Background: an optimization exercise with open tools, aiming at small area. Do not read the settings as production practice.
At most, simulation tests tie the RTL to the original design; equivalence was not proved.
Some runs may be left out. An edit can pass the tests and still lose a function that they never use.
Only the layout flow was run in runs 4 to 8; the RTL was not checked for function there.
Power and IR drop assume default switching activity.

`constraint.sdc`:
```
create_clock -name core_clock -period 6.0 [get_ports {clk}]
set_input_delay 1.2000 -clock core_clock [delete_from_list [all_inputs] [get_ports {clk}]]
set_output_delay 1.2000 -clock core_clock [all_outputs]
set_load 0.01 [all_outputs]
```
`design.v`:
```
module fifo_lite #(
    parameter WIDTH = 8,
    parameter DEPTH = 16,
    localparam ADDR_WIDTH = $clog2(DEPTH)
)(
    input  logic              clk,
    input  logic              rst,
    input  logic              wr_en,
    input  logic [WIDTH-1:0]  wr_data,
    input  logic              rd_en,
    output logic [WIDTH-1:0]  rd_data,
    output logic              rd_valid,
    output logic              empty,
    output logic              full
);
    logic [WIDTH-1:0] mem [0:DEPTH-1];
    logic [ADDR_WIDTH-1:0] wr_ptr, rd_ptr;
    logic [ADDR_WIDTH:0]   count;
    logic do_wr, do_rd;
    assign empty = (count == 0);
    assign full  = (count == DEPTH);
    assign do_wr = wr_en && !full;
    assign do_rd = rd_en && !empty;
    always_ff @(posedge clk) begin
        if (do_wr)
            mem[wr_ptr] <= wr_data;
    end
    always_ff @(posedge clk or posedge rst) begin
        if (rst) begin
            wr_ptr   <= 0;
            rd_ptr   <= 0;
            count    <= 0;
            rd_data  <= '0;
            rd_valid <= 0;
        end else begin
            rd_valid <= 0;
            if (do_wr)
                wr_ptr <= wr_ptr + 1;
            if (do_rd) begin
                rd_data  <= mem[rd_ptr];
                rd_ptr   <= rd_ptr + 1;
                rd_valid <= 1;
            end
            case ({do_wr, do_rd})
                2'b10: count <= count + 1;
                2'b01: count <= count - 1;
                default: count <= count;
            endcase
        end
    end
endmodule
module shift_mult #(
  parameter MULTIPLICAND_WIDTH = 16,
  parameter MULTIPLIER_WIDTH = 8,
  localparam PRODUCT_WIDTH = MULTIPLICAND_WIDTH + MULTIPLIER_WIDTH
) (
  input  logic [MULTIPLICAND_WIDTH-1:0] multiplicand,
  input  logic [MULTIPLIER_WIDTH-1:0]   multiplier,
  input  logic     start,
  input  logic     clk,
  input  logic     rst_n,
  output logic [PRODUCT_WIDTH-1:0] product,
  output logic     busy
);
  logic [PRODUCT_WIDTH-1:0]    cur_acc, nxt_acc;
  logic [PRODUCT_WIDTH-1:0]    cur_mcand, nxt_mcand;  
  logic [MULTIPLIER_WIDTH-1:0] cur_mplier, nxt_mplier;
  logic                        cur_op, nxt_op;
  always_ff @(posedge clk) begin
    cur_acc    <= nxt_acc;
    cur_mcand  <= nxt_mcand;
    cur_mplier <= nxt_mplier;
    cur_op     <= nxt_op;
  end
  always_comb begin
    nxt_acc    = cur_acc;
    nxt_mcand  = cur_mcand;
    nxt_mplier = cur_mplier;
    nxt_op     = cur_op;
    if (start) begin
      nxt_acc    = '0;
      nxt_mcand  = {{MULTIPLIER_WIDTH{1'b0}}, multiplicand};
      nxt_mplier = multiplier;
      if (multiplier > 0) nxt_op = 1'b1;
    end
    else if (nxt_op) begin
      if (nxt_mplier[0]) nxt_acc = nxt_acc + nxt_mcand;
      nxt_mcand  = nxt_mcand << 1;
      nxt_mplier = nxt_mplier >> 1;
      if (nxt_mplier == 0) nxt_op = 1'b0;
    end
    if (!rst_n) begin
      nxt_acc    = '0;
      nxt_mcand  = '0;
      nxt_mplier = '0;
      nxt_op     = 1'b0;
    end
  end
  assign product = cur_acc;
  assign busy    = cur_op;
endmodule
module baud_gen #(
	parameter DL_WIDTH = 16,
	parameter PSD_WIDTH = 4
) (
	input  logic                 clk,
	input  logic                 reset,              
	input  logic [DL_WIDTH-1:0]  divisor_latch,      
	input  logic [PSD_WIDTH-1:0] psd,                
	input  logic                 new_baud,           
	input  logic                 enable_sample,      
	input  logic                 enable_baud,        
	output logic        baud_tick,          
	output logic        sample_tick,        
	output logic        active              
);
	localparam SAMPLE_WIDTH  = DL_WIDTH + PSD_WIDTH + 1;
	localparam DIVISOR_WIDTH = SAMPLE_WIDTH + 4;
	logic [DIVISOR_WIDTH-1:0] baud_divisor;        
	logic [SAMPLE_WIDTH-1:0]  sample_divisor;      
	logic [DL_WIDTH:0]        dl_wrk;
	logic [PSD_WIDTH:0]       psd_wrk;
	logic start_mult;
	logic mult_busy;
	logic [DL_WIDTH+PSD_WIDTH+1:0] mult_full;
	logic [SAMPLE_WIDTH-1:0] mult_product;
	logic mult_done;
	logic stale;
	localparam logic [2:0] IDLE = 3'd0, MULT = 3'd1, PROC = 3'd2, DONE = 3'd3;
	logic [2:0] state, next_state;
	assign dl_wrk  = (divisor_latch == '0) ? {1'b1, {DL_WIDTH{1'b0}}} : {1'b0, divisor_latch};
	assign psd_wrk = {1'b0, psd} + 1'b1;
	shift_mult #(
		.MULTIPLICAND_WIDTH(DL_WIDTH + 1),
		.MULTIPLIER_WIDTH(PSD_WIDTH + 1)
	) mult1 (
		.multiplicand(dl_wrk),
		.multiplier(psd_wrk),
		.start(start_mult),
		.clk(clk),
		.rst_n(!reset),
		.product(mult_full),
		.busy(mult_busy)
	);
	assign mult_product = mult_full[SAMPLE_WIDTH-1:0];
	always_ff @(posedge clk)
		state <= next_state;
	always_comb begin
		next_state = state;
		start_mult = 0;
		case (state)
			IDLE:
				if (!mult_done) begin
					next_state = MULT;
					start_mult = 1;
				end
			MULT:
				if (!mult_busy)
					next_state = PROC;
			PROC:
				next_state = DONE;
			DONE:
				next_state = IDLE;
			default: ;
		endcase
		if (reset) next_state = IDLE;
	end
	always_ff @(posedge clk or posedge reset) begin
		if (reset) begin
			sample_divisor <= '0;
			baud_divisor   <= '0;
		end else if (state == PROC) begin
			sample_divisor <= mult_product - 1'b1;
			baud_divisor   <= {mult_product, 4'd0} - 1'b1;
		end
	end
	always_ff @(posedge clk or posedge reset) begin
		if (reset)
			stale <= 0;
		else if (state == IDLE)
			stale <= 0;
		else if (new_baud)
			stale <= 1;
	end
	always_ff @(posedge clk or posedge reset) begin
		if (reset)
			mult_done <= 0;
		else if (new_baud)
			mult_done <= 0;
		else if (state == DONE && !stale)
			mult_done <= 1;
	end
	assign active = (mult_done);
	logic [SAMPLE_WIDTH-1:0]  sample_counter;
	logic [DIVISOR_WIDTH-1:0] baud_counter;
	always_ff @(posedge clk or posedge reset) begin
		if (reset) begin
			sample_counter <= '0;
			baud_counter   <= '0;
			sample_tick    <= 0;
			baud_tick      <= 0;
		end else if (~active) begin
			sample_counter <= sample_divisor;
			baud_counter   <= baud_divisor;
			sample_tick    <= 0;
			baud_tick      <= 0;
		end else begin
			if (enable_sample) begin
				if (sample_counter == 0) begin
					sample_tick    <= 1;
					sample_counter <= sample_divisor;
				end else begin
					sample_tick    <= 0;
					sample_counter <= sample_counter - 1;
				end
			end
			else begin
				sample_counter <= sample_divisor;
			end
			if (enable_baud) begin
				if (baud_counter == 0) begin
					baud_tick    <= 1;
					baud_counter <= baud_divisor;
				end else begin
					baud_tick    <= 0;
					baud_counter <= baud_counter - 1;
				end
			end
			else begin
				baud_counter <= baud_divisor;
			end
		end
	end
endmodule
module uart_tx (
    input  logic        clk,
    input  logic        rst,
    input  logic [7:0]  tx_data,
    input  logic        tx_start,
    output logic        tx_busy,
    input  logic [3:0]  data_bits,
    input  logic        parity_en,
    input  logic        parity_even,
    input  logic [1:0]  stop_bits,
    input  logic        tick,
    output logic        txd,
    output logic        enable_baud
);
    localparam logic [2:0] IDLE = 3'd0, START = 3'd1, DATA = 3'd2, PARITY = 3'd3, STOP = 3'd4;
    logic [2:0] state;
    logic [7:0] shift_reg;
    logic [3:0] bit_cnt;
    logic       parity_bit;
    logic       stop_phase;
    logic       tx_pending;
    logic       tx_active;
    logic [7:0] data_mask;
    assign txd =
        (state == START)  ? 1'b0 :
        (state == DATA)   ? shift_reg[0] :
        (state == PARITY) ? parity_bit :
                            1'b1;
    assign tx_busy = tx_active || tx_pending;
    assign enable_baud = tx_busy;
    assign data_mask = 8'hFF >> (4'd8 - data_bits);
    always_ff @(posedge clk or posedge rst) begin
        if (rst) begin
            state       <= IDLE;
            shift_reg   <= 8'd0;
            bit_cnt     <= 0;
            parity_bit  <= 0;
            stop_phase  <= 0;
            tx_pending  <= 0;
            tx_active   <= 0;
        end else begin
            if (!tx_active && tx_start)
                tx_pending <= 1;
            if (tick) begin
                case (state)
                    IDLE: begin
                        if (tx_pending) begin
                            shift_reg  <= tx_data;
                            bit_cnt    <= 0;
                            parity_bit <= (^(tx_data & data_mask)) ^ !parity_even;
                            stop_phase <= 0;
                            tx_active  <= 1;
                            tx_pending <= 0;
                            state      <= START;
                        end
                    end
                    START: begin
                        state <= DATA;
                    end
                    DATA: begin
                        shift_reg <= {1'b0, shift_reg[7:1]};
                        bit_cnt <= bit_cnt + 1;
                        if (bit_cnt == data_bits - 1)
                            state <= (parity_en ? PARITY : STOP);
                    end
                    PARITY: begin
                        state <= STOP;
                    end
                    STOP: begin
                        if (stop_bits == 2'd2 && !stop_phase) begin
                            stop_phase <= 1;
                        end else begin
                            stop_phase <= 0;
                            tx_active  <= 0;
                            state      <= IDLE;
                        end
                    end
                    default: ;
                endcase
            end
        end
    end
endmodule
module uart_rx (
    input  logic        clk,
    input  logic        rst,
    input  logic        rxd,
    input  logic        sample_tick,
    input  logic        stop_bits,
    input  logic        parity_en,
    input  logic        parity_even,
    input  logic [3:0]  data_bits,
    input  logic        enable,
    output logic        enable_sample,
    output logic        data_ready,
    output logic [7:0]  data_out,
    output logic        parity_err,
    output logic        framing_err
);
    localparam logic [2:0] IDLE = 3'd0, START = 3'd1, DATA = 3'd2, PARITY = 3'd3, STOP = 3'd4;
    logic [2:0] state, next_state;
    logic [3:0] bit_count;
    logic [3:0] sample_count;
    logic [7:0] shift_reg;
    logic       sampled_parity;
    logic       stop_sampled;
    logic       stop_phase;
    logic [7:0] rx_word;
    logic       rx_parity;
    assign rx_word   = shift_reg >> (4'd8 - data_bits);
    assign rx_parity = (^rx_word) ^ !parity_even;
    always_ff @(posedge clk or posedge rst) begin
        if (rst)
            enable_sample <= 0;
        else if (state == IDLE && !rxd)
            enable_sample <= 1;
        else if (state == STOP && next_state == IDLE)
            enable_sample <= 0;
    end
    always_ff @(posedge clk)
        state <= next_state;
    always_ff @(posedge clk or posedge rst) begin
        if (rst) begin
            next_state      <= IDLE;
            bit_count       <= 0;
            sample_count    <= 0;
            shift_reg       <= 0;
            data_ready      <= 0;
            parity_err      <= 0;
            framing_err     <= 0;
            stop_sampled    <= 0;
            stop_phase      <= 0;
            data_out        <= 0;
            sampled_parity  <= 0;
        end else if (sample_tick) begin
            case (state)
                IDLE: begin
                    bit_count     <= 0;
                    sample_count  <= 0;
                    if (enable_sample)
                        next_state <= START;
                    else
                        next_state <= IDLE;
                end
                START: begin
                    if (sample_count == 7) begin
                        if (!rxd) begin
                            sample_count <= 0;
                            next_state <= DATA;
                        end else begin
                            next_state <= IDLE;
                        end
                    end else begin
                        sample_count <= sample_count + 1;
                        next_state <= START;
                    end
                end
                DATA: begin
                    if (sample_count == 15) begin
                        shift_reg <= {rxd, shift_reg[7:1]};
                        sample_count <= 0;
                        bit_count <= bit_count + 1;
                        if (bit_count == data_bits - 1)
                            next_state <= (parity_en ? PARITY : STOP);
                        else
                            next_state <= DATA;
                    end else begin
                        sample_count <= sample_count + 1;
                        next_state <= DATA;
                    end
                end
                PARITY: begin
                    if (sample_count == 15) begin
                        sampled_parity <= rxd;
                        sample_count <= 0;
                        next_state <= STOP;
                    end else begin
                        sample_count <= sample_count + 1;
                        next_state <= PARITY;
                    end
                end
                STOP: begin
                    if (sample_count == 15) begin
                        sample_count <= 0;
                        stop_sampled <= rxd;
                        stop_phase <= ~stop_phase;
                        if ((stop_bits && stop_phase == 1) || !stop_bits) begin
                            data_out <= rx_word;
                            if (stop_bits)
                                framing_err <= ~(stop_sampled & rxd);
                            else
                                framing_err <= ~rxd;
                            if (parity_en)
                                parity_err <= (sampled_parity != rx_parity);
                            else
                                parity_err <= 0;
                            data_ready   <= 1;
                            next_state   <= IDLE;
                            stop_phase   <= 0;
                            stop_sampled <= 0;
                        end else begin
                            next_state <= STOP;
                        end
                    end else begin
                        sample_count <= sample_count + 1;
                        next_state <= STOP;
                    end
                end
                default: ;
            endcase
        end else begin
            data_ready <= 0;
        end
    end
endmodule
module uart_top #(
    parameter DL_WIDTH = 16,
    parameter PSD_WIDTH = 4,
    parameter FIFO_DEPTH = 16
)(
    input  logic clk,
    input  logic rst,
    input  logic rxd,
    output logic txd,
    input  logic        wr_en,
    input  logic [7:0]  wr_data,
    output logic        tx_ready,
    input  logic        rd_en,
    output logic [7:0]  rd_data,
    output logic        rx_ready,
    output logic        rx_valid,
    output logic        parity_err,
    output logic        framing_err,
    output logic        overrun_err,
    input  logic [1:0]  stop_bits,
    input  logic        parity_en,
    input  logic        parity_even,
    input  logic [3:0]  data_bits,
    input  logic [DL_WIDTH-1:0]  divisor_latch,
    input  logic [PSD_WIDTH-1:0] psd,
    input  logic                 new_baud
);
    logic baud_tick, sample_tick;
    logic enable_baud, enable_sample;
    logic [7:0] tx_data;
    logic       tx_start, tx_busy;
    logic       tx_fifo_empty, tx_fifo_full;
    logic       tx_rd_valid;
    logic [7:0] tx_fifo_rd_data;
    logic [7:0] rx_data_out;
    logic       rx_data_ready;
    logic       rx_parity_err, rx_framing_err;
    logic       rx_fifo_full, rx_fifo_empty;
    logic         rx_fifo_wr_en; 
    logic [7:0] rx_fifo_rd_data;
    assign tx_ready = ~tx_fifo_full;
    assign rx_ready = ~rx_fifo_empty;
    assign rd_data  = rx_fifo_rd_data;
    assign tx_data  = tx_fifo_rd_data;
    assign rx_fifo_wr_en = rx_data_ready && ~rx_fifo_full;
    fifo_lite #(.WIDTH(8), .DEPTH(FIFO_DEPTH)) tx_fifo (
        .clk(clk),
        .rst(rst),
        .wr_en(wr_en),
        .wr_data(wr_data),
        .rd_en(tx_start),
        .rd_data(tx_fifo_rd_data),
        .rd_valid(tx_rd_valid),
        .full(tx_fifo_full),
        .empty(tx_fifo_empty)
    );
    fifo_lite #(.WIDTH(8), .DEPTH(FIFO_DEPTH)) rx_fifo (
        .clk(clk),
        .rst(rst),
        .wr_en(rx_fifo_wr_en),
        .wr_data(rx_data_out),
        .rd_en(rd_en),
        .rd_data(rx_fifo_rd_data),
        .rd_valid(rx_valid),
        .full(rx_fifo_full),
        .empty(rx_fifo_empty)
    );
    baud_gen #(
        .DL_WIDTH(DL_WIDTH),
        .PSD_WIDTH(PSD_WIDTH)
    ) baud_gen_inst (
        .clk(clk),
        .reset(rst),
        .divisor_latch(divisor_latch),
        .psd(psd),
        .new_baud(new_baud),
        .enable_sample(enable_sample),
        .enable_baud(enable_baud),
        .baud_tick(baud_tick),
        .sample_tick(sample_tick),
        .active()
    );
    uart_tx tx_inst (
        .clk(clk),
        .rst(rst),
        .tx_data(tx_data),
        .tx_start(tx_start),
        .tx_busy(tx_busy),
        .data_bits(data_bits),
        .parity_en(parity_en),
        .parity_even(parity_even),
        .stop_bits(stop_bits[0] ? 2'd2 : 2'd1),
        .tick(baud_tick),
        .txd(txd),
        .enable_baud(enable_baud)
    );
    uart_rx rx_inst (
        .clk(clk),
        .rst(rst),
        .rxd(rxd),
        .sample_tick(sample_tick),
        .stop_bits(stop_bits[0]),
        .parity_en(parity_en),
        .parity_even(parity_even),
        .data_bits(data_bits),
        .enable(1'b1),
        .enable_sample(enable_sample),
        .data_ready(rx_data_ready),
        .data_out(rx_data_out),
        .parity_err(rx_parity_err),
        .framing_err(rx_framing_err)
    );
    always_ff @(posedge clk or posedge rst) begin
        if (rst) begin
            tx_start <= 0;
        end else begin
            if (~tx_busy && ~tx_fifo_empty && !tx_start)
                tx_start <= 1;
            else
                tx_start <= 0;
        end
    end
    always_ff @(posedge clk or posedge rst) begin
        if (rst) begin
            parity_err   <= 0;
            framing_err  <= 0;
            overrun_err  <= 0;
        end else begin
            parity_err   <= rx_data_ready && rx_parity_err;
            framing_err  <= rx_data_ready && rx_framing_err;
            overrun_err  <= rx_data_ready && rx_fifo_full;
        end
    end
endmodule
module axi_ui #(
    parameter DL_WIDTH = 16,
    parameter PSD_WIDTH = 4,
    parameter FIFO_DEPTH = 16
)(
    input  logic clk,
    input  logic rst,
    input  logic [31:0] awaddr,
    input  logic        awvalid,
    output logic        awready,
    input  logic [31:0] wdata,
    input  logic [3:0]  wstrb,
    input  logic        wvalid,
    output logic        wready,
    output logic        bvalid,
    output logic [1:0]  bresp,
    input  logic        bready,
    input  logic [31:0] araddr,
    input  logic        arvalid,
    output logic        arready,
    output logic [31:0] rdata,
    output logic        rvalid,
    output logic [1:0]  rresp,
    input  logic        rready,
    output logic [7:0]  thr_out,
    output logic [7:0]  lcr_out,
    output logic [7:0]  dll_out,
    output logic [7:0]  dlm_out,
    output logic [7:0]  psd_out,
    output logic        wr_en,
    output logic        rd_en,
    input  logic [7:0]  rd_data,
    input  logic        tx_ready,
    input  logic        rx_ready,
    input  logic        rx_valid,
    input  logic        parity_err,
    input  logic        framing_err,
    input  logic        overrun_err,
    output logic        new_baud,
    output logic irq,
    output logic irq_n
);
    localparam logic [1:0] AXI_RESP_OKAY = 2'b00;
    logic [7:0] thr;     
    logic [7:0] ier;     
    logic [7:0] fcr;     
    logic [7:0] lcr;     
    logic [7:0] mcr;     
    logic [7:0] spr;     
    logic [7:0] dll;     
    logic [7:0] dlm;     
    logic [7:0] psd;     
    logic lsr_data_ready, lsr_overrun_err, lsr_parity_err, lsr_framing_err;
    logic lsr_thr_empty, lsr_tx_empty;
    logic [7:0] lsr;
    logic [3:0] isr_int_id;
    logic       isr_int_status;
    logic dlab;
    logic [2:0] axi_rd_addr;
    logic [7:0] axi_wr_data;
    logic axi_wr_en, axi_rd_en;
    logic [2:0] wr_addr_latched;
    logic wr_handshake;
    logic rhr_has_data;
    logic rhr_read;
    logic [7:0] reg_rd;
    assign dlab    = lcr[7];
    assign thr_out = thr;
    assign lcr_out = lcr;
    assign dll_out = dll;
    assign dlm_out = dlm;
    assign psd_out = psd;
    assign lsr = {1'b0, lsr_tx_empty, lsr_thr_empty, 1'b0,
                  lsr_framing_err, lsr_parity_err, lsr_overrun_err, lsr_data_ready};
    assign irq = (isr_int_id != 4'b0001);
    assign irq_n = ~irq;
    assign wr_handshake = awvalid && wvalid && awready && wready;
    assign rd_en = (rx_ready && !rhr_has_data && !rx_valid);
    always_comb begin
        case (axi_rd_addr)
            3'd0: reg_rd = dlab ? dll : rd_data;
            3'd1: reg_rd = dlab ? dlm : ier;
            3'd2: reg_rd = {3'b000, isr_int_id, isr_int_status};
            3'd3: reg_rd = lcr;
            3'd4: reg_rd = mcr;
            3'd5: reg_rd = dlab ? psd : lsr;
            3'd6: reg_rd = 8'h00;
            default: reg_rd = spr;
        endcase
    end
    assign rhr_read = axi_rd_en && (axi_rd_addr == 3'd0) && !dlab;
    always_ff @(posedge clk) begin
        if (wr_handshake) begin
            wr_addr_latched <= awaddr[2:0];
            axi_wr_data     <= wdata[7:0];
        end
    end
    always_ff @(posedge clk or posedge rst) begin
        if (rst) begin
            awready <= 0;
            wready  <= 0;
            bvalid  <= 0;
            bresp   <= AXI_RESP_OKAY;
            axi_wr_en <= 0;
            wr_en <= 0;
            new_baud <= 0;
            thr <= 8'h00;
            ier <= 8'h00;
            fcr <= 8'h00;
            lcr <= 8'h03;
            mcr <= 8'h00;
            spr <= 8'h00;
            dll <= 8'h01;
            dlm <= 8'h00;
            psd <= 8'h00;
        end else begin
            awready <= !awready && awvalid;
            wready  <= !wready  && wvalid;
            axi_wr_en <= wr_handshake;
            wr_en <= 0;
            new_baud <= 0;
            if (axi_wr_en) begin
                case (wr_addr_latched)
                    3'd0: if (dlab) dll <= axi_wr_data; else thr <= axi_wr_data;
                    3'd1: if (dlab) dlm <= axi_wr_data; else ier <= axi_wr_data;
                    3'd2: fcr <= axi_wr_data;
                    3'd3: lcr <= axi_wr_data;
                    3'd4: mcr <= axi_wr_data;
                    3'd5: if (dlab) psd <= axi_wr_data;
                    default: spr <= axi_wr_data;
                endcase
                if (wr_addr_latched == 3'd0 && !dlab)
                    wr_en <= 1;
                if (dlab && (wr_addr_latched == 3'd0 || wr_addr_latched == 3'd1 || wr_addr_latched == 3'd5))
                    new_baud <= 1;
            end
            if (axi_wr_en) begin
                bvalid <= 1;
                bresp  <= AXI_RESP_OKAY;
            end else if (bvalid && bready) begin
                bvalid <= 0;
            end
        end
    end
    always_ff @(posedge clk) begin
        if (arvalid && !arready)
            axi_rd_addr <= araddr[2:0];
    end
    always_ff @(posedge clk or posedge rst) begin
        if (rst) begin
            arready <= 0;
            rvalid  <= 0;
            rdata   <= 0;
            rresp   <= AXI_RESP_OKAY;
            axi_rd_en <= 0;
        end else begin
            arready <= arvalid && !arready;
            axi_rd_en <= arvalid && !arready;
            if (axi_rd_en) begin
                rvalid <= 1;
                rresp  <= AXI_RESP_OKAY;
                rdata  <= {24'd0, reg_rd};
            end else if (rvalid && rready) begin
                rvalid <= 0;
            end
        end
    end
    always_ff @(posedge clk or posedge rst) begin
        if (rst) begin
            rhr_has_data <= 0;
        end else if (rhr_read) begin
            rhr_has_data <= 0;
        end else if (rx_valid) begin
            rhr_has_data <= 1;
        end
    end
    always_ff @(posedge clk or posedge rst) begin
        if (rst) begin
            lsr_data_ready  <= 0;
            lsr_overrun_err <= 0;
            lsr_parity_err  <= 0;
            lsr_framing_err <= 0;
            lsr_thr_empty   <= 1;
            lsr_tx_empty    <= 1;
        end else begin
            lsr_data_ready  <= rhr_has_data;
            lsr_overrun_err <= overrun_err;
            lsr_parity_err  <= parity_err;
            lsr_framing_err <= framing_err;
            lsr_thr_empty   <= tx_ready;
            lsr_tx_empty    <= tx_ready;
        end
    end
    always_ff @(posedge clk or posedge rst) begin
        if (rst) begin
            isr_int_id     <= 4'b0001;
            isr_int_status <= 1'b1;
        end else begin
            if (ier[2] && (parity_err || framing_err || overrun_err)) begin
                isr_int_id     <= 4'b0110;
                isr_int_status <= 1'b0;
            end else if (ier[0] && rhr_has_data) begin
                isr_int_id     <= 4'b0100;
                isr_int_status <= 1'b0;
            end else if (ier[1] && tx_ready) begin
                isr_int_id     <= 4'b0010;
                isr_int_status <= 1'b0;
            end else begin
                isr_int_id     <= 4'b0001;
                isr_int_status <= 1'b1;
            end
        end
    end
endmodule
module uart_16550 #(
    parameter DL_WIDTH = 16,
    parameter PSD_WIDTH = 4,
    parameter FIFO_DEPTH = 16
)(
    input  logic clk,
    input  logic rst,
    input  logic [31:0] awaddr,
    input  logic        awvalid,
    output logic        awready,
    input  logic [31:0] wdata,
    input  logic [3:0]  wstrb,
    input  logic        wvalid,
    output logic        wready,
    output logic        bvalid,
    output logic [1:0]  bresp,
    input  logic        bready,
    input  logic [31:0] araddr,
    input  logic        arvalid,
    output logic        arready,
    output logic [31:0] rdata,
    output logic        rvalid,
    output logic [1:0]  rresp,
    input  logic        rready,
    output logic irq,
    output logic irq_n,
    input  logic rxd,
    output logic txd
);
    logic [7:0] thr, lcr, dll, dlm, psd;
    logic wr_en, rd_en;
    logic [7:0] rd_data;
    logic tx_ready, rx_ready, rx_valid;
    logic parity_err, framing_err, overrun_err;
    logic new_baud;
    logic [3:0] data_bits;
    assign data_bits = 4'd5 + {2'b00, lcr[1:0]};
    uart_top #(
        .DL_WIDTH(DL_WIDTH),
        .PSD_WIDTH(PSD_WIDTH),
        .FIFO_DEPTH(FIFO_DEPTH)
    ) uart_core (
        .clk(clk),
        .rst(rst),
        .rxd(rxd),
        .txd(txd),
        .wr_en(wr_en),
        .wr_data(thr),
        .tx_ready(tx_ready),
        .rd_en(rd_en),
        .rd_data(rd_data),
        .rx_ready(rx_ready),
        .rx_valid(rx_valid),
        .parity_err(parity_err),
        .framing_err(framing_err),
        .overrun_err(overrun_err),
        .stop_bits({1'b0, lcr[2]}),
        .parity_en(lcr[3]),
        .parity_even(lcr[4]),
        .data_bits(data_bits),
        .divisor_latch({dlm, dll}),
        .psd(psd[3:0]),
        .new_baud(new_baud)
    );
    axi_ui #(
        .DL_WIDTH(DL_WIDTH),
        .PSD_WIDTH(PSD_WIDTH),
        .FIFO_DEPTH(FIFO_DEPTH)
    ) ui (
        .clk(clk),
        .rst(rst),
        .awaddr(awaddr),
        .awvalid(awvalid),
        .awready(awready),
        .wdata(wdata),
        .wvalid(wvalid),
        .wstrb(wstrb),
        .wready(wready),
        .bvalid(bvalid),
        .bresp(bresp),
        .bready(bready),
        .araddr(araddr),
        .arvalid(arvalid),
        .arready(arready),
        .rdata(rdata),
        .rvalid(rvalid),
        .rresp(rresp),
        .rready(rready),
        .thr_out(thr),
        .lcr_out(lcr),
        .dll_out(dll),
        .dlm_out(dlm),
        .psd_out(psd),
        .wr_en(wr_en),
        .rd_en(rd_en),
        .rd_data(rd_data),
        .tx_ready(tx_ready),
        .rx_ready(rx_ready),
        .rx_valid(rx_valid),
        .parity_err(parity_err),
        .framing_err(framing_err),
        .overrun_err(overrun_err),
        .new_baud(new_baud),
        .irq(irq),
        .irq_n(irq_n)
    );
endmodule
```
`config.mk`:
```
export PLATFORM = sky130hd
export DESIGN_NAME = uart_16550
export DESIGN_NICKNAME = uart_16550
export VERILOG_FILES = /design/flow/design.v
export SDC_FILE = /design/flow/constraint.sdc
export NUM_CORES = 4
export LEC_CHECK = 0
export CAP_MARGIN = 20
export CORE_MARGIN = 2
export CORE_UTILIZATION = 40
export PLACE_DENSITY = 0.6
export SLEW_MARGIN = 20
```
`run.sh`:
```
#!/bin/bash
# synth_recipe.tcl (not shown) runs the flow's synth.tcl, then flattens the netlist and writes it again
# the make line also repeats each setting of config.mk as NAME=value (left out here)
make -C /OpenROAD-flow-scripts/flow DESIGN_CONFIG=/design/flow/config.mk WORK_HOME=/design/flow/orfs CLKGATE_MAP_FILE= SYNTH_SCRIPT=/design/flow/synth_recipe.tcl finish
```
run_1/detail.png
Region (170, 40) to (220, 90) µm. Cells in grey, sequential cells in the stronger grey; small squares are vias.
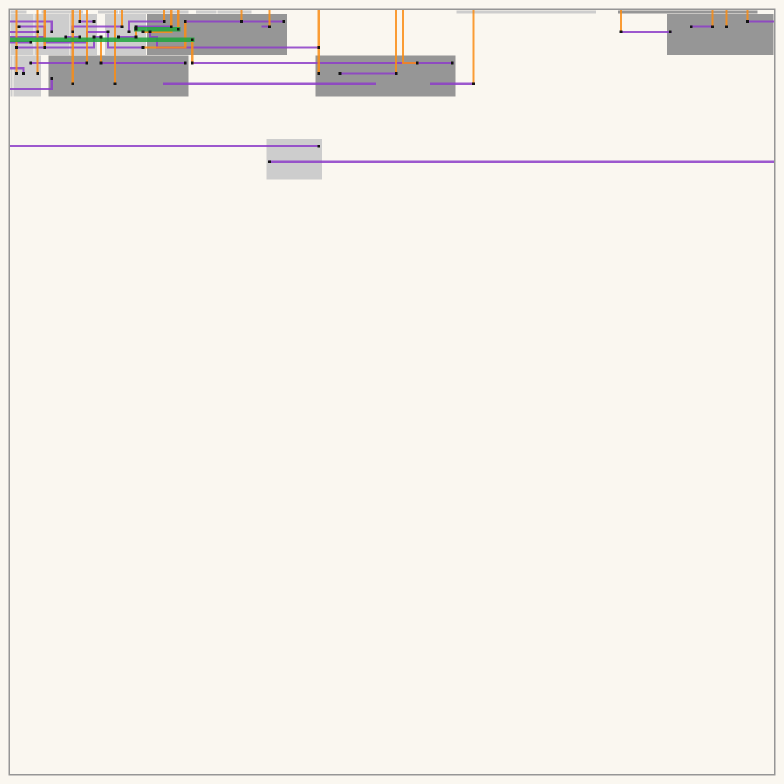
[green] metal 3
[orange] metal 2
[purple] metal 1
cells with their middle in the window: 10
most frequent: dfrtp_1 (4), o21ai_0 (2)
sequential cells in the window: 4
netlist names of flops here include: `uart_core.rx_inst.sample_count` (2)

run_1/cell_density.png
(1.5 px per µm) The die is cut into 26 by 26 equal tiles; dark blue is low, red is high, 0 to 100% covered.
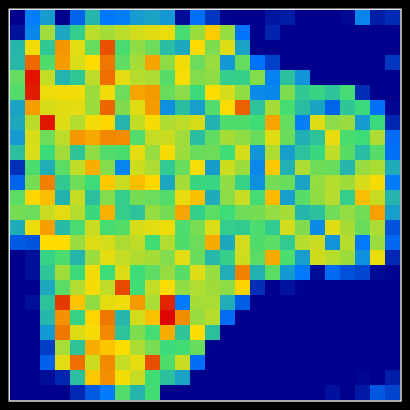
tiles over 75% full: 9.6%
nearly empty tiles: 23%
mean over tiles: 42%
emptiest ninth of the die: lower right
fullest tile: 99%

run_1/by_instance.png
(1.5 px per µm) Other cells in grey.
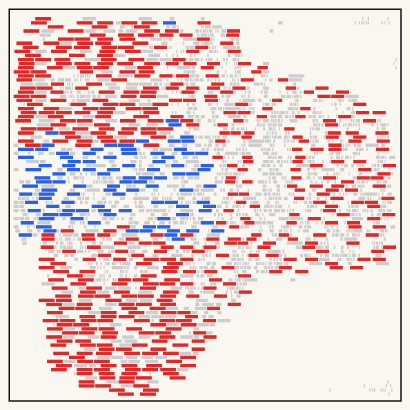
[blue] `ui` | placed flops: 103
[red] `uart_core` | placed flops: 481 | where: widely spread

run_1/metal_density.png
(1.5 px per µm) The die is cut into 26 by 26 equal tiles; dark blue is low, red is high, scaled to the fullest tile. Values are wire area over tile area, all layers added.
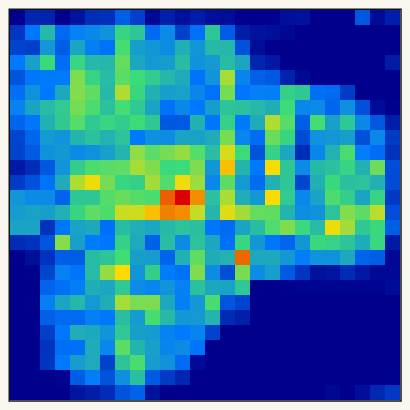
fullest tile: 0.50
densest ninth of the die: centre
nearly empty tiles: 24%
mean over tiles: 0.13
tiles over half the peak: 13%
emptiest ninth of the die: lower right

==> results.py, run 1 <==
metrics = {
    "run_status": {
        "outcome": "complete, no violations",
    },
    "power": {
        "clock_power_mw": 3.85,
        "pg_seq_mw": 4.90,
        "swShare_pct": 28.3,
        "clockPowerShare_pct": 36.7,
        "p_per_area_nw_per_um2": 356,
        "power_mw": 10.5,
        "peakVddDrop_uv": 322,
        "power.group.top": "sequential cells",
    },
    "worst_setup_path": {
        "cp_max_fo": 17,
        "slowest_stage": "dfrtp_1",
        "cpPeakStageDelay_ps": 910,
        "reg2reg_from": "uart_core.rx_fifo.count[0]$_DFFE_PP0P_",
    },
    "synth": {
        "synthAdderAreaFrac_pct": 2.80,
        "async_flop_share_pct": 44.7,
        "ys_types": 76,
        "yosys.area.top_type_share_pct": 30.9,
        "syn_avg_cell_area_um2": 12.9,
        "synth-compound-area-share_pct": 7.45,
        "synth_top_area_cell": "edfxtp_1",
        "synth_seq_area_share_pct": 59.8,
        "synth_edf_count": 270,
        "synth_common_cells": "270 x edfxtp_1, 256 x dfrtp_1, 202 x nand2_1",
        "synth-seq-cells": 584,
    },
    "cts": {
        "cts_setup_buffers": 0,
        "cts_tree": "built",
        "clockBufferDepth": 3,
        "cts_root_buf": "clkbuf_16",
        "h-tree-depth": 2,
        "clk_latency_ps": 670,
        "cts_buffers": 61,
        "ctsResizeCount": 0,
    },
    "timing": {
        "setup_viol": 0,
        "setup_tns_ps": 0,
        "holdWs_ps": 385,
        "slew_viol_final": 0,
        "grt_setup_unrepaired": "no",
        "fin_crit_sh_pct": 57.6,
        "period_minus_slack_ps": 3460,
        "slew_headroom_pct": 28.0,
    },
    "drt": {
        "vias_per_cell": 5.31,
        "drt_iter0_markers": 1122,
        "dr_total_vias": 15700,
        "detail-route-antenna-nets": 0,
        "top_layer": "met4",
        "dr.pass1.iters": 5,
        "drc_errors": 0,
        "dr_wl_met2_um": 26000,
    },
    "final_layout": {
        "drive_above_1_share_pct": 15.8,
        "seq_cells": 584,
        "final_common_cell": "edfxtp_1",
        "buffers": 57,
        "clock_area_share_pct": 7.01,
        "seq_area_share_pct": 53.4,
        "stdcell_count": 2965,
        "clkbuf_count": 81,
        "n_fill_cell": 5770,
        "multi_input_area_share_pct": 33.3,
        "design_area_um2": 29400,
        "largest_class": "sequential cells",
    },
    "global_routing": {
        "met1_usage_pct": 23.4,
        "busiest_layer": "met2",
        "grt_max_degree": 167,
        "grt_use_total_pct": 16.7,
        "grt_pass1_wl_um": 88500,
        "antenna_found_initial": 0,
    },
    "floorplan": {
        "start_util_pct": 40.6,
        "dieArea_um2": 67700,
        "die_height_um": 260,
    },
    "hold_path": {
        "hold_end": "ui.lsr_overrun_err$_DFF_PP0_",
        "hold_path_class": "flop to flop",
        "min_delay_path_depth": 0,
    },
    "placed_design": {
        "port_buffers": 37,
    },
}
--- run 2 (changed files replaced; the others as in run 1) ---
==> design.v <==
module fifo_lite #(
    parameter WIDTH = 8,
    parameter DEPTH = 16,
    localparam ADDR_WIDTH = $clog2(DEPTH)
)(
    input  logic              clk,
    input  logic              rst,
    input  logic              wr_en,
    input  logic [WIDTH-1:0]  wr_data,
    input  logic              rd_en,
    output logic [WIDTH-1:0]  head,      
    output logic              empty,
    output logic              full
);
    logic [WIDTH-1:0] mem [0:DEPTH-1];
    logic [ADDR_WIDTH:0] last;    
    logic do_wr, do_rd;
    assign empty = last[ADDR_WIDTH];
    assign full  = (last == DEPTH - 1);
    assign do_wr = wr_en && !full;
    assign do_rd = rd_en && !empty;
    assign head = mem[last[ADDR_WIDTH-1:0]];
    always_ff @(posedge clk) begin
        if (do_wr) begin
            mem[0] <= wr_data;
            for (int i = 1; i < DEPTH; i++)
                mem[i] <= mem[i-1];
        end
    end
    always_ff @(posedge clk or posedge rst) begin
        if (rst)
            last <= '1;
        else if (do_wr && !do_rd)
            last <= last + 1'b1;
        else if (do_rd && !do_wr)
            last <= last - 1'b1;
    end
endmodule
module baud_gen #(
	parameter DL_WIDTH = 16,
	parameter PSD_WIDTH = 4
) (
	input  logic                 clk,
	input  logic                 reset,              
	input  logic [DL_WIDTH-1:0]  divisor_latch,      
	input  logic [PSD_WIDTH-1:0] psd,                
	input  logic                 new_baud,           
	input  logic                 enable_sample,      
	input  logic                 enable_baud,        
	output logic        baud_tick,          
	output logic        sample_tick,        
	output logic        active              
);
	logic [3:0] seq;         
	logic       stale;
	logic       mult_done;
	logic [3:0] seq_len;
	always_comb begin
		casez (psd)
			4'b0000: seq_len = 4'd4;
			4'b000?: seq_len = 4'd5;
			4'b0010: seq_len = 4'd5;
			4'b0???: seq_len = (psd == 4'b0111) ? 4'd7 : 4'd6;
			4'b1111: seq_len = 4'd8;
			default: seq_len = 4'd7;
		endcase
	end
	always_ff @(posedge clk or posedge reset) begin
		if (reset)
			seq <= '0;
		else if (seq != 0)
			seq <= seq - 1'b1;
		else if (!mult_done)
			seq <= seq_len;
	end
	always_ff @(posedge clk or posedge reset) begin
		if (reset)
			stale <= 0;
		else if (seq == 0)
			stale <= 0;
		else if (new_baud)
			stale <= 1;
	end
	always_ff @(posedge clk or posedge reset) begin
		if (reset)
			mult_done <= 0;
		else if (new_baud)
			mult_done <= 0;
		else if (seq == 4'd1 && !stale)
			mult_done <= 1;
	end
	assign active = mult_done;
	logic [PSD_WIDTH-1:0] s_pc;
	logic [DL_WIDTH-1:0]  s_dc;
	logic s_pz, s_end;
	assign s_pz  = (s_pc == 0);
	assign s_end = s_pz && (s_dc == 1);
	always_ff @(posedge clk) begin
		if (!mult_done || !enable_sample || s_end) begin
			s_pc <= psd;
			s_dc <= divisor_latch;
		end else if (s_pz) begin
			s_pc <= psd;
			s_dc <= s_dc - 1'b1;
		end else begin
			s_pc <= s_pc - 1'b1;
		end
	end
	always_ff @(posedge clk) begin
		if (!mult_done)
			sample_tick <= 0;
		else if (enable_sample)
			sample_tick <= s_end;
	end
	logic [3:0]           b_sc;
	logic [PSD_WIDTH-1:0] b_pc;
	logic [DL_WIDTH-1:0]  b_dc;
	logic b_sz, b_pz, b_end;
	assign b_sz  = (b_sc == 0);
	assign b_pz  = b_sz && (b_pc == 0);
	assign b_end = b_pz && (b_dc == 1);
	always_ff @(posedge clk) begin
		if (!mult_done || !enable_baud || b_end) begin
			b_sc <= 4'd15;
			b_pc <= psd;
			b_dc <= divisor_latch;
		end else begin
			b_sc <= b_sc - 1'b1;
			if (b_sz)
				b_pc <= b_pz ? psd : b_pc - 1'b1;
			if (b_pz)
				b_dc <= b_dc - 1'b1;
		end
	end
	always_ff @(posedge clk) begin
		if (!mult_done)
			baud_tick <= 0;
		else if (enable_baud)
			baud_tick <= b_end;
	end
endmodule
module uart_tx (
    input  logic        clk,
    input  logic        rst,
    input  logic [7:0]  tx_data,       
    input  logic        fifo_empty,
    output logic        tx_start,      
    input  logic [1:0]  data_len,      
    input  logic        parity_en,
    input  logic        parity_even,
    input  logic        two_stop,
    input  logic        tick,
    output logic        txd,
    output logic        enable_baud
);
    localparam logic [2:0] IDLE = 3'd0, POP = 3'd1, PEND = 3'd3, START = 3'd2,
                           DATA = 3'd6, PARITY = 3'd7, STOP1 = 3'd5, STOP2 = 3'd4;
    logic [2:0] state;
    logic [7:0] shift_reg;
    logic [3:0] bit_cnt;
    logic       parity_bit;
    logic [7:0] data_mask;
    assign txd =
        (state == START)  ? 1'b0 :
        (state == DATA)   ? shift_reg[0] :
        (state == PARITY) ? parity_bit :
                            1'b1;
    assign tx_start    = (state == POP);
    assign enable_baud = (state != IDLE) && (state != POP);
    assign data_mask = {data_len == 2'd3, data_len[1], data_len != 2'd0, 5'h1F};
    always_ff @(posedge clk) begin
        if (tx_start)
            shift_reg <= tx_data;
        else if (tick && state == DATA)
            shift_reg <= {1'b0, shift_reg[7:1]};
    end
    always_ff @(posedge clk) begin
        if (tick && state == PEND) begin
            bit_cnt    <= 0;
            parity_bit <= (^(shift_reg & data_mask)) ^ !parity_even;
        end else if (tick && state == DATA) begin
            bit_cnt <= bit_cnt + 1;
        end
    end
    always_ff @(posedge clk or posedge rst) begin
        if (rst) begin
            state <= IDLE;
        end else begin
            case (state)
                IDLE: if (!fifo_empty) state <= POP;
                POP:  state <= PEND;
                default: ;
            endcase
            if (tick) begin
                case (state)
                    PEND: state <= START;
                    START: state <= DATA;
                    DATA: begin
                        if (bit_cnt == {2'b01, data_len})
                            state <= (parity_en ? PARITY : STOP1);
                    end
                    PARITY: state <= STOP1;
                    STOP1: state <= two_stop ? STOP2 : IDLE;
                    STOP2: state <= IDLE;
                    default: ;
                endcase
            end
        end
    end
endmodule
module uart_rx (
    input  logic        clk,
    input  logic        rst,
    input  logic        rxd,
    input  logic        sample_tick,
    input  logic        stop_bits,
    input  logic        parity_en,
    input  logic        parity_even,
    input  logic [3:0]  data_bits,
    input  logic        enable,
    output logic        enable_sample,
    output logic        data_ready,
    output logic [7:0]  data_out,
    output logic        parity_err,
    output logic        framing_err
);
    localparam logic [2:0] IDLE = 3'd0, START = 3'd1, DATA = 3'd2, PARITY = 3'd3, STOP = 3'd4;
    logic [2:0] state, next_state;
    logic [3:0] bit_count;
    logic [3:0] sample_count;
    logic [7:0] shift_reg;
    logic       sampled_parity;
    logic       stop_sampled;
    logic       stop_phase;
    logic [7:0] rx_word;
    logic       rx_parity;
    assign rx_word   = shift_reg >> (4'd8 - data_bits);
    assign rx_parity = (^rx_word) ^ !parity_even;
    always_ff @(posedge clk or posedge rst) begin
        if (rst)
            enable_sample <= 0;
        else if (state == IDLE && !rxd)
            enable_sample <= 1;
        else if (state == STOP && next_state == IDLE)
            enable_sample <= 0;
    end
    always_ff @(posedge clk)
        state <= next_state;
    always_ff @(posedge clk or posedge rst) begin
        if (rst) begin
            next_state      <= IDLE;
            bit_count       <= 0;
            sample_count    <= 0;
            shift_reg       <= 0;
            data_ready      <= 0;
            parity_err      <= 0;
            framing_err     <= 0;
            stop_sampled    <= 0;
            stop_phase      <= 0;
            data_out        <= 0;
            sampled_parity  <= 0;
        end else if (sample_tick) begin
            case (state)
                IDLE: begin
                    bit_count     <= 0;
                    sample_count  <= 0;
                    if (enable_sample)
                        next_state <= START;
                    else
                        next_state <= IDLE;
                end
                START: begin
                    if (sample_count == 7) begin
                        if (!rxd) begin
                            sample_count <= 0;
                            next_state <= DATA;
                        end else begin
                            next_state <= IDLE;
                        end
                    end else begin
                        sample_count <= sample_count + 1;
                        next_state <= START;
                    end
                end
                DATA: begin
                    if (sample_count == 15) begin
                        shift_reg <= {rxd, shift_reg[7:1]};
                        sample_count <= 0;
                        bit_count <= bit_count + 1;
                        if (bit_count == data_bits - 1)
                            next_state <= (parity_en ? PARITY : STOP);
                        else
                            next_state <= DATA;
                    end else begin
                        sample_count <= sample_count + 1;
                        next_state <= DATA;
                    end
                end
                PARITY: begin
                    if (sample_count == 15) begin
                        sampled_parity <= rxd;
                        sample_count <= 0;
                        next_state <= STOP;
                    end else begin
                        sample_count <= sample_count + 1;
                        next_state <= PARITY;
                    end
                end
                STOP: begin
                    if (sample_count == 15) begin
                        sample_count <= 0;
                        stop_sampled <= rxd;
                        stop_phase <= ~stop_phase;
                        if ((stop_bits && stop_phase == 1) || !stop_bits) begin
                            data_out <= rx_word;
                            if (stop_bits)
                                framing_err <= ~(stop_sampled & rxd);
                            else
                                framing_err <= ~rxd;
                            if (parity_en)
                                parity_err <= (sampled_parity != rx_parity);
                            else
                                parity_err <= 0;
                            data_ready   <= 1;
                            next_state   <= IDLE;
                            stop_phase   <= 0;
                            stop_sampled <= 0;
                        end else begin
                            next_state <= STOP;
                        end
                    end else begin
                        sample_count <= sample_count + 1;
                        next_state <= STOP;
                    end
                end
                default: ;
            endcase
        end else begin
            data_ready <= 0;
        end
    end
endmodule
module uart_top #(
    parameter DL_WIDTH = 16,
    parameter PSD_WIDTH = 4,
    parameter FIFO_DEPTH = 16
)(
    input  logic clk,
    input  logic rst,
    input  logic rxd,
    output logic txd,
    input  logic        wr_en,
    input  logic [7:0]  wr_data,
    output logic        tx_ready,
    input  logic        rd_en,
    output logic [7:0]  rd_data,
    output logic        rx_ready,
    output logic        rx_valid,
    output logic        parity_err,
    output logic        framing_err,
    output logic        overrun_err,
    input  logic [7:0]  lcr,
    input  logic [DL_WIDTH-1:0]  divisor_latch,
    input  logic [PSD_WIDTH-1:0] psd,
    input  logic                 new_baud
);
    logic baud_tick, sample_tick;
    logic enable_baud, enable_sample;
    logic       tx_start;
    logic       tx_fifo_empty, tx_fifo_full;
    logic [7:0] tx_head;
    logic [7:0] rx_data_out;
    logic       rx_data_ready;
    logic       rx_parity_err, rx_framing_err;
    logic       rx_fifo_full, rx_fifo_empty;
    logic       rx_fifo_wr_en;
    logic [7:0] rx_head;
    logic       do_rd;
    assign tx_ready = ~tx_fifo_full;
    assign rx_ready = ~rx_fifo_empty;
    assign rx_fifo_wr_en = rx_data_ready && ~rx_fifo_full;
    assign do_rd = rd_en && ~rx_fifo_empty;
    fifo_lite #(.WIDTH(8), .DEPTH(FIFO_DEPTH)) tx_fifo (
        .clk(clk),
        .rst(rst),
        .wr_en(wr_en),
        .wr_data(wr_data),
        .rd_en(tx_start),
        .head(tx_head),
        .full(tx_fifo_full),
        .empty(tx_fifo_empty)
    );
    fifo_lite #(.WIDTH(8), .DEPTH(FIFO_DEPTH)) rx_fifo (
        .clk(clk),
        .rst(rst),
        .wr_en(rx_fifo_wr_en),
        .wr_data(rx_data_out),
        .rd_en(rd_en),
        .head(rx_head),
        .full(rx_fifo_full),
        .empty(rx_fifo_empty)
    );
    always_ff @(posedge clk or posedge rst) begin
        if (rst) begin
            rd_data  <= '0;
            rx_valid <= 0;
        end else begin
            rx_valid <= do_rd;
            if (do_rd)
                rd_data <= rx_head;
        end
    end
    baud_gen #(
        .DL_WIDTH(DL_WIDTH),
        .PSD_WIDTH(PSD_WIDTH)
    ) baud_gen_inst (
        .clk(clk),
        .reset(rst),
        .divisor_latch(divisor_latch),
        .psd(psd),
        .new_baud(new_baud),
        .enable_sample(enable_sample),
        .enable_baud(enable_baud),
        .baud_tick(baud_tick),
        .sample_tick(sample_tick),
        .active()
    );
    uart_tx tx_inst (
        .clk(clk),
        .rst(rst),
        .tx_data(tx_head),
        .fifo_empty(tx_fifo_empty),
        .tx_start(tx_start),
        .data_len(lcr[1:0]),
        .parity_en(lcr[3]),
        .parity_even(lcr[4]),
        .two_stop(lcr[2]),
        .tick(baud_tick),
        .txd(txd),
        .enable_baud(enable_baud)
    );
    uart_rx rx_inst (
        .clk(clk),
        .rst(rst),
        .rxd(rxd),
        .sample_tick(sample_tick),
        .stop_bits(lcr[2]),
        .parity_en(lcr[3]),
        .parity_even(lcr[4]),
        .data_bits(4'd5 + {2'b00, lcr[1:0]}),
        .enable(1'b1),
        .enable_sample(enable_sample),
        .data_ready(rx_data_ready),
        .data_out(rx_data_out),
        .parity_err(rx_parity_err),
        .framing_err(rx_framing_err)
    );
    always_ff @(posedge clk or posedge rst) begin
        if (rst) begin
            parity_err   <= 0;
            framing_err  <= 0;
            overrun_err  <= 0;
        end else begin
            parity_err   <= rx_data_ready && rx_parity_err;
            framing_err  <= rx_data_ready && rx_framing_err;
            overrun_err  <= rx_data_ready && rx_fifo_full;
        end
    end
endmodule
module axi_ui #(
    parameter DL_WIDTH = 16,
    parameter PSD_WIDTH = 4,
    parameter FIFO_DEPTH = 16
)(
    input  logic clk,
    input  logic rst,
    input  logic [31:0] awaddr,
    input  logic        awvalid,
    output logic        awready,
    input  logic [31:0] wdata,
    input  logic [3:0]  wstrb,
    input  logic        wvalid,
    output logic        wready,
    output logic        bvalid,
    output logic [1:0]  bresp,
    input  logic        bready,
    input  logic [31:0] araddr,
    input  logic        arvalid,
    output logic        arready,
    output logic [31:0] rdata,
    output logic        rvalid,
    output logic [1:0]  rresp,
    input  logic        rready,
    output logic [7:0]  thr_out,
    output logic [7:0]  lcr_out,
    output logic [7:0]  dll_out,
    output logic [7:0]  dlm_out,
    output logic [7:0]  psd_out,
    output logic        wr_en,
    input  logic [7:0]  rd_data,
    input  logic        tx_ready,
    input  logic        rx_ready,
    input  logic        rx_valid,
    output logic        rd_en,
    input  logic        parity_err,
    input  logic        framing_err,
    input  logic        overrun_err,
    output logic        new_baud,
    output logic irq,
    output logic irq_n
);
    logic [7:0] ier;     
    logic [7:0] lcr;     
    logic [7:0] mcr;     
    logic [7:0] spr;     
    logic [7:0] dll;     
    logic [7:0] dlm;     
    logic [7:0] psd;     
    logic lsr_data_ready, lsr_overrun_err, lsr_parity_err, lsr_framing_err;
    logic lsr_thr_empty;
    logic [7:0] lsr;
    logic isr_a, isr_b, isr_none;
    logic dlab;
    logic [2:0] axi_rd_addr;
    logic [7:0] axi_wr_data;
    logic axi_wr_en, axi_rd_en;
    logic [2:0] wr_addr_latched;
    logic rhr_has_data;
    logic rhr_read;
    logic [7:0] reg_rd;
    assign dlab    = lcr[7];
    assign thr_out = axi_wr_data;
    assign lcr_out = lcr;
    assign dll_out = dll;
    assign dlm_out = dlm;
    assign psd_out = psd;
    assign lsr = {1'b0, lsr_thr_empty, lsr_thr_empty, 1'b0,
                  lsr_framing_err, lsr_parity_err, lsr_overrun_err, lsr_data_ready};
    assign isr_none = !(isr_a || isr_b);
    assign irq   = !isr_none;
    assign irq_n = isr_none;
    assign bresp = 2'b00;
    assign rresp = 2'b00;
    logic [7:0] rdata_q;
    assign rdata = {24'd0, rdata_q};
    assign wready = awready;
    assign rd_en = (rx_ready && !rhr_has_data && !rx_valid);
    always_comb begin
        case (axi_rd_addr)
            3'd0: reg_rd = dlab ? dll : rd_data;
            3'd1: reg_rd = dlab ? dlm : ier;
            3'd2: reg_rd = {3'b000, 1'b0, isr_a, isr_b, isr_none, isr_none};
            3'd3: reg_rd = lcr;
            3'd4: reg_rd = mcr;
            3'd5: reg_rd = dlab ? psd : lsr;
            3'd6: reg_rd = 8'h00;
            default: reg_rd = spr;
        endcase
    end
    assign rhr_read = axi_rd_en && (axi_rd_addr == 3'd0) && !dlab;
    always_ff @(posedge clk) begin
        if (awready) begin
            wr_addr_latched <= awaddr[2:0];
            axi_wr_data     <= wdata[7:0];
        end
    end
    always_ff @(posedge clk or posedge rst) begin
        if (rst) begin
            awready   <= 0;
            bvalid    <= 0;
            axi_wr_en <= 0;
            wr_en     <= 0;
            new_baud  <= 0;
        end else begin
            awready   <= !awready && awvalid;
            axi_wr_en <= awready;
            wr_en     <= axi_wr_en && wr_addr_latched == 3'd0 && !dlab;
            new_baud  <= axi_wr_en && dlab && (wr_addr_latched == 3'd0 || wr_addr_latched == 3'd1 || wr_addr_latched == 3'd5);
            if (axi_wr_en)
                bvalid <= 1;
            else if (bready)
                bvalid <= 0;
        end
    end
    always_ff @(posedge clk or posedge rst) begin
        if (rst) begin
            ier <= 8'h00;
            lcr <= 8'h03;
            mcr <= 8'h00;
            spr <= 8'h00;
            dll <= 8'h01;
            dlm <= 8'h00;
            psd <= 8'h00;
        end else if (axi_wr_en) begin
            case (wr_addr_latched)
                3'd0: if (dlab) dll <= axi_wr_data;
                3'd1: if (dlab) dlm <= axi_wr_data; else ier <= axi_wr_data;
                3'd2: ;
                3'd3: lcr <= axi_wr_data;
                3'd4: mcr <= axi_wr_data;
                3'd5: if (dlab) psd <= axi_wr_data;
                default: spr <= axi_wr_data;
            endcase
        end
    end
    always_ff @(posedge clk) begin
        if (arvalid && !arready)
            axi_rd_addr <= araddr[2:0];
    end
    assign axi_rd_en = arready;
    always_ff @(posedge clk or posedge rst) begin
        if (rst) begin
            arready    <= 0;
            rvalid     <= 0;
            rdata_q <= 0;
        end else begin
            arready <= arvalid && !arready;
            if (axi_rd_en) begin
                rvalid     <= 1;
                rdata_q <= reg_rd;
            end else if (rready) begin
                rvalid <= 0;
            end
        end
    end
    always_ff @(posedge clk or posedge rst) begin
        if (rst) begin
            rhr_has_data <= 0;
        end else if (rhr_read) begin
            rhr_has_data <= 0;
        end else if (rx_valid) begin
            rhr_has_data <= 1;
        end
    end
    always_ff @(posedge clk or posedge rst) begin
        if (rst) begin
            lsr_data_ready  <= 0;
            lsr_overrun_err <= 0;
            lsr_parity_err  <= 0;
            lsr_framing_err <= 0;
            lsr_thr_empty   <= 1;
        end else begin
            lsr_data_ready  <= rhr_has_data;
            lsr_overrun_err <= overrun_err;
            lsr_parity_err  <= parity_err;
            lsr_framing_err <= framing_err;
            lsr_thr_empty   <= tx_ready;
        end
    end
    always_ff @(posedge clk or posedge rst) begin
        if (rst) begin
            isr_a <= 0;
            isr_b <= 0;
        end else begin
            if (ier[2] && (parity_err || framing_err || overrun_err)) begin
                isr_a <= 1;
                isr_b <= 1;
            end else if (ier[0] && rhr_has_data) begin
                isr_a <= 1;
                isr_b <= 0;
            end else if (ier[1] && tx_ready) begin
                isr_a <= 0;
                isr_b <= 1;
            end else begin
                isr_a <= 0;
                isr_b <= 0;
            end
        end
    end
endmodule
module uart_16550 #(
    parameter DL_WIDTH = 16,
    parameter PSD_WIDTH = 4,
    parameter FIFO_DEPTH = 16
)(
    input  logic clk,
    input  logic rst,
    input  logic [31:0] awaddr,
    input  logic        awvalid,
    output logic        awready,
    input  logic [31:0] wdata,
    input  logic [3:0]  wstrb,
    input  logic        wvalid,
    output logic        wready,
    output logic        bvalid,
    output logic [1:0]  bresp,
    input  logic        bready,
    input  logic [31:0] araddr,
    input  logic        arvalid,
    output logic        arready,
    output logic [31:0] rdata,
    output logic        rvalid,
    output logic [1:0]  rresp,
    input  logic        rready,
    output logic irq,
    output logic irq_n,
    input  logic rxd,
    output logic txd
);
    logic [7:0] thr, lcr, dll, dlm, psd;
    logic wr_en, rd_en;
    logic [7:0] rd_data;
    logic tx_ready, rx_ready, rx_valid;
    logic parity_err, framing_err, overrun_err;
    logic new_baud;
    uart_top #(
        .DL_WIDTH(DL_WIDTH),
        .PSD_WIDTH(PSD_WIDTH),
        .FIFO_DEPTH(FIFO_DEPTH)
    ) uart_core (
        .clk(clk),
        .rst(rst),
        .rxd(rxd),
        .txd(txd),
        .wr_en(wr_en),
        .wr_data(thr),
        .tx_ready(tx_ready),
        .rd_en(rd_en),
        .rd_data(rd_data),
        .rx_ready(rx_ready),
        .rx_valid(rx_valid),
        .parity_err(parity_err),
        .framing_err(framing_err),
        .overrun_err(overrun_err),
        .lcr(lcr),
        .divisor_latch({dlm, dll}),
        .psd(psd[3:0]),
        .new_baud(new_baud)
    );
    axi_ui #(
        .DL_WIDTH(DL_WIDTH),
        .PSD_WIDTH(PSD_WIDTH),
        .FIFO_DEPTH(FIFO_DEPTH)
    ) ui (
        .clk(clk),
        .rst(rst),
        .awaddr(awaddr),
        .awvalid(awvalid),
        .awready(awready),
        .wdata(wdata),
        .wvalid(wvalid),
        .wstrb(wstrb),
        .wready(wready),
        .bvalid(bvalid),
        .bresp(bresp),
        .bready(bready),
        .araddr(araddr),
        .arvalid(arvalid),
        .arready(arready),
        .rdata(rdata),
        .rvalid(rvalid),
        .rresp(rresp),
        .rready(rready),
        .thr_out(thr),
        .lcr_out(lcr),
        .dll_out(dll),
        .dlm_out(dlm),
        .psd_out(psd),
        .wr_en(wr_en),
        .rd_en(rd_en),
        .rd_data(rd_data),
        .tx_ready(tx_ready),
        .rx_ready(rx_ready),
        .rx_valid(rx_valid),
        .parity_err(parity_err),
        .framing_err(framing_err),
        .overrun_err(overrun_err),
        .new_baud(new_baud),
        .irq(irq),
        .irq_n(irq_n)
    );
endmodule
==> config.mk <==
export PLATFORM = sky130hd
export DESIGN_NAME = uart_16550
export DESIGN_NICKNAME = uart_16550
export VERILOG_FILES = /design/flow/design.v
export SDC_FILE = /design/flow/constraint.sdc
export NUM_CORES = 4
export LEC_CHECK = 0
export ABC_AREA = 1
export CAP_MARGIN = 20
export CORE_MARGIN = 2
export CORE_UTILIZATION = 40
export PLACE_DENSITY = 0.6
export SLEW_MARGIN = 20
==> run 2 against run 1 <==
First-iteration DRC count is 5.2% higher. Total power is 12% lower. Non-clock buffer count is 11 lower. Sequential power is 14% lower. Sequential cell count is 108 lower. Clock power is 16% lower. Hold slack worse by 12 ps. Cell area is 19% lower. Utilization is 0.081 points lower. Via count is 7.2% lower. Critical endpoint is now uart_core.tx_fifo.last[4]$_DFFE_PP1P_.
==> results.py, run 2 <==
metrics = {
    "timing": {
        "setup_tns_ps": 0,
        "holdWs_ps": 372,
        "slew_viol_final": 0,
        "grt_setup_unrepaired": "no",
        "period_minus_slack_ps": 4130,
        "setup_viol": 0,
        "slew_headroom_pct": 31.7,
    },
    "floorplan": {
        "start_util_pct": 40.3,
        "dieArea_um2": 54500,
    },
    "global_routing": {
        "antenna_found_initial": 0,
        "grt_pass1_wl_um": 77400,
        "grt_use_total_pct": 18.1,
        "busiest_layer": "met2",
        "met1_usage_pct": 25.9,
        "grt_max_degree": 111,
    },
    "final_layout": {
        "final_common_cell": "nand2_1",
        "n_fill_cell": 4878,
        "largest_class": "sequential cells",
        "buffers": 46,
        "drive_above_1_share_pct": 6.99,
        "stdcell_count": 2835,
        "design_area_um2": 23800,
        "clock_area_share_pct": 7.34,
    },
    "worst_setup_path": {
        "cp_max_fo": 75,
        "cpPeakStageDelay_ps": 760,
        "reg2reg_from": "uart_core.tx_fifo.last[0]$_DFFE_PP1P_",
    },
    "power": {
        "clock_power_mw": 3.23,
        "peakVddDrop_uv": 232,
        "pg_seq_mw": 4.22,
        "power.group.top": "sequential cells",
        "swShare_pct": 30.7,
        "p_per_area_nw_per_um2": 387,
    },
    "synth": {
        "ys_types": 53,
        "synth-compound-area-share_pct": 7.63,
        "synth_common_cells": "525 x nand2_1, 315 x edfxtp_1, 187 x inv_1",
        "synth-seq-cells": 476,
        "syn_avg_cell_area_um2": 10.3,
        "yosys.area.top_type_share_pct": 44.9,
        "synthAdderAreaFrac_pct": 1.62,
        "synth_edf_count": 315,
        "synth_top_area_cell": "edfxtp_1",
        "async_flop_share_pct": 30.3,
    },
    "cts": {
        "cts_root_buf": "clkbuf_16",
        "cts_buffers": 52,
        "clockBufferDepth": 3,
        "h-tree-depth": 2,
        "cts_tree": "built",
        "cts_setup_buffers": 0,
    },
    "drt": {
        "top_layer": "met4",
        "drc_errors": 0,
        "dr_wl_met2_um": 22000,
        "dr_total_vias": 14600,
    },
    "run_status": {
        "outcome": "complete, no violations",
    },
    "hold_path": {
        "min_delay_path_depth": 0,
        "hold_path_class": "flop to flop",
    },
    "placed_design": {
        "port_buffers": 36,
    },
}
run_2/cell_density.png
(1.5 px per µm) The die is cut into 23 by 23 equal tiles; dark blue is low, red is high, 0 to 100% covered.
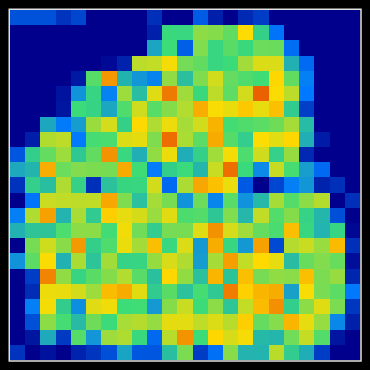
tiles over 75% full: 8.9%
mean over tiles: 42%
nearly empty tiles: 19%
emptiest ninth of the die: upper left
fullest tile: 89%

run_2/by_instance.png
(1.5 px per µm) Other cells in grey.
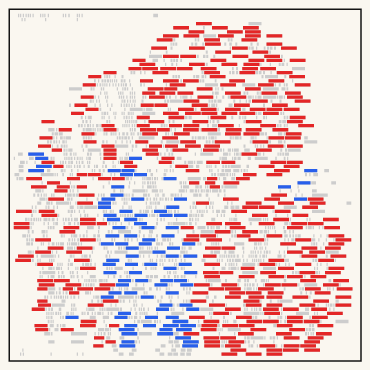
[blue] `ui` | placed flops: 93
[red] `uart_core` | placed flops: 383 | where: widely spread

run_2/clocks.png
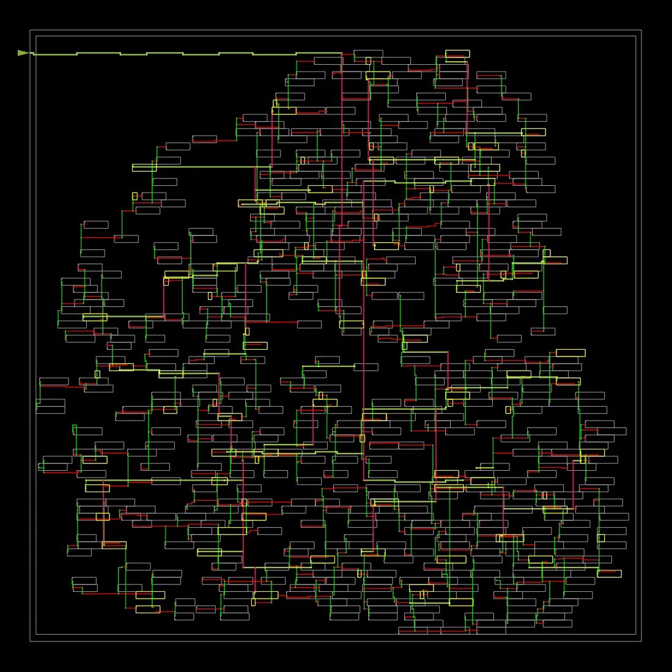
sequential cell count: 476
Setup Skew: 31.4 ps
clock sinks: 476
Layout clock buffers: 67
clock latency (worst-skew pair): 620 ps

--- run 3 (diff from run 2) ---
--- a/config.mk
+++ b/config.mk
@@ -5,7 +5,6 @@
 export SDC_FILE = /design/flow/constraint.sdc
 export NUM_CORES = 4
 export LEC_CHECK = 0
-export ABC_AREA = 1
 export CAP_MARGIN = 20
 export CORE_MARGIN = 2
 export CORE_UTILIZATION = 40
==> run 3 against run 2 <==
Count of clock-buffer cells in the layout is 9 higher. Global-route usage is 1.1 points lower. Non-clock buffer count is 6 higher. Cell area is 0.14% lower. First-iteration DRC count is 7.8% lower. Total power is 1.6% higher. Critical path depth is 4 lower. Maximum frequency is 15% higher. Final cell count is 15% lower. Utilization is 0.15 points lower. Critical path type unchanged. Largest cell class unchanged.
==> results.py, run 3 <==
metrics = {
    "hold_path": {
        "hold_end": "uart_core.baud_gen_inst.b_sc[0]$_SDFF_PP1_",
        "min_delay_path_depth": 1,
        "hold_path_class": "flop to flop",
        "hold_start": "uart_core.baud_gen_inst.b_sc[0]$_SDFF_PP1_",
    },
    "power": {
        "combPwrFrac_pct": 20.4,
        "power_mw": 9.35,
        "peakVddDrop_uv": 279,
        "p_per_area_nw_per_um2": 394,
        "power.group.top": "sequential cells",
        "clockPowerShare_pct": 34.0,
        "swShare_pct": 29.4,
        "pg_seq_mw": 4.26,
        "seqPwrFrac_pct": 45.6,
        "netSwitchingPower_mw": 2.75,
        "clock_power_mw": 3.18,
    },
    "timing": {
        "setup_tns_ps": 0,
        "fin_crit_sh_pct": 60.0,
        "clock_skew_ps": 23.4,
        "hold_viol": 0,
        "slew_headroom_pct": 31.0,
        "grt_setup_unrepaired": "no",
        "setup_ws_ps": 2400,
        "setup_viol": 0,
        "slew_viol_final": 0,
        "holdWs_ps": 397,
        "period_minus_slack_ps": 3600,
    },
    "worst_setup_path": {
        "crit_cells": 11,
        "cpMostUsedCell": "ha_1",
        "r2r_slack_ps": 2400,
        "arrival_ps": 4120,
        "reg2reg_from": "uart_core.rx_fifo.last[0]$_DFFE_PP1P_",
        "cp-end-kind": "flop",
        "slowest_stage": "dfstp_2",
        "path_buf_inv": 1,
        "cpPeakStageDelay_ps": 1090,
        "r2r_end": "uart_core.rx_fifo.last[4]$_DFFE_PP1P_",
        "cp_max_fo": 41,
        "crit_chain": "nand2_1 > nor3_1 > nor2_4 > ha_1 > inv_1 > ha_1 > a21o_1 > a21oi_1 > xnor2_1 > nor2_1 > xor2_1",
    },
    "synth": {
        "synthAdderAreaFrac_pct": 1.61,
        "synth_top_family_by_area": "compound AO/OA/AOI/OAI gates",
        "synth-seq-cells": 476,
        "syn_avg_cell_area_um2": 12.7,
        "synthesis.area_um2": 21100,
        "synth_seq_area_share_pct": 63.5,
        "ys_types": 72,
        "synth_edf_count": 315,
        "yosys-mux-area-fraction_pct": 8.12,
        "yosys.area.top_type_share_pct": 44.8,
        "synth_top_area_cell": "edfxtp_1",
        "synth-compound-area-share_pct": 10.9,
        "async_flop_share_pct": 30.3,
        "synth_common_cells": "315 x edfxtp_1, 153 x nand2_1, 130 x dfrtp_1",
    },
    "drt": {
        "dr_wl_met2_um": 21400,
        "dr.pass1.iters": 5,
        "detail-route-antenna-nets": 0,
        "wl_per_cell_um": 19.2,
        "drt_iter0_markers": 1088,
        "drc_errors": 0,
        "vias_per_cell": 5.46,
        "top_layer": "met4",
        "dr_total_vias": 13200,
    },
    "run_status": {
        "outcome": "complete, no violations",
    },
    "cts": {
        "clk_latency_ps": 600,
        "h-tree-depth": 2,
        "clkTransAtPathRegs_ps": 60,
        "cts_sinks": 476,
        "cts_buffers": 50,
        "cts_tree": "built",
        "cts_setup_buffers": 0,
        "cts_root_buf": "clkbuf_16",
        "ctsResizeCount": 0,
        "clockBufferDepth": 3,
    },
    "final_layout": {
        "seq_area_share_pct": 56.6,
        "inverters_excl_clock": 41,
        "buffers": 52,
        "design_area_um2": 23700,
        "clock_area_share_pct": 7.15,
        "final_common_cell": "edfxtp_1",
        "postLayoutCoreUtil_pct": 45.2,
        "clkbuf_count": 76,
        "multi_input_area_share_pct": 29.9,
        "multi_input_area_um2": 7100,
        "drive_above_1_share_pct": 13.2,
        "n_fill_cell": 4727,
        "seq_cells": 476,
        "stdcell_count": 2409,
        "largest_class": "sequential cells",
        "num_antenna_cells": 0,
        "reg_top3": "uart_core.rx_fifo.mem x128, uart_core.tx_fifo.mem x128",
    },
    "placed_design": {
        "place_area_um2": 22000,
        "finalWeightedCongestion": 0.826,
        "pre_cts_slack_ps": 2420,
        "port_buffers": 36,
        "dp_cells": 2315,
    },
    "floorplan": {
        "start_util_pct": 40.3,
        "dieArea_um2": 54700,
        "row_count": 84,
        "die_height_um": 234,
        "die_w_um": 234,
    },
    "global_routing": {
        "busiest_layer": "met2",
        "grt_max_degree": 112,
        "antenna_found_initial": 0,
        "grt_pass1_wl_um": 72800,
        "met1_usage_pct": 24.6,
        "grt_pass1_vias": 13000,
        "grt_use_total_pct": 17.0,
    },
}
run_3/detail.png
Region (150, 33) to (200, 83) µm. Cells in grey, sequential cells in the stronger grey; small squares are vias.
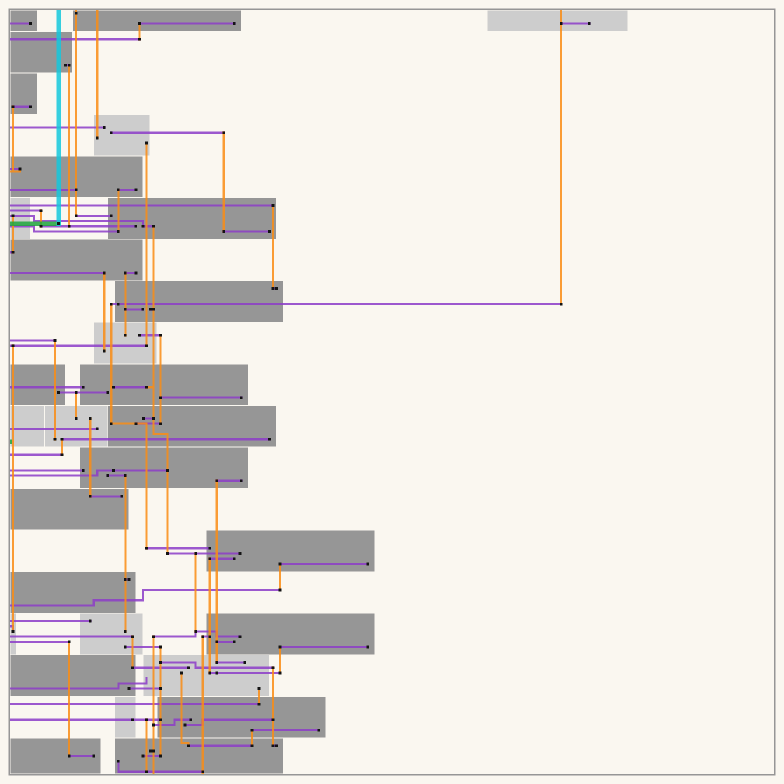
[green] metal 3
[orange] metal 2
[purple] metal 1
[cyan] metal 4
netlist names of flops here include: `uart_core.rx_fifo.mem` (16)
sequential cells in the window: 16
cells with their middle in the window: 23
most frequent: edfxtp_1 (16), mux2_2 (3)

run_3/metal_density.png
(1.5 px per µm) The die is cut into 23 by 23 equal tiles; dark blue is low, red is high, scaled to the fullest tile. Values are wire area over tile area, all layers added.
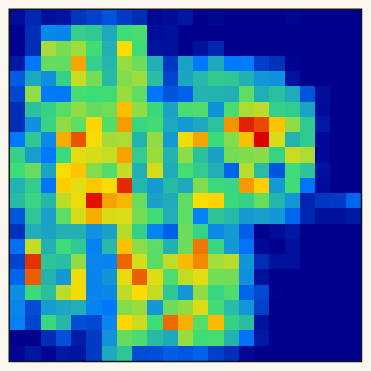
fullest tile: 0.40
emptiest ninth of the die: lower right
mean over tiles: 0.13
nearly empty tiles: 22%
tiles over half the peak: 30%

run_3/by_instance.png
(1.5 px per µm) Other cells in grey.
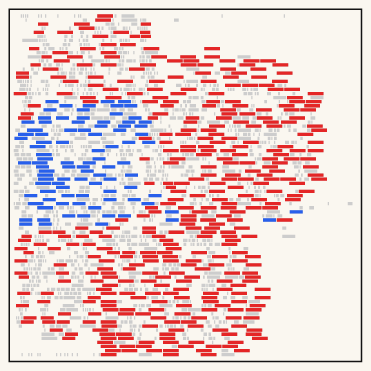
[blue] `ui` | placed flops: 93 | where: middle left
[red] `uart_core` | placed flops: 383

--- run 4 (diff from run 3) ---
--- a/design.v
+++ b/design.v
@@ -234,8 +234,12 @@
     logic       stop_phase;
     logic [7:0] rx_word;
     logic       rx_parity;
+    logic       mid;           
+    logic       last_stop;     
     assign rx_word   = shift_reg >> (4'd8 - data_bits);
     assign rx_parity = (^rx_word) ^ !parity_even;
+    assign mid       = (sample_count == 15);
+    assign last_stop = (stop_bits && stop_phase == 1) || !stop_bits;
     always_ff @(posedge clk or posedge rst) begin
         if (rst)
             enable_sample <= 0;
@@ -249,69 +253,79 @@
     always_ff @(posedge clk or posedge rst) begin
         if (rst) begin
             next_state      <= IDLE;
-            bit_count       <= 0;
-            sample_count    <= 0;
             shift_reg       <= 0;
             data_ready      <= 0;
-            parity_err      <= 0;
-            framing_err     <= 0;
-            stop_sampled    <= 0;
             stop_phase      <= 0;
-            data_out        <= 0;
             sampled_parity  <= 0;
         end else if (sample_tick) begin
             case (state)
-                IDLE: begin
-                    bit_count     <= 0;
-                    sample_count  <= 0;
-                    if (enable_sample)
-                        next_state <= START;
+                IDLE:
+                    next_state <= enable_sample ? START : IDLE;
+                START:
+                    if (sample_count == 7)
+                        next_state <= rxd ? IDLE : DATA;
                     else
-                        next_state <= IDLE;
-                end
-                START: begin
-                    if (sample_count == 7) begin
-                        if (!rxd) begin
-                            sample_count <= 0;
-                            next_state <= DATA;
-                        end else begin
-                            next_state <= IDLE;
-                        end
-                    end else begin
-                        sample_count <= sample_count + 1;
                         next_state <= START;
-                    end
-                end
-                DATA: begin
-                    if (sample_count == 15) begin
+                DATA:
+                    if (mid) begin
                         shift_reg <= {rxd, shift_reg[7:1]};
-                        sample_count <= 0;
-                        bit_count <= bit_count + 1;
                         if (bit_count == data_bits - 1)
                             next_state <= (parity_en ? PARITY : STOP);
                         else
                             next_state <= DATA;
                     end else begin
-                        sample_count <= sample_count + 1;
                         next_state <= DATA;
                     end
-                end
-                PARITY: begin
-                    if (sample_count == 15) begin
+                PARITY:
+                    if (mid) begin
                         sampled_parity <= rxd;
-                        sample_count <= 0;
                         next_state <= STOP;
                     end else begin
-                        sample_count <= sample_count + 1;
                         next_state <= PARITY;
                     end
+                STOP:
+                    if (mid) begin
+                        stop_phase <= ~stop_phase;
+                        if (last_stop) begin
+                            data_ready <= 1;
+                            next_state <= IDLE;
+                            stop_phase <= 0;
+                        end else begin
+                            next_state <= STOP;
+                        end
+                    end else begin
+                        next_state <= STOP;
+                    end
+                default: ;
+            endcase
+        end else begin
+            data_ready <= 0;
+        end
+    end
+    always_ff @(posedge clk) begin
+        if (sample_tick) begin
+            case (state)
+                IDLE: begin
+                    bit_count    <= 0;
+                    sample_count <= 0;
+                end
+                START:
+                    if (sample_count == 7) begin
+                        if (!rxd)
+                            sample_count <= 0;
+                    end else begin
+                        sample_count <= sample_count + 1;
+                    end
+                DATA, PARITY: begin
+                    sample_count <= sample_count + 1;
+                    if (mid && state == DATA)
+                        bit_count <= bit_count + 1;
                 end
                 STOP: begin
-                    if (sample_count == 15) begin
-                        sample_count <= 0;
+                    sample_count <= sample_count + 1;
+                    if (mid) begin
                         stop_sampled <= rxd;
-                        stop_phase <= ~stop_phase;
-                        if ((stop_bits && stop_phase == 1) || !stop_bits) begin
+                        if (last_stop) begin
                             data_out <= rx_word;
                             if (stop_bits)
                                 framing_err <= ~(stop_sampled & rxd);
@@ -321,22 +335,12 @@
                                 parity_err <= (sampled_parity != rx_parity);
                             else
                                 parity_err <= 0;
-                            data_ready   <= 1;
-                            next_state   <= IDLE;
-                            stop_phase   <= 0;
                             stop_sampled <= 0;
-                        end else begin
-                            next_state <= STOP;
                         end
-                    end else begin
-                        sample_count <= sample_count + 1;
-                        next_state <= STOP;
                     end
                 end
                 default: ;
             endcase
-        end else begin
-            data_ready <= 0;
         end
     end
 endmodule
@@ -400,16 +404,14 @@
         .full(rx_fifo_full),
         .empty(rx_fifo_empty)
     );
-    always_ff @(posedge clk or posedge rst) begin
-        if (rst) begin
-            rd_data  <= '0;
-            rx_valid <= 0;
-        end else begin
-            rx_valid <= do_rd;
-            if (do_rd)
-                rd_data <= rx_head;
-        end
+    always_ff @(posedge clk) begin
+        if (rst)
+            rd_data <= '0;
+        else if (do_rd)
+            rd_data <= rx_head;
     end
+    always_ff @(posedge clk)
+        rx_valid <= do_rd;
     baud_gen #(
         .DL_WIDTH(DL_WIDTH),
         .PSD_WIDTH(PSD_WIDTH)
@@ -455,16 +457,10 @@
         .parity_err(rx_parity_err),
         .framing_err(rx_framing_err)
     );
-    always_ff @(posedge clk or posedge rst) begin
-        if (rst) begin
-            parity_err   <= 0;
-            framing_err  <= 0;
-            overrun_err  <= 0;
-        end else begin
-            parity_err   <= rx_data_ready && rx_parity_err;
-            framing_err  <= rx_data_ready && rx_framing_err;
-            overrun_err  <= rx_data_ready && rx_fifo_full;
-        end
+    always_ff @(posedge clk) begin
+        parity_err   <= rx_data_ready && rx_parity_err;
+        framing_err  <= rx_data_ready && rx_framing_err;
+        overrun_err  <= rx_data_ready && rx_fifo_full;
     end
 endmodule
 module axi_ui #(
@@ -582,7 +578,7 @@
                 bvalid <= 0;
         end
     end
-    always_ff @(posedge clk or posedge rst) begin
+    always_ff @(posedge clk) begin
         if (rst) begin
             ier <= 8'h00;
             lcr <= 8'h03;
@@ -632,20 +628,12 @@
             rhr_has_data <= 1;
         end
     end
-    always_ff @(posedge clk or posedge rst) begin
-        if (rst) begin
-            lsr_data_ready  <= 0;
-            lsr_overrun_err <= 0;
-            lsr_parity_err  <= 0;
-            lsr_framing_err <= 0;
-            lsr_thr_empty   <= 1;
-        end else begin
-            lsr_data_ready  <= rhr_has_data;
-            lsr_overrun_err <= overrun_err;
-            lsr_parity_err  <= parity_err;
-            lsr_framing_err <= framing_err;
-            lsr_thr_empty   <= tx_ready;
-        end
+    always_ff @(posedge clk) begin
+        lsr_data_ready  <= rhr_has_data;
+        lsr_overrun_err <= overrun_err;
+        lsr_parity_err  <= parity_err;
+        lsr_framing_err <= framing_err;
+        lsr_thr_empty   <= tx_ready;
     end
     always_ff @(posedge clk or posedge rst) begin
         if (rst) begin
--- a/config.mk
+++ b/config.mk
@@ -8,5 +8,6 @@
 export CAP_MARGIN = 20
 export CORE_MARGIN = 2
 export CORE_UTILIZATION = 40
+export CTS_BUF_LIST = sky130_fd_sc_hd__clkbuf_8
 export PLACE_DENSITY = 0.6
 export SLEW_MARGIN = 20
==> run 4 against run 3 <==
Still clean. Final cell count up 4.3%. Global-route usage increased by 1.1 points. Cell area shrank 1.1%. Total power fell by 14%. Combinational power fell by 31%. Utilization up 0.34 points. Wire length is 4.7% higher. Setup slack got worse by 280 ps. Synthesized area fell by 0.95%. Largest power group unchanged. Highest routed layer unchanged.
==> results.py, run 4 <==
metrics = {
    "run_status": {
        "outcome": "complete, no violations",
    },
    "worst_setup_path": {
        "path_buf_inv": 1,
        "cp-end-kind": "flop",
        "r2r_slack_ps": 2120,
        "arrival_ps": 4400,
        "reg2reg_from": "ui.lcr[0]$_SDFFE_PP1P_",
        "cp_max_fo": 17,
        "slowest_stage": "dfxtp_1",
        "r2r_end": "uart_core.rx_inst.parity_err$_SDFFCE_PN0P_",
        "crit_cells": 9,
        "crit_chain": "inv_1 > ha_1 > or3b_1 > o311a_1 > or4_4 > o311ai_2 > a21oi_2 > or4_1 > a21boi_1",
        "cpPeakStageDelay_ps": 800,
    },
    "synth": {
        "yosys-mux-area-fraction_pct": 7.22,
        "synth-compound-area-share_pct": 11.0,
        "yosys.area.top_type_share_pct": 47.9,
        "async_flop_share_pct": 10.9,
        "synth_common_cells": "334 x edfxtp_1, 183 x nor2_1, 133 x nand2_1",
        "syn_avg_cell_area_um2": 12.2,
        "synth_top_area_cell": "edfxtp_1",
        "synthAdderAreaFrac_pct": 1.67,
        "synth_seq_area_share_pct": 62.8,
        "ys_types": 77,
    },
    "cts": {
        "clockBufferDepth": 3,
        "clkTransAtPathRegs_ps": 60,
        "cts_sinks": 476,
        "cts_buffers": 83,
        "ctsResizeCount": 0,
        "cts_setup_buffers": 0,
        "clk_latency_ps": 670,
        "h-tree-depth": 3,
        "cts_tree": "built",
    },
    "global_routing": {
        "grt_use_total_pct": 18.1,
        "grt_pass1_wl_um": 76400,
        "grt_max_degree": 95,
        "busiest_layer": "met2",
        "antenna_found_initial": 0,
        "grt_pass1_vias": 13400,
        "met1_usage_pct": 25.8,
    },
    "final_layout": {
        "postLayoutCoreUtil_pct": 45.6,
        "multi_input_area_um2": 7170,
        "reg_top3": "uart_core.rx_fifo.mem x128, uart_core.tx_fifo.mem x128",
        "num_antenna_cells": 1,
        "final_common_cell": "edfxtp_1",
        "n_fill_cell": 4717,
        "drive_above_1_share_pct": 11.0,
        "stdcell_count": 2513,
        "seq_area_share_pct": 56.0,
        "clock_area_share_pct": 6.85,
        "largest_class": "sequential cells",
        "design_area_um2": 23500,
    },
    "power": {
        "p_per_area_nw_per_um2": 342,
        "clockPowerShare_pct": 35.7,
        "seqPwrFrac_pct": 47.9,
        "swShare_pct": 28.6,
        "power_mw": 8.03,
        "netSwitchingPower_mw": 2.29,
        "combPwrFrac_pct": 16.4,
        "peakVddDrop_uv": 190,
    },
    "timing": {
        "holdWs_ps": 387,
        "setup_tns_ps": 0,
        "fin_crit_sh_pct": 64.6,
        "setup_ws_ps": 2120,
        "slew_headroom_pct": 30.4,
        "hold_viol": 0,
        "slew_viol_final": 0,
        "grt_setup_unrepaired": "no",
    },
    "drt": {
        "drt_iter0_markers": 1142,
        "dr_total_vias": 13800,
        "dr_wl_met2_um": 22200,
        "drc_errors": 0,
        "wl_per_cell_um": 19.3,
        "dr.pass1.iters": 5,
        "top_layer": "met4",
    },
    "placed_design": {
        "port_buffers": 36,
        "place_area_um2": 21800,
    },
    "hold_path": {
        "hold_path_class": "flop to flop",
        "hold_end": "ui.lsr_overrun_err$_DFF_P_",
        "hold_start": "uart_core.overrun_err$_DFF_P_",
        "min_delay_path_depth": 0,
    },
    "floorplan": {
        "die_w_um": 233,
        "dieArea_um2": 54200,
        "start_util_pct": 40.6,
        "die_height_um": 233,
        "row_count": 83,
    },
}
run_4/cell_density.png
(1.5 px per µm) The die is cut into 23 by 23 equal tiles; dark blue is low, red is high, 0 to 100% covered.
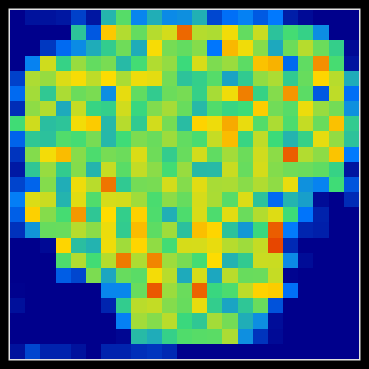
fullest tile: 92%
mean over tiles: 42%
nearly empty tiles: 18%
tiles over 75% full: 6.6%
densest ninth of the die: centre
emptiest ninth of the die: lower left

run_4/by_instance.png
(1.5 px per µm) Other cells in grey.
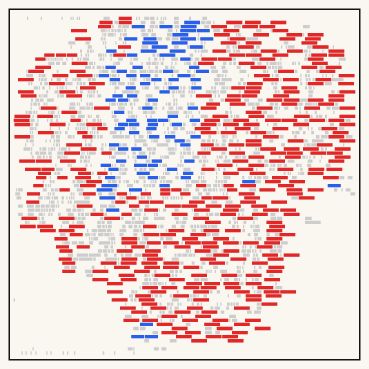
[blue] `ui` | placed flops: 93
[red] `uart_core` | placed flops: 383 | where: widely spread

run_4/clocks.png
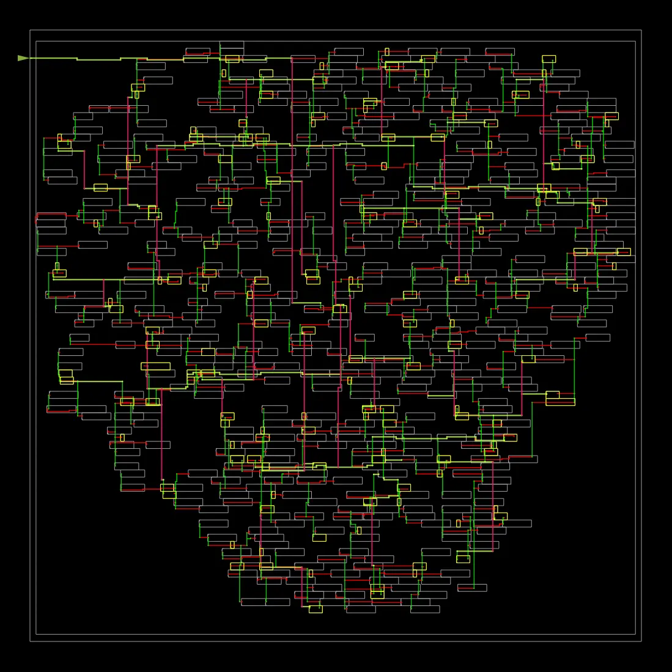
Layout clock buffers: 94
Setup Skew: 22.4 ps
clk pwr: 2.87 mW

--- run 5 (diff from run 4) ---
--- a/config.mk
+++ b/config.mk
@@ -8,6 +8,6 @@
 export CAP_MARGIN = 20
 export CORE_MARGIN = 2
 export CORE_UTILIZATION = 40
-export CTS_BUF_LIST = sky130_fd_sc_hd__clkbuf_8
+export CTS_BUF_LIST = sky130_fd_sc_hd__clkbuf_4
 export PLACE_DENSITY = 0.6
 export SLEW_MARGIN = 20
==> run 5 against run 4 <==
Clock skew up 34 ps. Register-to-register slack hardly changed. Sequential share of layout area down 0.40 points. Synthesized area did not move. Synthesized cell count is the same. Wire length increased by 0.66%. First-iteration DRC count is 6.7% higher. Final cell count grew 3.5%. Count of clock-buffer cells in the layout grew 109. Sequential power barely moved. Hold slack got worse by 35 ps. Largest power group unchanged.
==> results.py, run 5 <==
metrics = {
    "run_status": {
        "outcome": "complete, no violations",
    },
    "synth": {
        "synth-seq-cells": 476,
        "synth_edf_count": 334,
        "ys_types": 77,
        "async_flop_share_pct": 10.9,
        "synthAdderAreaFrac_pct": 1.67,
        "synth_common_cells": "334 x edfxtp_1, 183 x nor2_1, 133 x nand2_1",
        "syn_avg_cell_area_um2": 12.2,
        "yosys-mux-area-fraction_pct": 7.22,
        "synthesis.area_um2": 20900,
    },
    "global_routing": {
        "busiest_layer": "met2",
        "antenna_found_initial": 2,
        "grt_max_degree": 95,
        "met1_usage_pct": 25.5,
    },
    "final_layout": {
        "multi_input_area_um2": 7170,
        "drive_above_1_share_pct": 16.0,
        "inverters_excl_clock": 47,
        "clock_area_share_pct": 7.48,
        "n_fill_cell": 4769,
        "postLayoutCoreUtil_pct": 45.9,
        "seq_area_share_pct": 55.6,
        "multi_input_area_share_pct": 30.3,
        "num_antenna_cells": 4,
        "reg_top3": "uart_core.rx_fifo.mem x128, uart_core.tx_fifo.mem x128",
        "seq_cells": 476,
        "buffers": 58,
        "largest_class": "sequential cells",
    },
    "floorplan": {
        "dieArea_um2": 54200,
        "die_height_um": 233,
        "start_util_pct": 40.6,
        "die_w_um": 233,
    },
    "timing": {
        "slew_headroom_pct": 28.7,
        "fin_crit_sh_pct": 67.8,
        "period_minus_slack_ps": 4070,
        "grt_setup_unrepaired": "no",
        "holdWs_ps": 352,
        "setup_ws_ps": 1930,
        "slew_viol_final": 0,
    },
    "cts": {
        "cts_setup_buffers": 0,
        "cts_root_buf": "clkbuf_4",
        "cts_buffers": 132,
        "h-tree-depth": 4,
        "cts_sinks": 476,
    },
    "worst_setup_path": {
        "reg2reg_from": "ui.lcr[0]$_SDFFE_PP1P_",
        "crit_cells": 4,
        "cpPeakStageDelay_ps": 640,
        "crit_chain": "inv_1 > nor3b_1 > o21ai_0 > clkdlybuf4s50_1",
        "slowest_stage": "clkdlybuf4s50_1",
        "arrival_ps": 2870,
        "r2r_slack_ps": 2110,
        "r2r_end": "uart_core.rx_inst.parity_err$_SDFFCE_PN0P_",
    },
    "power": {
        "power.group.top": "sequential cells",
        "clockPowerShare_pct": 37.4,
        "peakVddDrop_uv": 205,
        "p_per_area_nw_per_um2": 349,
        "power_mw": 8.25,
    },
    "placed_design": {
        "place_area_um2": 21800,
        "finalWeightedCongestion": 0.802,
        "port_buffers": 36,
        "dp_cells": 2358,
        "pre_cts_slack_ps": 2080,
    },
    "drt": {
        "top_layer": "met4",
        "vias_per_cell": 5.41,
        "drt_iter0_markers": 1219,
        "drc_errors": 0,
    },
    "hold_path": {
        "hold_end": "ui.lsr_parity_err$_DFF_P_",
        "hold_path_class": "flop to flop",
    },
}
run_5/metal_density.png
(1.5 px per µm) The die is cut into 23 by 23 equal tiles; dark blue is low, red is high, scaled to the fullest tile. Values are wire area over tile area, all layers added.
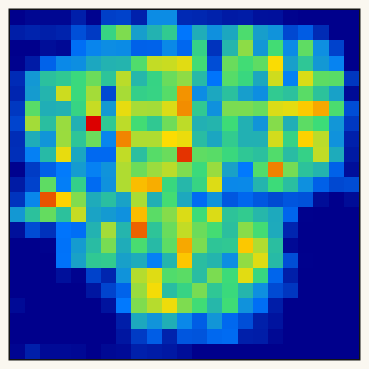
mean over tiles: 0.14
densest ninth of the die: centre
tiles over half the peak: 25%
fullest tile: 0.46

run_5/clocks.png
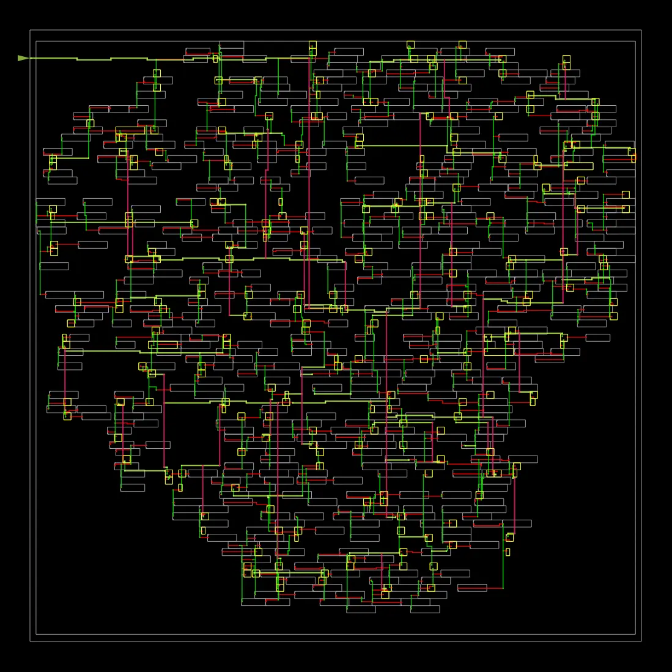
clk pwr: 3.09 mW
clock latency (worst-skew pair): 940 ps

run_5/cell_density.png
(1.5 px per µm) The die is cut into 23 by 23 equal tiles; dark blue is low, red is high, 0 to 100% covered.
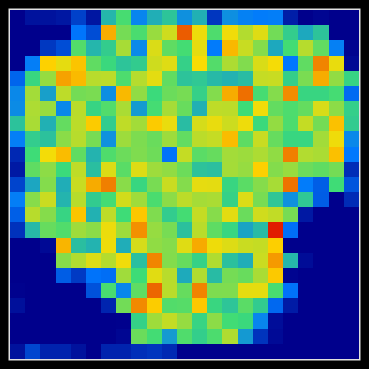
fullest tile: 97%
mean over tiles: 42%
tiles over 75% full: 7.4%
densest ninth of the die: centre
nearly empty tiles: 20%

--- run 6 (diff from run 5) ---
--- a/design.v
+++ b/design.v
@@ -578,26 +578,28 @@
                 bvalid <= 0;
         end
     end
+    logic [7:0] wd_z;        
+    logic [7:0] wd_lcr;      
+    logic [7:0] wd_dll;      
+    logic       we_dll, we_dlm, we_ier, we_lcr, we_mcr, we_psd, we_spr;
+    assign wd_z   = axi_wr_data & {8{!rst}};
+    assign wd_lcr = {wd_z[7:2], axi_wr_data[1:0] | {2{rst}}};
+    assign wd_dll = {wd_z[7:1], axi_wr_data[0] | rst};
+    assign we_dll = rst || (axi_wr_en && wr_addr_latched == 3'd0 && dlab);
+    assign we_dlm = rst || (axi_wr_en && wr_addr_latched == 3'd1 && dlab);
+    assign we_ier = rst || (axi_wr_en && wr_addr_latched == 3'd1 && !dlab);
+    assign we_lcr = rst || (axi_wr_en && wr_addr_latched == 3'd3);
+    assign we_mcr = rst || (axi_wr_en && wr_addr_latched == 3'd4);
+    assign we_psd = rst || (axi_wr_en && wr_addr_latched == 3'd5 && dlab);
+    assign we_spr = rst || (axi_wr_en && wr_addr_latched[2:1] == 2'b11);
     always_ff @(posedge clk) begin
-        if (rst) begin
-            ier <= 8'h00;
-            lcr <= 8'h03;
-            mcr <= 8'h00;
-            spr <= 8'h00;
-            dll <= 8'h01;
-            dlm <= 8'h00;
-            psd <= 8'h00;
-        end else if (axi_wr_en) begin
-            case (wr_addr_latched)
-                3'd0: if (dlab) dll <= axi_wr_data;
-                3'd1: if (dlab) dlm <= axi_wr_data; else ier <= axi_wr_data;
-                3'd2: ;
-                3'd3: lcr <= axi_wr_data;
-                3'd4: mcr <= axi_wr_data;
-                3'd5: if (dlab) psd <= axi_wr_data;
-                default: spr <= axi_wr_data;
-            endcase
-        end
+        if (we_dll) dll <= wd_dll;
+        if (we_dlm) dlm <= wd_z;
+        if (we_ier) ier <= wd_z;
+        if (we_lcr) lcr <= wd_lcr;
+        if (we_mcr) mcr <= wd_z;
+        if (we_psd) psd <= wd_z;
+        if (we_spr) spr <= wd_z;
     end
     always_ff @(posedge clk) begin
         if (arvalid && !arready)
--- a/config.mk
+++ b/config.mk
@@ -8,6 +8,8 @@
 export CAP_MARGIN = 20
 export CORE_MARGIN = 2
 export CORE_UTILIZATION = 40
-export CTS_BUF_LIST = sky130_fd_sc_hd__clkbuf_4
+export CTS_BUF_LIST = sky130_fd_sc_hd__clkbuf_16
+export CTS_CLUSTER_DIAMETER = 80
+export CTS_CLUSTER_SIZE = 30
 export PLACE_DENSITY = 0.6
 export SLEW_MARGIN = 20
==> run 6 against run 5 <==
Die area fell by 0.36%. Sequential cell count did not move. Global-route usage fell by 1.5 points. Clock skew fell by 33 ps. Synthesized cell count fell by 6.9%. Sequential power rose by 8.3%. Critical endpoint is now uart_core.rx_inst.parity_err$_SDFFCE_PN0P_. Clock power fell by 24%. First-iteration DRC count rose by 25%. Largest cell class unchanged.
==> results.py, run 6 <==
metrics = {
    "cts": {
        "cts_tree": "built",
        "cts_root_buf": "clkbuf_16",
        "cts_sinks": 476,
        "clockBufferDepth": 3,
        "clkTransAtPathRegs_ps": 90,
        "ctsResizeCount": 0,
        "cts_setup_buffers": 0,
        "h-tree-depth": 1,
    },
    "hold_path": {
        "min_delay_path_depth": 0,
        "hold_start": "uart_core.framing_err$_DFF_P_",
    },
    "worst_setup_path": {
        "cp_max_fo": 24,
        "cp-end-kind": "flop",
        "r2r_end": "uart_core.rx_inst.parity_err$_SDFFCE_PN0P_",
        "reg2reg_from": "ui.lcr[0]$_DFFE_PP_",
        "arrival_ps": 4260,
        "slowest_stage": "edfxtp_1",
        "crit_cells": 8,
        "cpPeakStageDelay_ps": 940,
        "r2r_slack_ps": 2070,
    },
    "final_layout": {
        "inverters_excl_clock": 50,
        "final_common_cell": "edfxtp_1",
        "buffers": 54,
        "multi_input_area_share_pct": 28.6,
        "seq_area_share_pct": 59.9,
        "n_fill_cell": 4627,
        "reg_top3": "uart_core.rx_fifo.mem x128, uart_core.tx_fifo.mem x128",
        "multi_input_area_um2": 6540,
        "drive_above_1_share_pct": 8.94,
        "largest_class": "sequential cells",
        "seq_cells": 476,
        "num_antenna_cells": 0,
        "postLayoutCoreUtil_pct": 44.5,
        "clock_area_share_pct": 4.83,
        "design_area_um2": 22900,
    },
    "synth": {
        "synth_common_cells": "390 x edfxtp_1, 127 x nor2_1, 105 x nand2_1",
        "synth_edf_count": 390,
        "async_flop_share_pct": 10.9,
        "synthAdderAreaFrac_pct": 1.63,
        "synth-seq-cells": 476,
        "synthesis.area_um2": 20900,
        "synth_top_family_by_area": "compound AO/OA/AOI/OAI gates",
        "yosys.area.top_type_share_pct": 56.2,
        "synth-compound-area-share_pct": 11.4,
        "ys_types": 80,
        "yosys-mux-area-fraction_pct": 4.58,
    },
    "timing": {
        "tightest_slew_ps": 1040,
        "slew_viol_final": 0,
        "holdWs_ps": 365,
        "setup_tns_ps": 0,
        "grt_setup_unrepaired": "no",
        "setup_viol": 0,
        "slew_headroom_pct": 30.5,
        "fin_crit_sh_pct": 65.5,
        "period_minus_slack_ps": 3930,
        "setup_ws_ps": 2070,
    },
    "global_routing": {
        "grt_max_degree": 96,
        "busiest_layer": "met2",
        "met1_usage_pct": 25.5,
        "grt_pass1_wl_um": 71800,
        "grt_pass1_vias": 12300,
    },
    "floorplan": {
        "die_height_um": 232,
        "dieArea_um2": 54000,
        "start_util_pct": 40.6,
        "die_w_um": 232,
        "row_count": 83,
    },
    "power": {
        "combPwrFrac_pct": 18.8,
        "power_mw": 8.02,
        "clockPowerShare_pct": 29.3,
        "peakVddDrop_uv": 244,
        "p_per_area_nw_per_um2": 350,
        "seqPwrFrac_pct": 51.9,
        "netSwitchingPower_mw": 2.43,
        "clock_power_mw": 2.35,
        "pg_seq_mw": 4.16,
        "power.group.top": "sequential cells",
    },
    "drt": {
        "top_layer": "met4",
        "wl_per_cell_um": 19.9,
        "dr_total_vias": 12800,
        "drc_errors": 0,
        "dr_wl_met2_um": 20700,
        "drt_iter0_markers": 1520,
        "vias_per_cell": 5.57,
    },
    "placed_design": {
        "place_area_um2": 21800,
        "pre_cts_slack_ps": 2110,
        "port_buffers": 36,
        "dp_cells": 2249,
    },
    "run_status": {
        "outcome": "complete, no violations",
    },
}
run_6/clocks.png
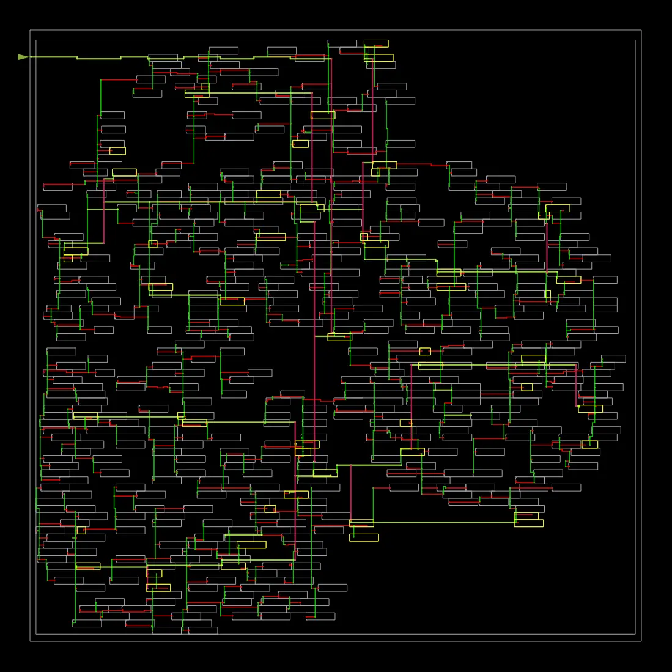
Inserted Clock Buffers: 29
clock latency (worst-skew pair): 600 ps
Setup Skew: 23.4 ps

run_6/metal_density.png
(1.5 px per µm) The die is cut into 23 by 23 equal tiles; dark blue is low, red is high, scaled to the fullest tile. Values are wire area over tile area, all layers added.
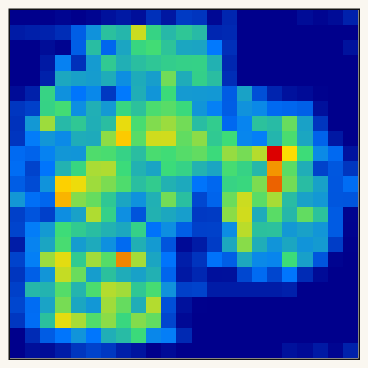
fullest tile: 0.51
nearly empty tiles: 22%
tiles over half the peak: 16%
mean over tiles: 0.14
emptiest ninth of the die: upper right

run_6/cell_density.png
(1.5 px per µm) The die is cut into 23 by 23 equal tiles; dark blue is low, red is high, 0 to 100% covered.
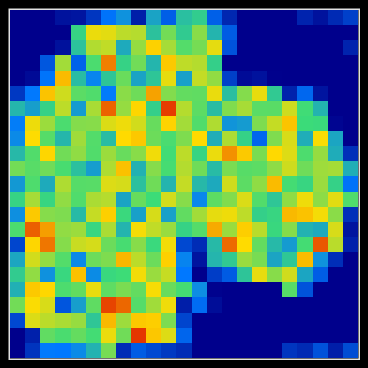
nearly empty tiles: 20%
emptiest ninth of the die: upper right
tiles over 75% full: 8.7%
fullest tile: 94%
mean over tiles: 41%

--- run 7 (diff from run 6) ---
--- a/config.mk
+++ b/config.mk
@@ -7,9 +7,9 @@
 export LEC_CHECK = 0
 export CAP_MARGIN = 20
 export CORE_MARGIN = 2
-export CORE_UTILIZATION = 40
+export CORE_UTILIZATION = 65
 export CTS_BUF_LIST = sky130_fd_sc_hd__clkbuf_16
 export CTS_CLUSTER_DIAMETER = 80
 export CTS_CLUSTER_SIZE = 30
-export PLACE_DENSITY = 0.6
+export PLACE_DENSITY = 0.75
 export SLEW_MARGIN = 20
==> run 7 against run 6 <==
Cell area is 3.7% lower. Sequential power is 3% higher. Highest routed layer unchanged. Via count is 0.61% higher. Critical endpoint is now uart_core.tx_fifo.last[4]$_DFFE_PP1P_. Hold slack worse by 2.0 ps. Die area is 38% lower. Global-route usage is 9.2 points higher. Final cell count is 13% lower. Synthesized cell count stayed put. Sequential share of layout area is 2.3 points higher. Largest power group unchanged.
==> results.py, run 7 <==
metrics = {
    "final_layout": {
        "postLayoutCoreUtil_pct": 69.8,
        "clkbuf_count": 21,
        "multi_input_area_share_pct": 29.7,
        "seq_area_share_pct": 62.2,
        "final_common_cell": "edfxtp_1",
        "reg_top3": "uart_core.rx_fifo.mem x128, uart_core.tx_fifo.mem x128",
        "n_fill_cell": 2135,
    },
    "cts": {
        "ctsResizeCount": 0,
        "h-tree-depth": 1,
        "cts_setup_buffers": 0,
        "cts_root_buf": "clkbuf_16",
        "cts_tree": "built",
        "clkTransAtPathRegs_ps": 110,
    },
    "power": {
        "combPwrFrac_pct": 18.9,
        "peakVddDrop_uv": 305,
        "netSwitchingPower_mw": 2.20,
        "swShare_pct": 30.0,
        "seqPwrFrac_pct": 58.1,
        "p_per_area_nw_per_um2": 334,
        "pg_seq_mw": 4.28,
        "clock_power_mw": 1.69,
    },
    "placed_design": {
        "pre_cts_slack_ps": 2130,
        "place_area_um2": 21400,
        "port_buffers": 36,
    },
    "drt": {
        "top_layer": "met4",
        "vias_per_cell": 6.44,
        "dr_wl_met2_um": 20200,
    },
    "synth": {
        "synth-seq-cells": 476,
        "yosys-mux-area-fraction_pct": 4.58,
        "synth_edf_count": 390,
        "synth_common_cells": "390 x edfxtp_1, 127 x nor2_1, 105 x nand2_1",
        "synthAdderAreaFrac_pct": 1.63,
        "synth_top_family_by_area": "compound AO/OA/AOI/OAI gates",
        "async_flop_share_pct": 10.9,
        "synthesis.area_um2": 20900,
        "yosys.area.top_type_share_pct": 56.2,
    },
    "worst_setup_path": {
        "slowest_stage": "dfstp_2",
        "cp_max_fo": 68,
        "crit_chain": "nand2_1 > or3_1 > and2_4 > ha_1 > inv_1 > ha_1 > a21o_1 > a21oi_1 > xnor2_1 > nor2_1 > xnor2_1",
        "arrival_ps": 4360,
        "reg2reg_from": "uart_core.tx_fifo.last[0]$_DFFE_PP1P_",
        "cpPeakStageDelay_ps": 1040,
        "crit_cells": 11,
    },
    "global_routing": {
        "grt_use_total_pct": 26.1,
        "busiest_layer": "met2",
        "grt_pass1_wl_um": 68200,
        "antenna_found_initial": 0,
    },
    "run_status": {
        "outcome": "complete, no violations",
    },
    "hold_path": {
        "hold_path_class": "flop to flop",
        "hold_end": "ui.lsr_framing_err$_DFF_P_",
        "min_delay_path_depth": 0,
    },
    "timing": {
        "setup_viol": 0,
        "slew_headroom_pct": 33.9,
        "setup_ws_ps": 2130,
        "period_minus_slack_ps": 3870,
    },
}
run_7/clocks.png
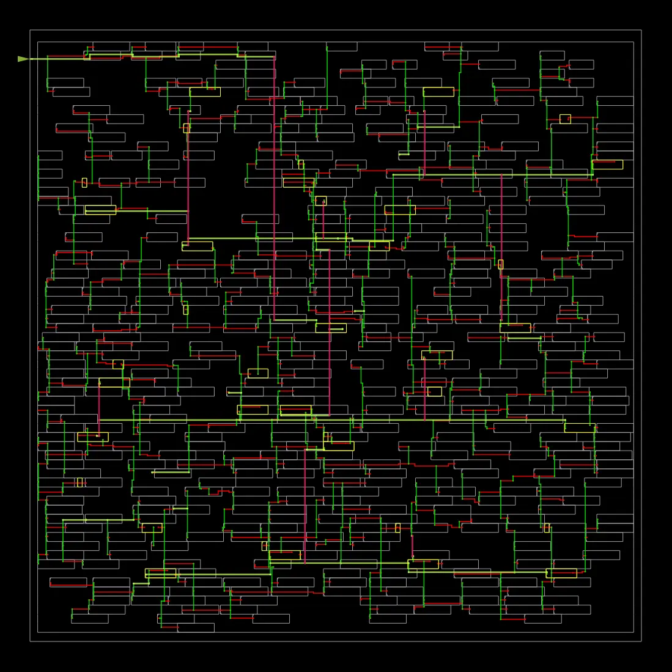
Inserted Clock Buffers: 21
clock latency (worst-skew pair): 550 ps

run_7/by_instance.png
(2 px per µm) Other cells in grey.
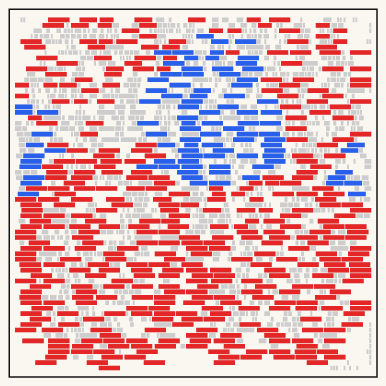
[red] `uart_core` | placed flops: 383 | where: widely spread
[blue] `ui` | placed flops: 93

run_7/metal_density.png
(2 px per µm) The die is cut into 37 by 37 equal tiles; dark blue is low, red is high, scaled to the fullest tile. Values are wire area over tile area, all layers added.
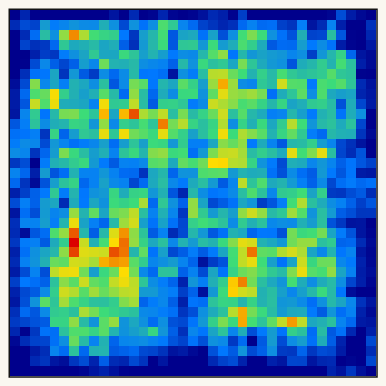
fullest tile: 0.64
mean over tiles: 0.21
nearly empty tiles: 7.9%
tiles over half the peak: 18%

--- run 8 (diff from run 7) ---
--- a/config.mk
+++ b/config.mk
@@ -8,8 +8,8 @@
 export CAP_MARGIN = 20
 export CORE_MARGIN = 2
 export CORE_UTILIZATION = 65
-export CTS_BUF_LIST = sky130_fd_sc_hd__clkbuf_16
-export CTS_CLUSTER_DIAMETER = 80
-export CTS_CLUSTER_SIZE = 30
+export CTS_BUF_LIST = sky130_fd_sc_hd__clkbuf_8
+export CTS_CLUSTER_DIAMETER = 40
+export CTS_CLUSTER_SIZE = 16
 export PLACE_DENSITY = 0.75
 export SLEW_MARGIN = 20
==> run 8 against run 7 <==
Still clean. Via count is 2.9% higher. Maximum frequency decreased by 0.18%. Final cell count is 3.0% higher. Synthesized cell count is the same. Count of clock-buffer cells in the layout increased by 35. Utilization increased by 1.7 points. Setup slack worse by 7.1 ps. Wire length is 2.5% higher. Register-to-register slack is essentially flat. Critical path depth is the same. Sequential share of layout area fell by 1.5 points.
==> results.py, run 8 <==
metrics = {
    "cts": {
        "cts_setup_buffers": 0,
        "clk_latency_ps": 630,
        "clkTransAtPathRegs_ps": 90,
        "cts_buffers": 53,
        "cts_tree": "built",
        "ctsResizeCount": 0,
        "clockBufferDepth": 3,
    },
    "global_routing": {
        "met1_usage_pct": 40.5,
        "antenna_found_initial": 0,
        "grt_pass1_vias": 12600,
        "grt_max_degree": 75,
        "grt_use_total_pct": 26.8,
    },
    "drt": {
        "dr.pass1.iters": 5,
        "dr_total_vias": 13300,
        "vias_per_cell": 6.43,
        "drc_errors": 0,
        "top_layer": "met4",
        "dr_wl_met2_um": 20300,
        "detail-route-antenna-nets": 0,
        "drt_iter0_markers": 1498,
    },
    "final_layout": {
        "seq_area_share_pct": 60.7,
        "inverters_excl_clock": 50,
        "buffers": 48,
        "reg_top3": "uart_core.rx_fifo.mem x128, uart_core.tx_fifo.mem x128",
        "num_antenna_cells": 0,
        "multi_input_area_um2": 6540,
        "drive_above_1_share_pct": 11.0,
    },
    "synth": {
        "ys_types": 80,
        "synth_seq_area_share_pct": 65.7,
        "synth_edf_count": 390,
        "yosys-mux-area-fraction_pct": 4.58,
        "synthAdderAreaFrac_pct": 1.63,
        "synth-compound-area-share_pct": 11.4,
        "synth_common_cells": "390 x edfxtp_1, 127 x nor2_1, 105 x nand2_1",
        "synth-seq-cells": 476,
    },
    "worst_setup_path": {
        "r2r_slack_ps": 2120,
        "cpPeakStageDelay_ps": 1080,
        "cp-end-kind": "flop",
        "reg2reg_from": "uart_core.tx_fifo.last[3]$_DFFE_PP1P_",
        "path_buf_inv": 1,
        "cp_max_fo": 68,
        "slowest_stage": "dfstp_2",
        "crit_chain": "nand2_1 > or3_1 > and2_4 > ha_1 > inv_1 > ha_1 > a21o_1 > a21oi_1 > xnor2_1 > nor2_1 > xnor2_1",
    },
    "floorplan": {
        "dieArea_um2": 33500,
        "die_height_um": 183,
    },
    "timing": {
        "tightest_slew_ps": 1020,
        "grt_setup_unrepaired": "no",
        "slew_viol_final": 0,
        "slew_headroom_pct": 32.1,
        "setup_tns_ps": 0,
        "hold_viol": 0,
        "setup_viol": 0,
    },
    "power": {
        "swShare_pct": 30.9,
        "seqPwrFrac_pct": 53.2,
        "power.group.top": "sequential cells",
        "clockPowerShare_pct": 29.5,
    },
    "hold_path": {
        "hold_start": "uart_core.parity_err$_DFF_P_",
        "min_delay_path_depth": 0,
    },
    "placed_design": {
        "place_area_um2": 21400,
        "dp_cells": 1965,
    },
    "run_status": {
        "outcome": "complete, no violations",
    },
}
run_8/detail.png
Region (112, 21) to (162, 71) µm. Cells in grey, sequential cells in the stronger grey; small squares are vias.
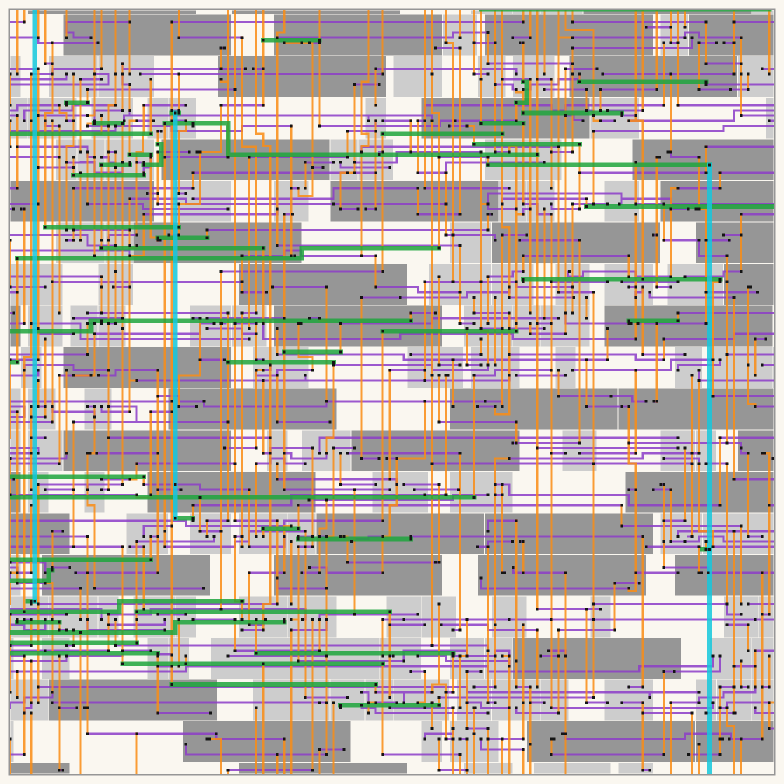
[green] metal 3
[orange] metal 2
[purple] metal 1
[cyan] metal 4
most frequent: edfxtp_1 (35), nand3_1 (9), nand2_1 (8)
netlist names of flops here include: `uart_core.rx_fifo.mem` (35)
cells with their middle in the window: 138
sequential cells in the window: 35

run_8/metal_density.png
(2 px per µm) The die is cut into 37 by 37 equal tiles; dark blue is low, red is high, scaled to the fullest tile. Values are wire area over tile area, all layers added.
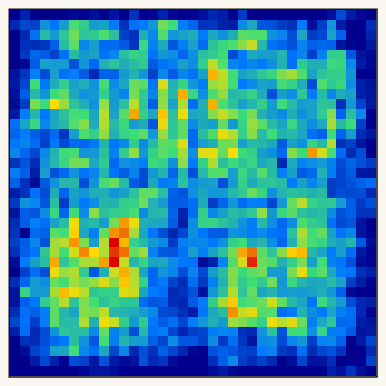
mean over tiles: 0.22
tiles over half the peak: 18%
fullest tile: 0.68
nearly empty tiles: 7.3%

run_8/cell_density.png
(2 px per µm) The die is cut into 18 by 18 equal tiles; dark blue is low, red is high, 0 to 100% covered.
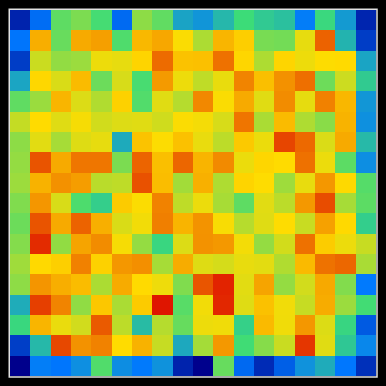
fullest tile: 98%
nearly empty tiles: 0.60%
tiles over 75% full: 37%

--- run 9 (diff from run 8) ---
--- a/design.v
+++ b/design.v
@@ -92,19 +92,19 @@
 	assign active = mult_done;
 	logic [PSD_WIDTH-1:0] s_pc;
 	logic [DL_WIDTH-1:0]  s_dc;
-	logic s_pz, s_end;
-	assign s_pz  = (s_pc == 0);
-	assign s_end = s_pz && (s_dc == 1);
+	logic s_dz, s_end, s_reload;
+	assign s_dz     = (s_dc == 1);
+	assign s_end    = s_dz && (s_pc == 0);
+	assign s_reload = !mult_done || !enable_sample || s_end;
 	always_ff @(posedge clk) begin
-		if (!mult_done || !enable_sample || s_end) begin
-			s_pc <= psd;
+		if (s_reload || s_dz)
 			s_dc <= divisor_latch;
-		end else if (s_pz) begin
-			s_pc <= psd;
+		else
 			s_dc <= s_dc - 1'b1;
-		end else begin
+		if (s_reload)
+			s_pc <= psd;
+		else if (s_dz)
 			s_pc <= s_pc - 1'b1;
-		end
 	end
 	always_ff @(posedge clk) begin
 		if (!mult_done)
@@ -115,22 +115,24 @@
 	logic [3:0]           b_sc;
 	logic [PSD_WIDTH-1:0] b_pc;
 	logic [DL_WIDTH-1:0]  b_dc;
-	logic b_sz, b_pz, b_end;
-	assign b_sz  = (b_sc == 0);
-	assign b_pz  = b_sz && (b_pc == 0);
-	assign b_end = b_pz && (b_dc == 1);
+	logic b_dz, b_pz, b_end, b_reload;
+	assign b_dz     = (b_dc == 1);
+	assign b_pz     = b_dz && (b_pc == 0);
+	assign b_end    = b_pz && (b_sc == 0);
+	assign b_reload = !mult_done || !enable_baud || b_end;
 	always_ff @(posedge clk) begin
-		if (!mult_done || !enable_baud || b_end) begin
-			b_sc <= 4'd15;
-			b_pc <= psd;
+		if (b_reload || b_dz)
 			b_dc <= divisor_latch;
-		end else begin
+		else
+			b_dc <= b_dc - 1'b1;
+		if (b_reload || b_pz)
+			b_pc <= psd;
+		else if (b_dz)
+			b_pc <= b_pc - 1'b1;
+		if (b_reload)
+			b_sc <= 4'd15;
+		else if (b_pz)
 			b_sc <= b_sc - 1'b1;
-			if (b_sz)
-				b_pc <= b_pz ? psd : b_pc - 1'b1;
-			if (b_pz)
-				b_dc <= b_dc - 1'b1;
-		end
 	end
 	always_ff @(posedge clk) begin
 		if (!mult_done)
@@ -517,10 +519,9 @@
     logic [7:0] lsr;
     logic isr_a, isr_b, isr_none;
     logic dlab;
-    logic [2:0] axi_rd_addr;
+    logic [2:0] addr;        
     logic [7:0] axi_wr_data;
-    logic axi_wr_en, axi_rd_en;
-    logic [2:0] wr_addr_latched;
+    logic axi_wr_en, axi_wr_en_d, axi_rd_en;
     logic rhr_has_data;
     logic rhr_read;
     logic [7:0] reg_rd;
@@ -542,7 +543,7 @@
     assign wready = awready;
     assign rd_en = (rx_ready && !rhr_has_data && !rx_valid);
     always_comb begin
-        case (axi_rd_addr)
+        case (addr)
             3'd0: reg_rd = dlab ? dll : rd_data;
             3'd1: reg_rd = dlab ? dlm : ier;
             3'd2: reg_rd = {3'b000, 1'b0, isr_a, isr_b, isr_none, isr_none};
@@ -553,25 +554,27 @@
             default: reg_rd = spr;
         endcase
     end
-    assign rhr_read = axi_rd_en && (axi_rd_addr == 3'd0) && !dlab;
+    assign rhr_read = axi_rd_en && (addr == 3'd0) && !dlab;
     always_ff @(posedge clk) begin
-        if (awready) begin
-            wr_addr_latched <= awaddr[2:0];
-            axi_wr_data     <= wdata[7:0];
-        end
+        if (awready)
+            axi_wr_data <= wdata[7:0];
+        if (awready)
+            addr <= awaddr[2:0];
+        else if (arvalid && !arready)
+            addr <= araddr[2:0];
+    end
+    always_ff @(posedge clk) begin
+        axi_wr_en   <= awready;
+        axi_wr_en_d <= axi_wr_en;
     end
+    assign wr_en    = axi_wr_en_d && addr == 3'd0 && !dlab;
+    assign new_baud = axi_wr_en_d && dlab && (addr == 3'd0 || addr == 3'd1 || addr == 3'd5);
     always_ff @(posedge clk or posedge rst) begin
         if (rst) begin
-            awready   <= 0;
-            bvalid    <= 0;
-            axi_wr_en <= 0;
-            wr_en     <= 0;
-            new_baud  <= 0;
+            awready <= 0;
+            bvalid  <= 0;
         end else begin
-            awready   <= !awready && awvalid;
-            axi_wr_en <= awready;
-            wr_en     <= axi_wr_en && wr_addr_latched == 3'd0 && !dlab;
-            new_baud  <= axi_wr_en && dlab && (wr_addr_latched == 3'd0 || wr_addr_latched == 3'd1 || wr_addr_latched == 3'd5);
+            awready <= !awready && awvalid;
             if (axi_wr_en)
                 bvalid <= 1;
             else if (bready)
@@ -585,13 +588,13 @@
     assign wd_z   = axi_wr_data & {8{!rst}};
     assign wd_lcr = {wd_z[7:2], axi_wr_data[1:0] | {2{rst}}};
     assign wd_dll = {wd_z[7:1], axi_wr_data[0] | rst};
-    assign we_dll = rst || (axi_wr_en && wr_addr_latched == 3'd0 && dlab);
-    assign we_dlm = rst || (axi_wr_en && wr_addr_latched == 3'd1 && dlab);
-    assign we_ier = rst || (axi_wr_en && wr_addr_latched == 3'd1 && !dlab);
-    assign we_lcr = rst || (axi_wr_en && wr_addr_latched == 3'd3);
-    assign we_mcr = rst || (axi_wr_en && wr_addr_latched == 3'd4);
-    assign we_psd = rst || (axi_wr_en && wr_addr_latched == 3'd5 && dlab);
-    assign we_spr = rst || (axi_wr_en && wr_addr_latched[2:1] == 2'b11);
+    assign we_dll = rst || (axi_wr_en && addr == 3'd0 && dlab);
+    assign we_dlm = rst || (axi_wr_en && addr == 3'd1 && dlab);
+    assign we_ier = rst || (axi_wr_en && addr == 3'd1 && !dlab);
+    assign we_lcr = rst || (axi_wr_en && addr == 3'd3);
+    assign we_mcr = rst || (axi_wr_en && addr == 3'd4);
+    assign we_psd = rst || (axi_wr_en && addr == 3'd5 && dlab);
+    assign we_spr = rst || (axi_wr_en && addr[2:1] == 2'b11);
     always_ff @(posedge clk) begin
         if (we_dll) dll <= wd_dll;
         if (we_dlm) dlm <= wd_z;
@@ -601,10 +604,6 @@
         if (we_psd) psd <= wd_z;
         if (we_spr) spr <= wd_z;
     end
-    always_ff @(posedge clk) begin
-        if (arvalid && !arready)
-            axi_rd_addr <= araddr[2:0];
-    end
     assign axi_rd_en = arready;
     always_ff @(posedge clk or posedge rst) begin
         if (rst) begin
--- a/config.mk
+++ b/config.mk
@@ -8,8 +8,8 @@
 export CAP_MARGIN = 20
 export CORE_MARGIN = 2
 export CORE_UTILIZATION = 65
-export CTS_BUF_LIST = sky130_fd_sc_hd__clkbuf_8
-export CTS_CLUSTER_DIAMETER = 40
-export CTS_CLUSTER_SIZE = 16
+export CTS_BUF_LIST = sky130_fd_sc_hd__clkbuf_16
+export CTS_CLUSTER_DIAMETER = 80
+export CTS_CLUSTER_SIZE = 30
 export PLACE_DENSITY = 0.75
 export SLEW_MARGIN = 20
==> run 9 against run 8 <==
Still clean on timing, DRC and antenna. Die area down 1.6%. Highest routed layer is now met5. Total power down 9.0%. Hold slack better by 8.8 ps. Synthesized cell count down 1.1%. Global-route usage down 1.4 points. Non-clock buffer count up 2. Sequential share of layout area up 0.60 points. Critical path depth up 1.
==> results.py, run 9 <==
metrics = {
    "run_status": {
        "outcome": "complete, no violations",
    },
    "final_layout": {
        "reg_top3": "uart_core.rx_fifo.mem x128, uart_core.tx_fifo.mem x128",
        "n_fill_cell": 2110,
        "drive_above_1_share_pct": 7.80,
        "final_common_cell": "edfxtp_1",
        "postLayoutCoreUtil_pct": 69.2,
        "num_antenna_cells": 0,
        "stdcell_count": 1979,
        "inverters_excl_clock": 41,
        "multi_input_area_um2": 6580,
        "clock_area_share_pct": 3.12,
        "design_area_um2": 21700,
        "buffers": 50,
        "seq_area_share_pct": 61.3,
    },
    "global_routing": {
        "met1_usage_pct": 37.7,
        "grt_max_degree": 87,
        "antenna_found_initial": 1,
        "busiest_layer": "met2",
        "grt_pass1_wl_um": 65900,
        "grt_use_total_pct": 25.4,
    },
    "synth": {
        "ys_types": 79,
        "synthesis.area_um2": 20500,
        "synth_top_area_cell": "edfxtp_1",
        "synth_top_family_by_area": "simple AND/OR/NAND/NOR gates",
        "syn_avg_cell_area_um2": 13.0,
        "synth_edf_count": 359,
        "synth-seq-cells": 472,
        "synthAdderAreaFrac_pct": 1.72,
        "synth_seq_area_share_pct": 64.9,
        "yosys.area.top_type_share_pct": 52.6,
        "synth-compound-area-share_pct": 10.5,
        "yosys-mux-area-fraction_pct": 5.65,
        "synth_common_cells": "359 x edfxtp_1, 135 x nand2_1, 98 x o21ai_0",
    },
    "hold_path": {
        "min_delay_path_depth": 0,
        "hold_end": "ui.lsr_framing_err$_DFF_P_",
        "hold_start": "uart_core.framing_err$_DFF_P_",
    },
    "drt": {
        "dr_total_vias": 12300,
        "wl_per_cell_um": 21.1,
        "dr_wl_met2_um": 19400,
        "drt_iter0_markers": 1487,
        "dr.pass1.iters": 5,
        "top_layer": "met5",
        "detail-route-antenna-nets": 0,
        "vias_per_cell": 6.23,
    },
    "floorplan": {
        "die_height_um": 182,
        "start_util_pct": 65.5,
        "row_count": 65,
        "die_w_um": 182,
        "dieArea_um2": 33000,
    },
    "worst_setup_path": {
        "cp-end-kind": "flop",
        "reg2reg_from": "uart_core.tx_fifo.last[2]$_DFFE_PP1P_",
        "slowest_stage": "dfstp_2",
        "r2r_end": "uart_core.tx_fifo.last[4]$_DFFE_PP1P_",
        "path_buf_inv": 1,
        "cpPeakStageDelay_ps": 1030,
        "crit_chain": "and2_0 > and2_1 > nand2_1 > and3_4 > ha_1 > inv_1 > ha_1 > a21o_1 > a21oi_1 > xnor2_1 > nor2_1 > xnor2_1",
        "crit_cells": 12,
        "arrival_ps": 4620,
    },
    "timing": {
        "holdWs_ps": 383,
        "setup_ws_ps": 1850,
        "slew_viol_final": 0,
        "fin_crit_sh_pct": 69.1,
        "hold_viol": 0,
        "setup_tns_ps": 0,
        "tightest_slew_ps": 1120,
        "period_minus_slack_ps": 4150,
        "grt_setup_unrepaired": "no",
        "slew_headroom_pct": 25.1,
    },
    "cts": {
        "h-tree-depth": 1,
        "cts_setup_buffers": 0,
        "clkTransAtPathRegs_ps": 110,
        "cts_hold_buf": 0,
        "ctsResizeCount": 0,
        "clk_latency_ps": 550,
        "cts_root_buf": "clkbuf_16",
        "clockBufferDepth": 3,
        "cts_tree": "built",
    },
    "power": {
        "combPwrFrac_pct": 20.7,
        "swShare_pct": 29.6,
        "pg_seq_mw": 4.06,
        "power.group.top": "sequential cells",
        "seqPwrFrac_pct": 55.5,
        "clockPowerShare_pct": 23.8,
        "clock_power_mw": 1.75,
        "peakVddDrop_uv": 234,
        "power_mw": 7.33,
        "netSwitchingPower_mw": 2.17,
    },
    "placed_design": {
        "place_area_um2": 21000,
        "finalWeightedCongestion": 0.867,
        "pre_cts_slack_ps": 1910,
    },
}
run_9/clocks.png
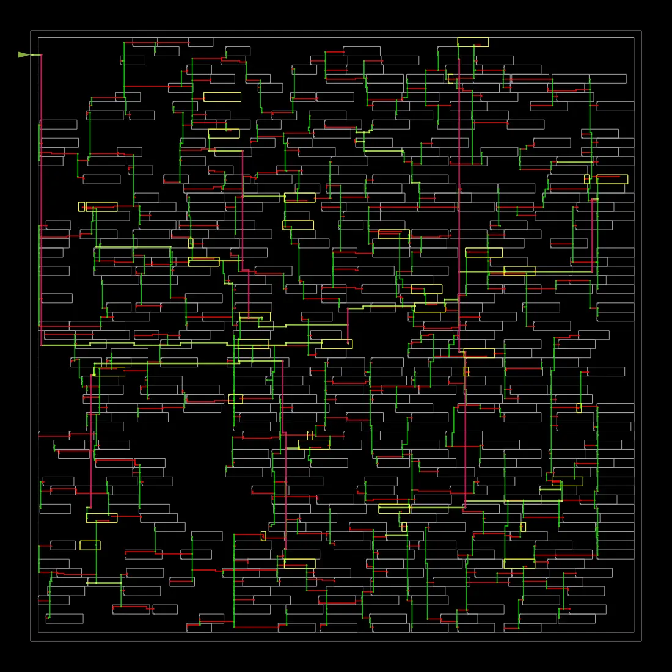
clock sinks: 472
Layout clock buffers: 22
Setup Skew: 19.2 ps
Inserted Clock Buffers: 20
sequential cell count: 472

run_9/metal_density.png
(2 px per µm) The die is cut into 36 by 36 equal tiles; dark blue is low, red is high, scaled to the fullest tile. Values are wire area over tile area, all layers added.
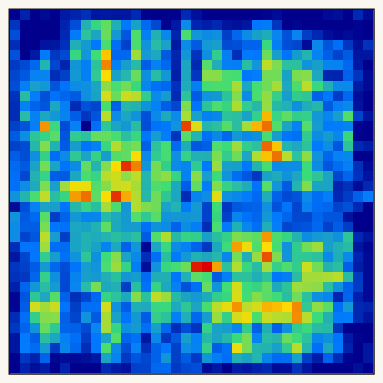
nearly empty tiles: 6.6%
fullest tile: 0.65
mean over tiles: 0.21
tiles over half the peak: 18%

run_9/by_instance.png
(2 px per µm) Other cells in grey.
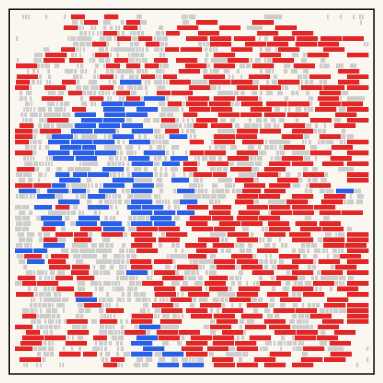
[red] `uart_core` | placed flops: 383 | where: widely spread
[blue] `ui` | placed flops: 89


==> gallery <==
Zoomed window.
shot_01.png
Region (149, 33) to (199, 83) µm. Cells in grey, sequential cells in the stronger grey; small squares are vias.
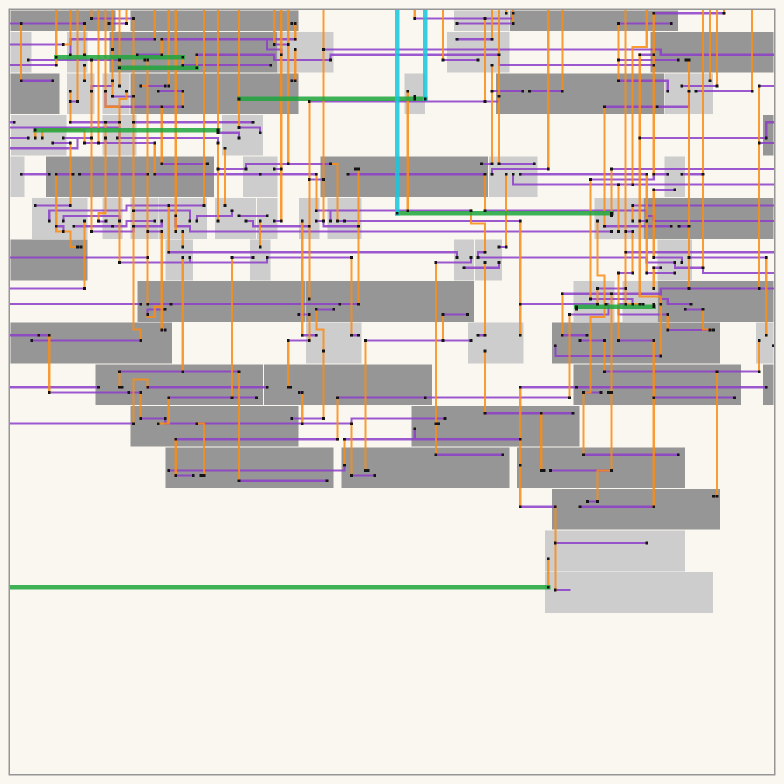
shot_02.png
Region (150, 33) to (200, 83) µm. Cells in grey, sequential cells in the stronger grey; small squares are vias.
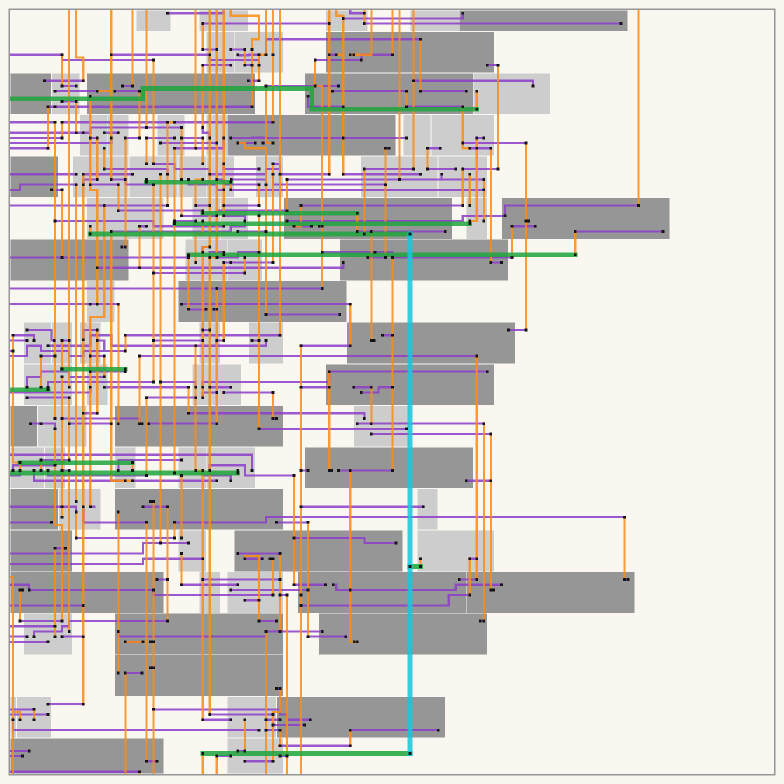
shot_03.png
Region (112, 21) to (162, 71) µm. Cells in grey, sequential cells in the stronger grey; small squares are vias.
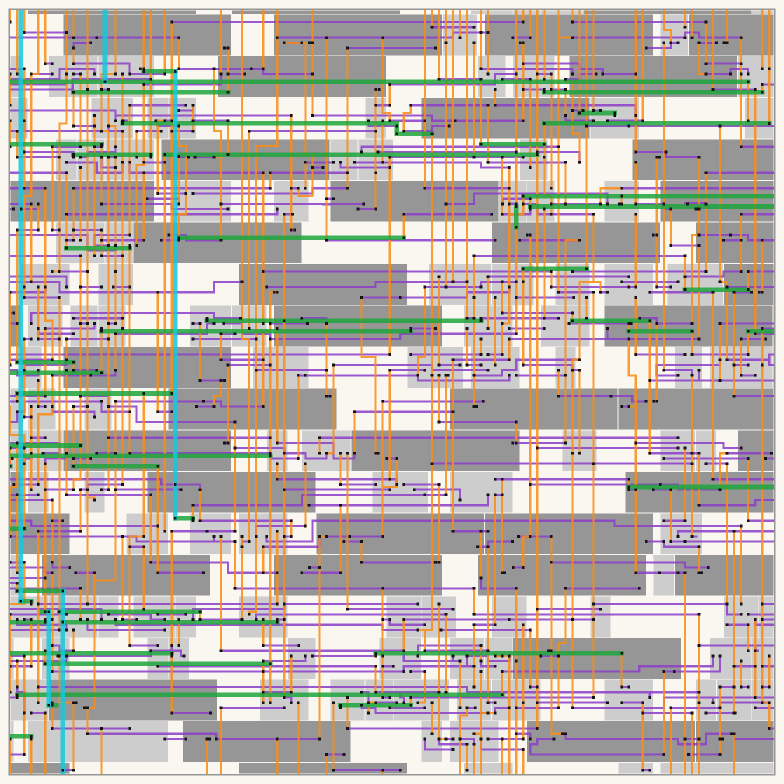
shot_04.png
Region (150, 33) to (200, 83) µm. Cells in grey, sequential cells in the stronger grey; small squares are vias.
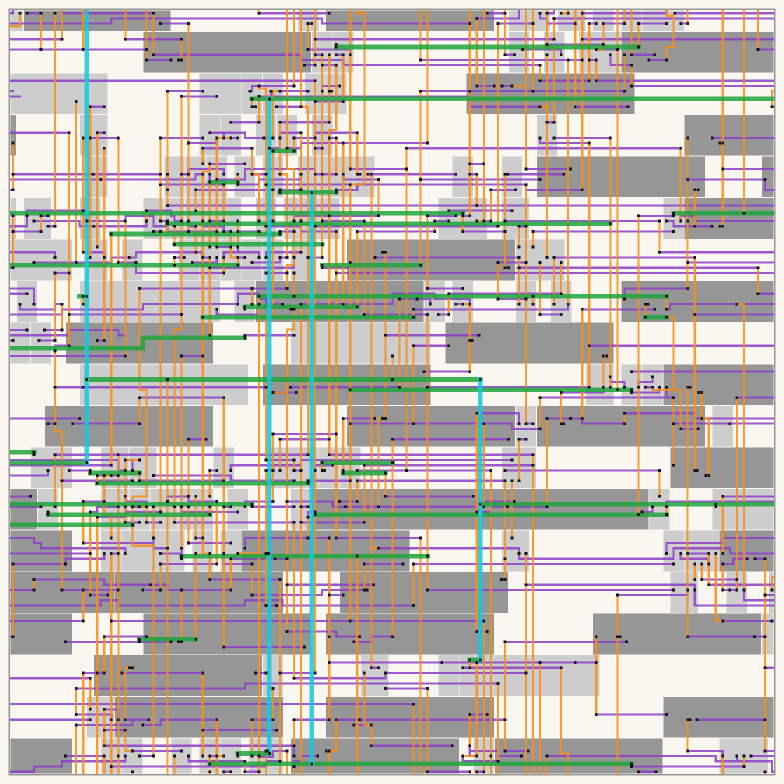
shot_05.png
Region (111, 20) to (161, 70) µm. Cells in grey, sequential cells in the stronger grey; small squares are vias.
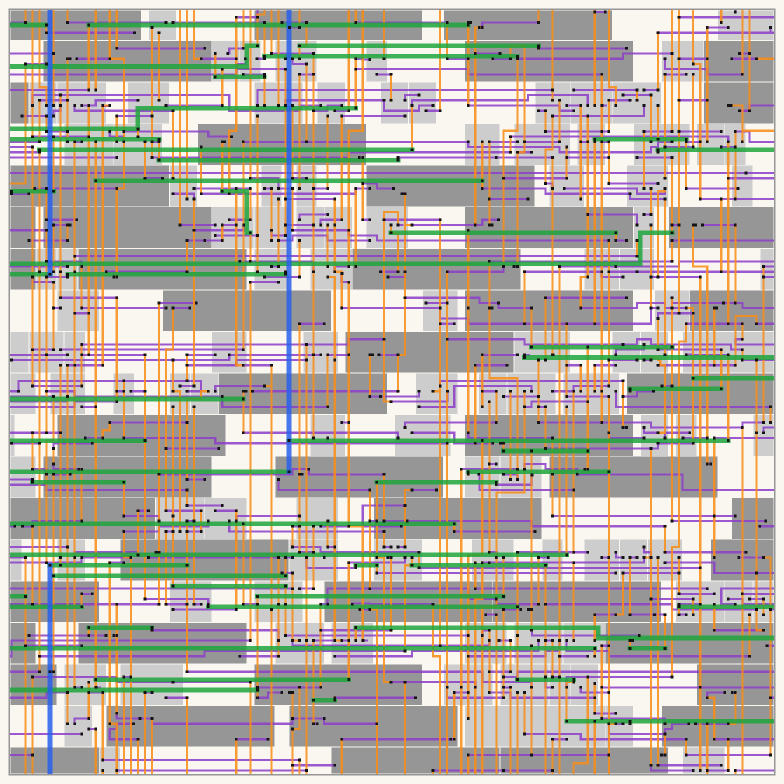
shot_01.png: run 6
shot_04.png: run 2
shot_02.png: run 4
shot_03.png: run 7
shot_05.png: run 9

Key to shot_04.png:
[purple] metal 1
[green] metal 3
[cyan] metal 4
[orange] metal 2
most frequent: nand2_1 (38), edfxtp_1 (32), nor2_1 (19)
sequential cells in the window: 34
cells with their middle in the window: 145
netlist names of flops here include: `uart_core.tx_fifo.mem` (32), `uart_core.tx_fifo.last` (2)

Setup slack of run 9, layout unchanged: 1.855 ns with ideal ports, 1.855 ns with driving cells assumed (clock clkbuf_16, inputs buf_2), 1.855 ns with port delays also shifted by the 0.592 ns mid clock arrival.
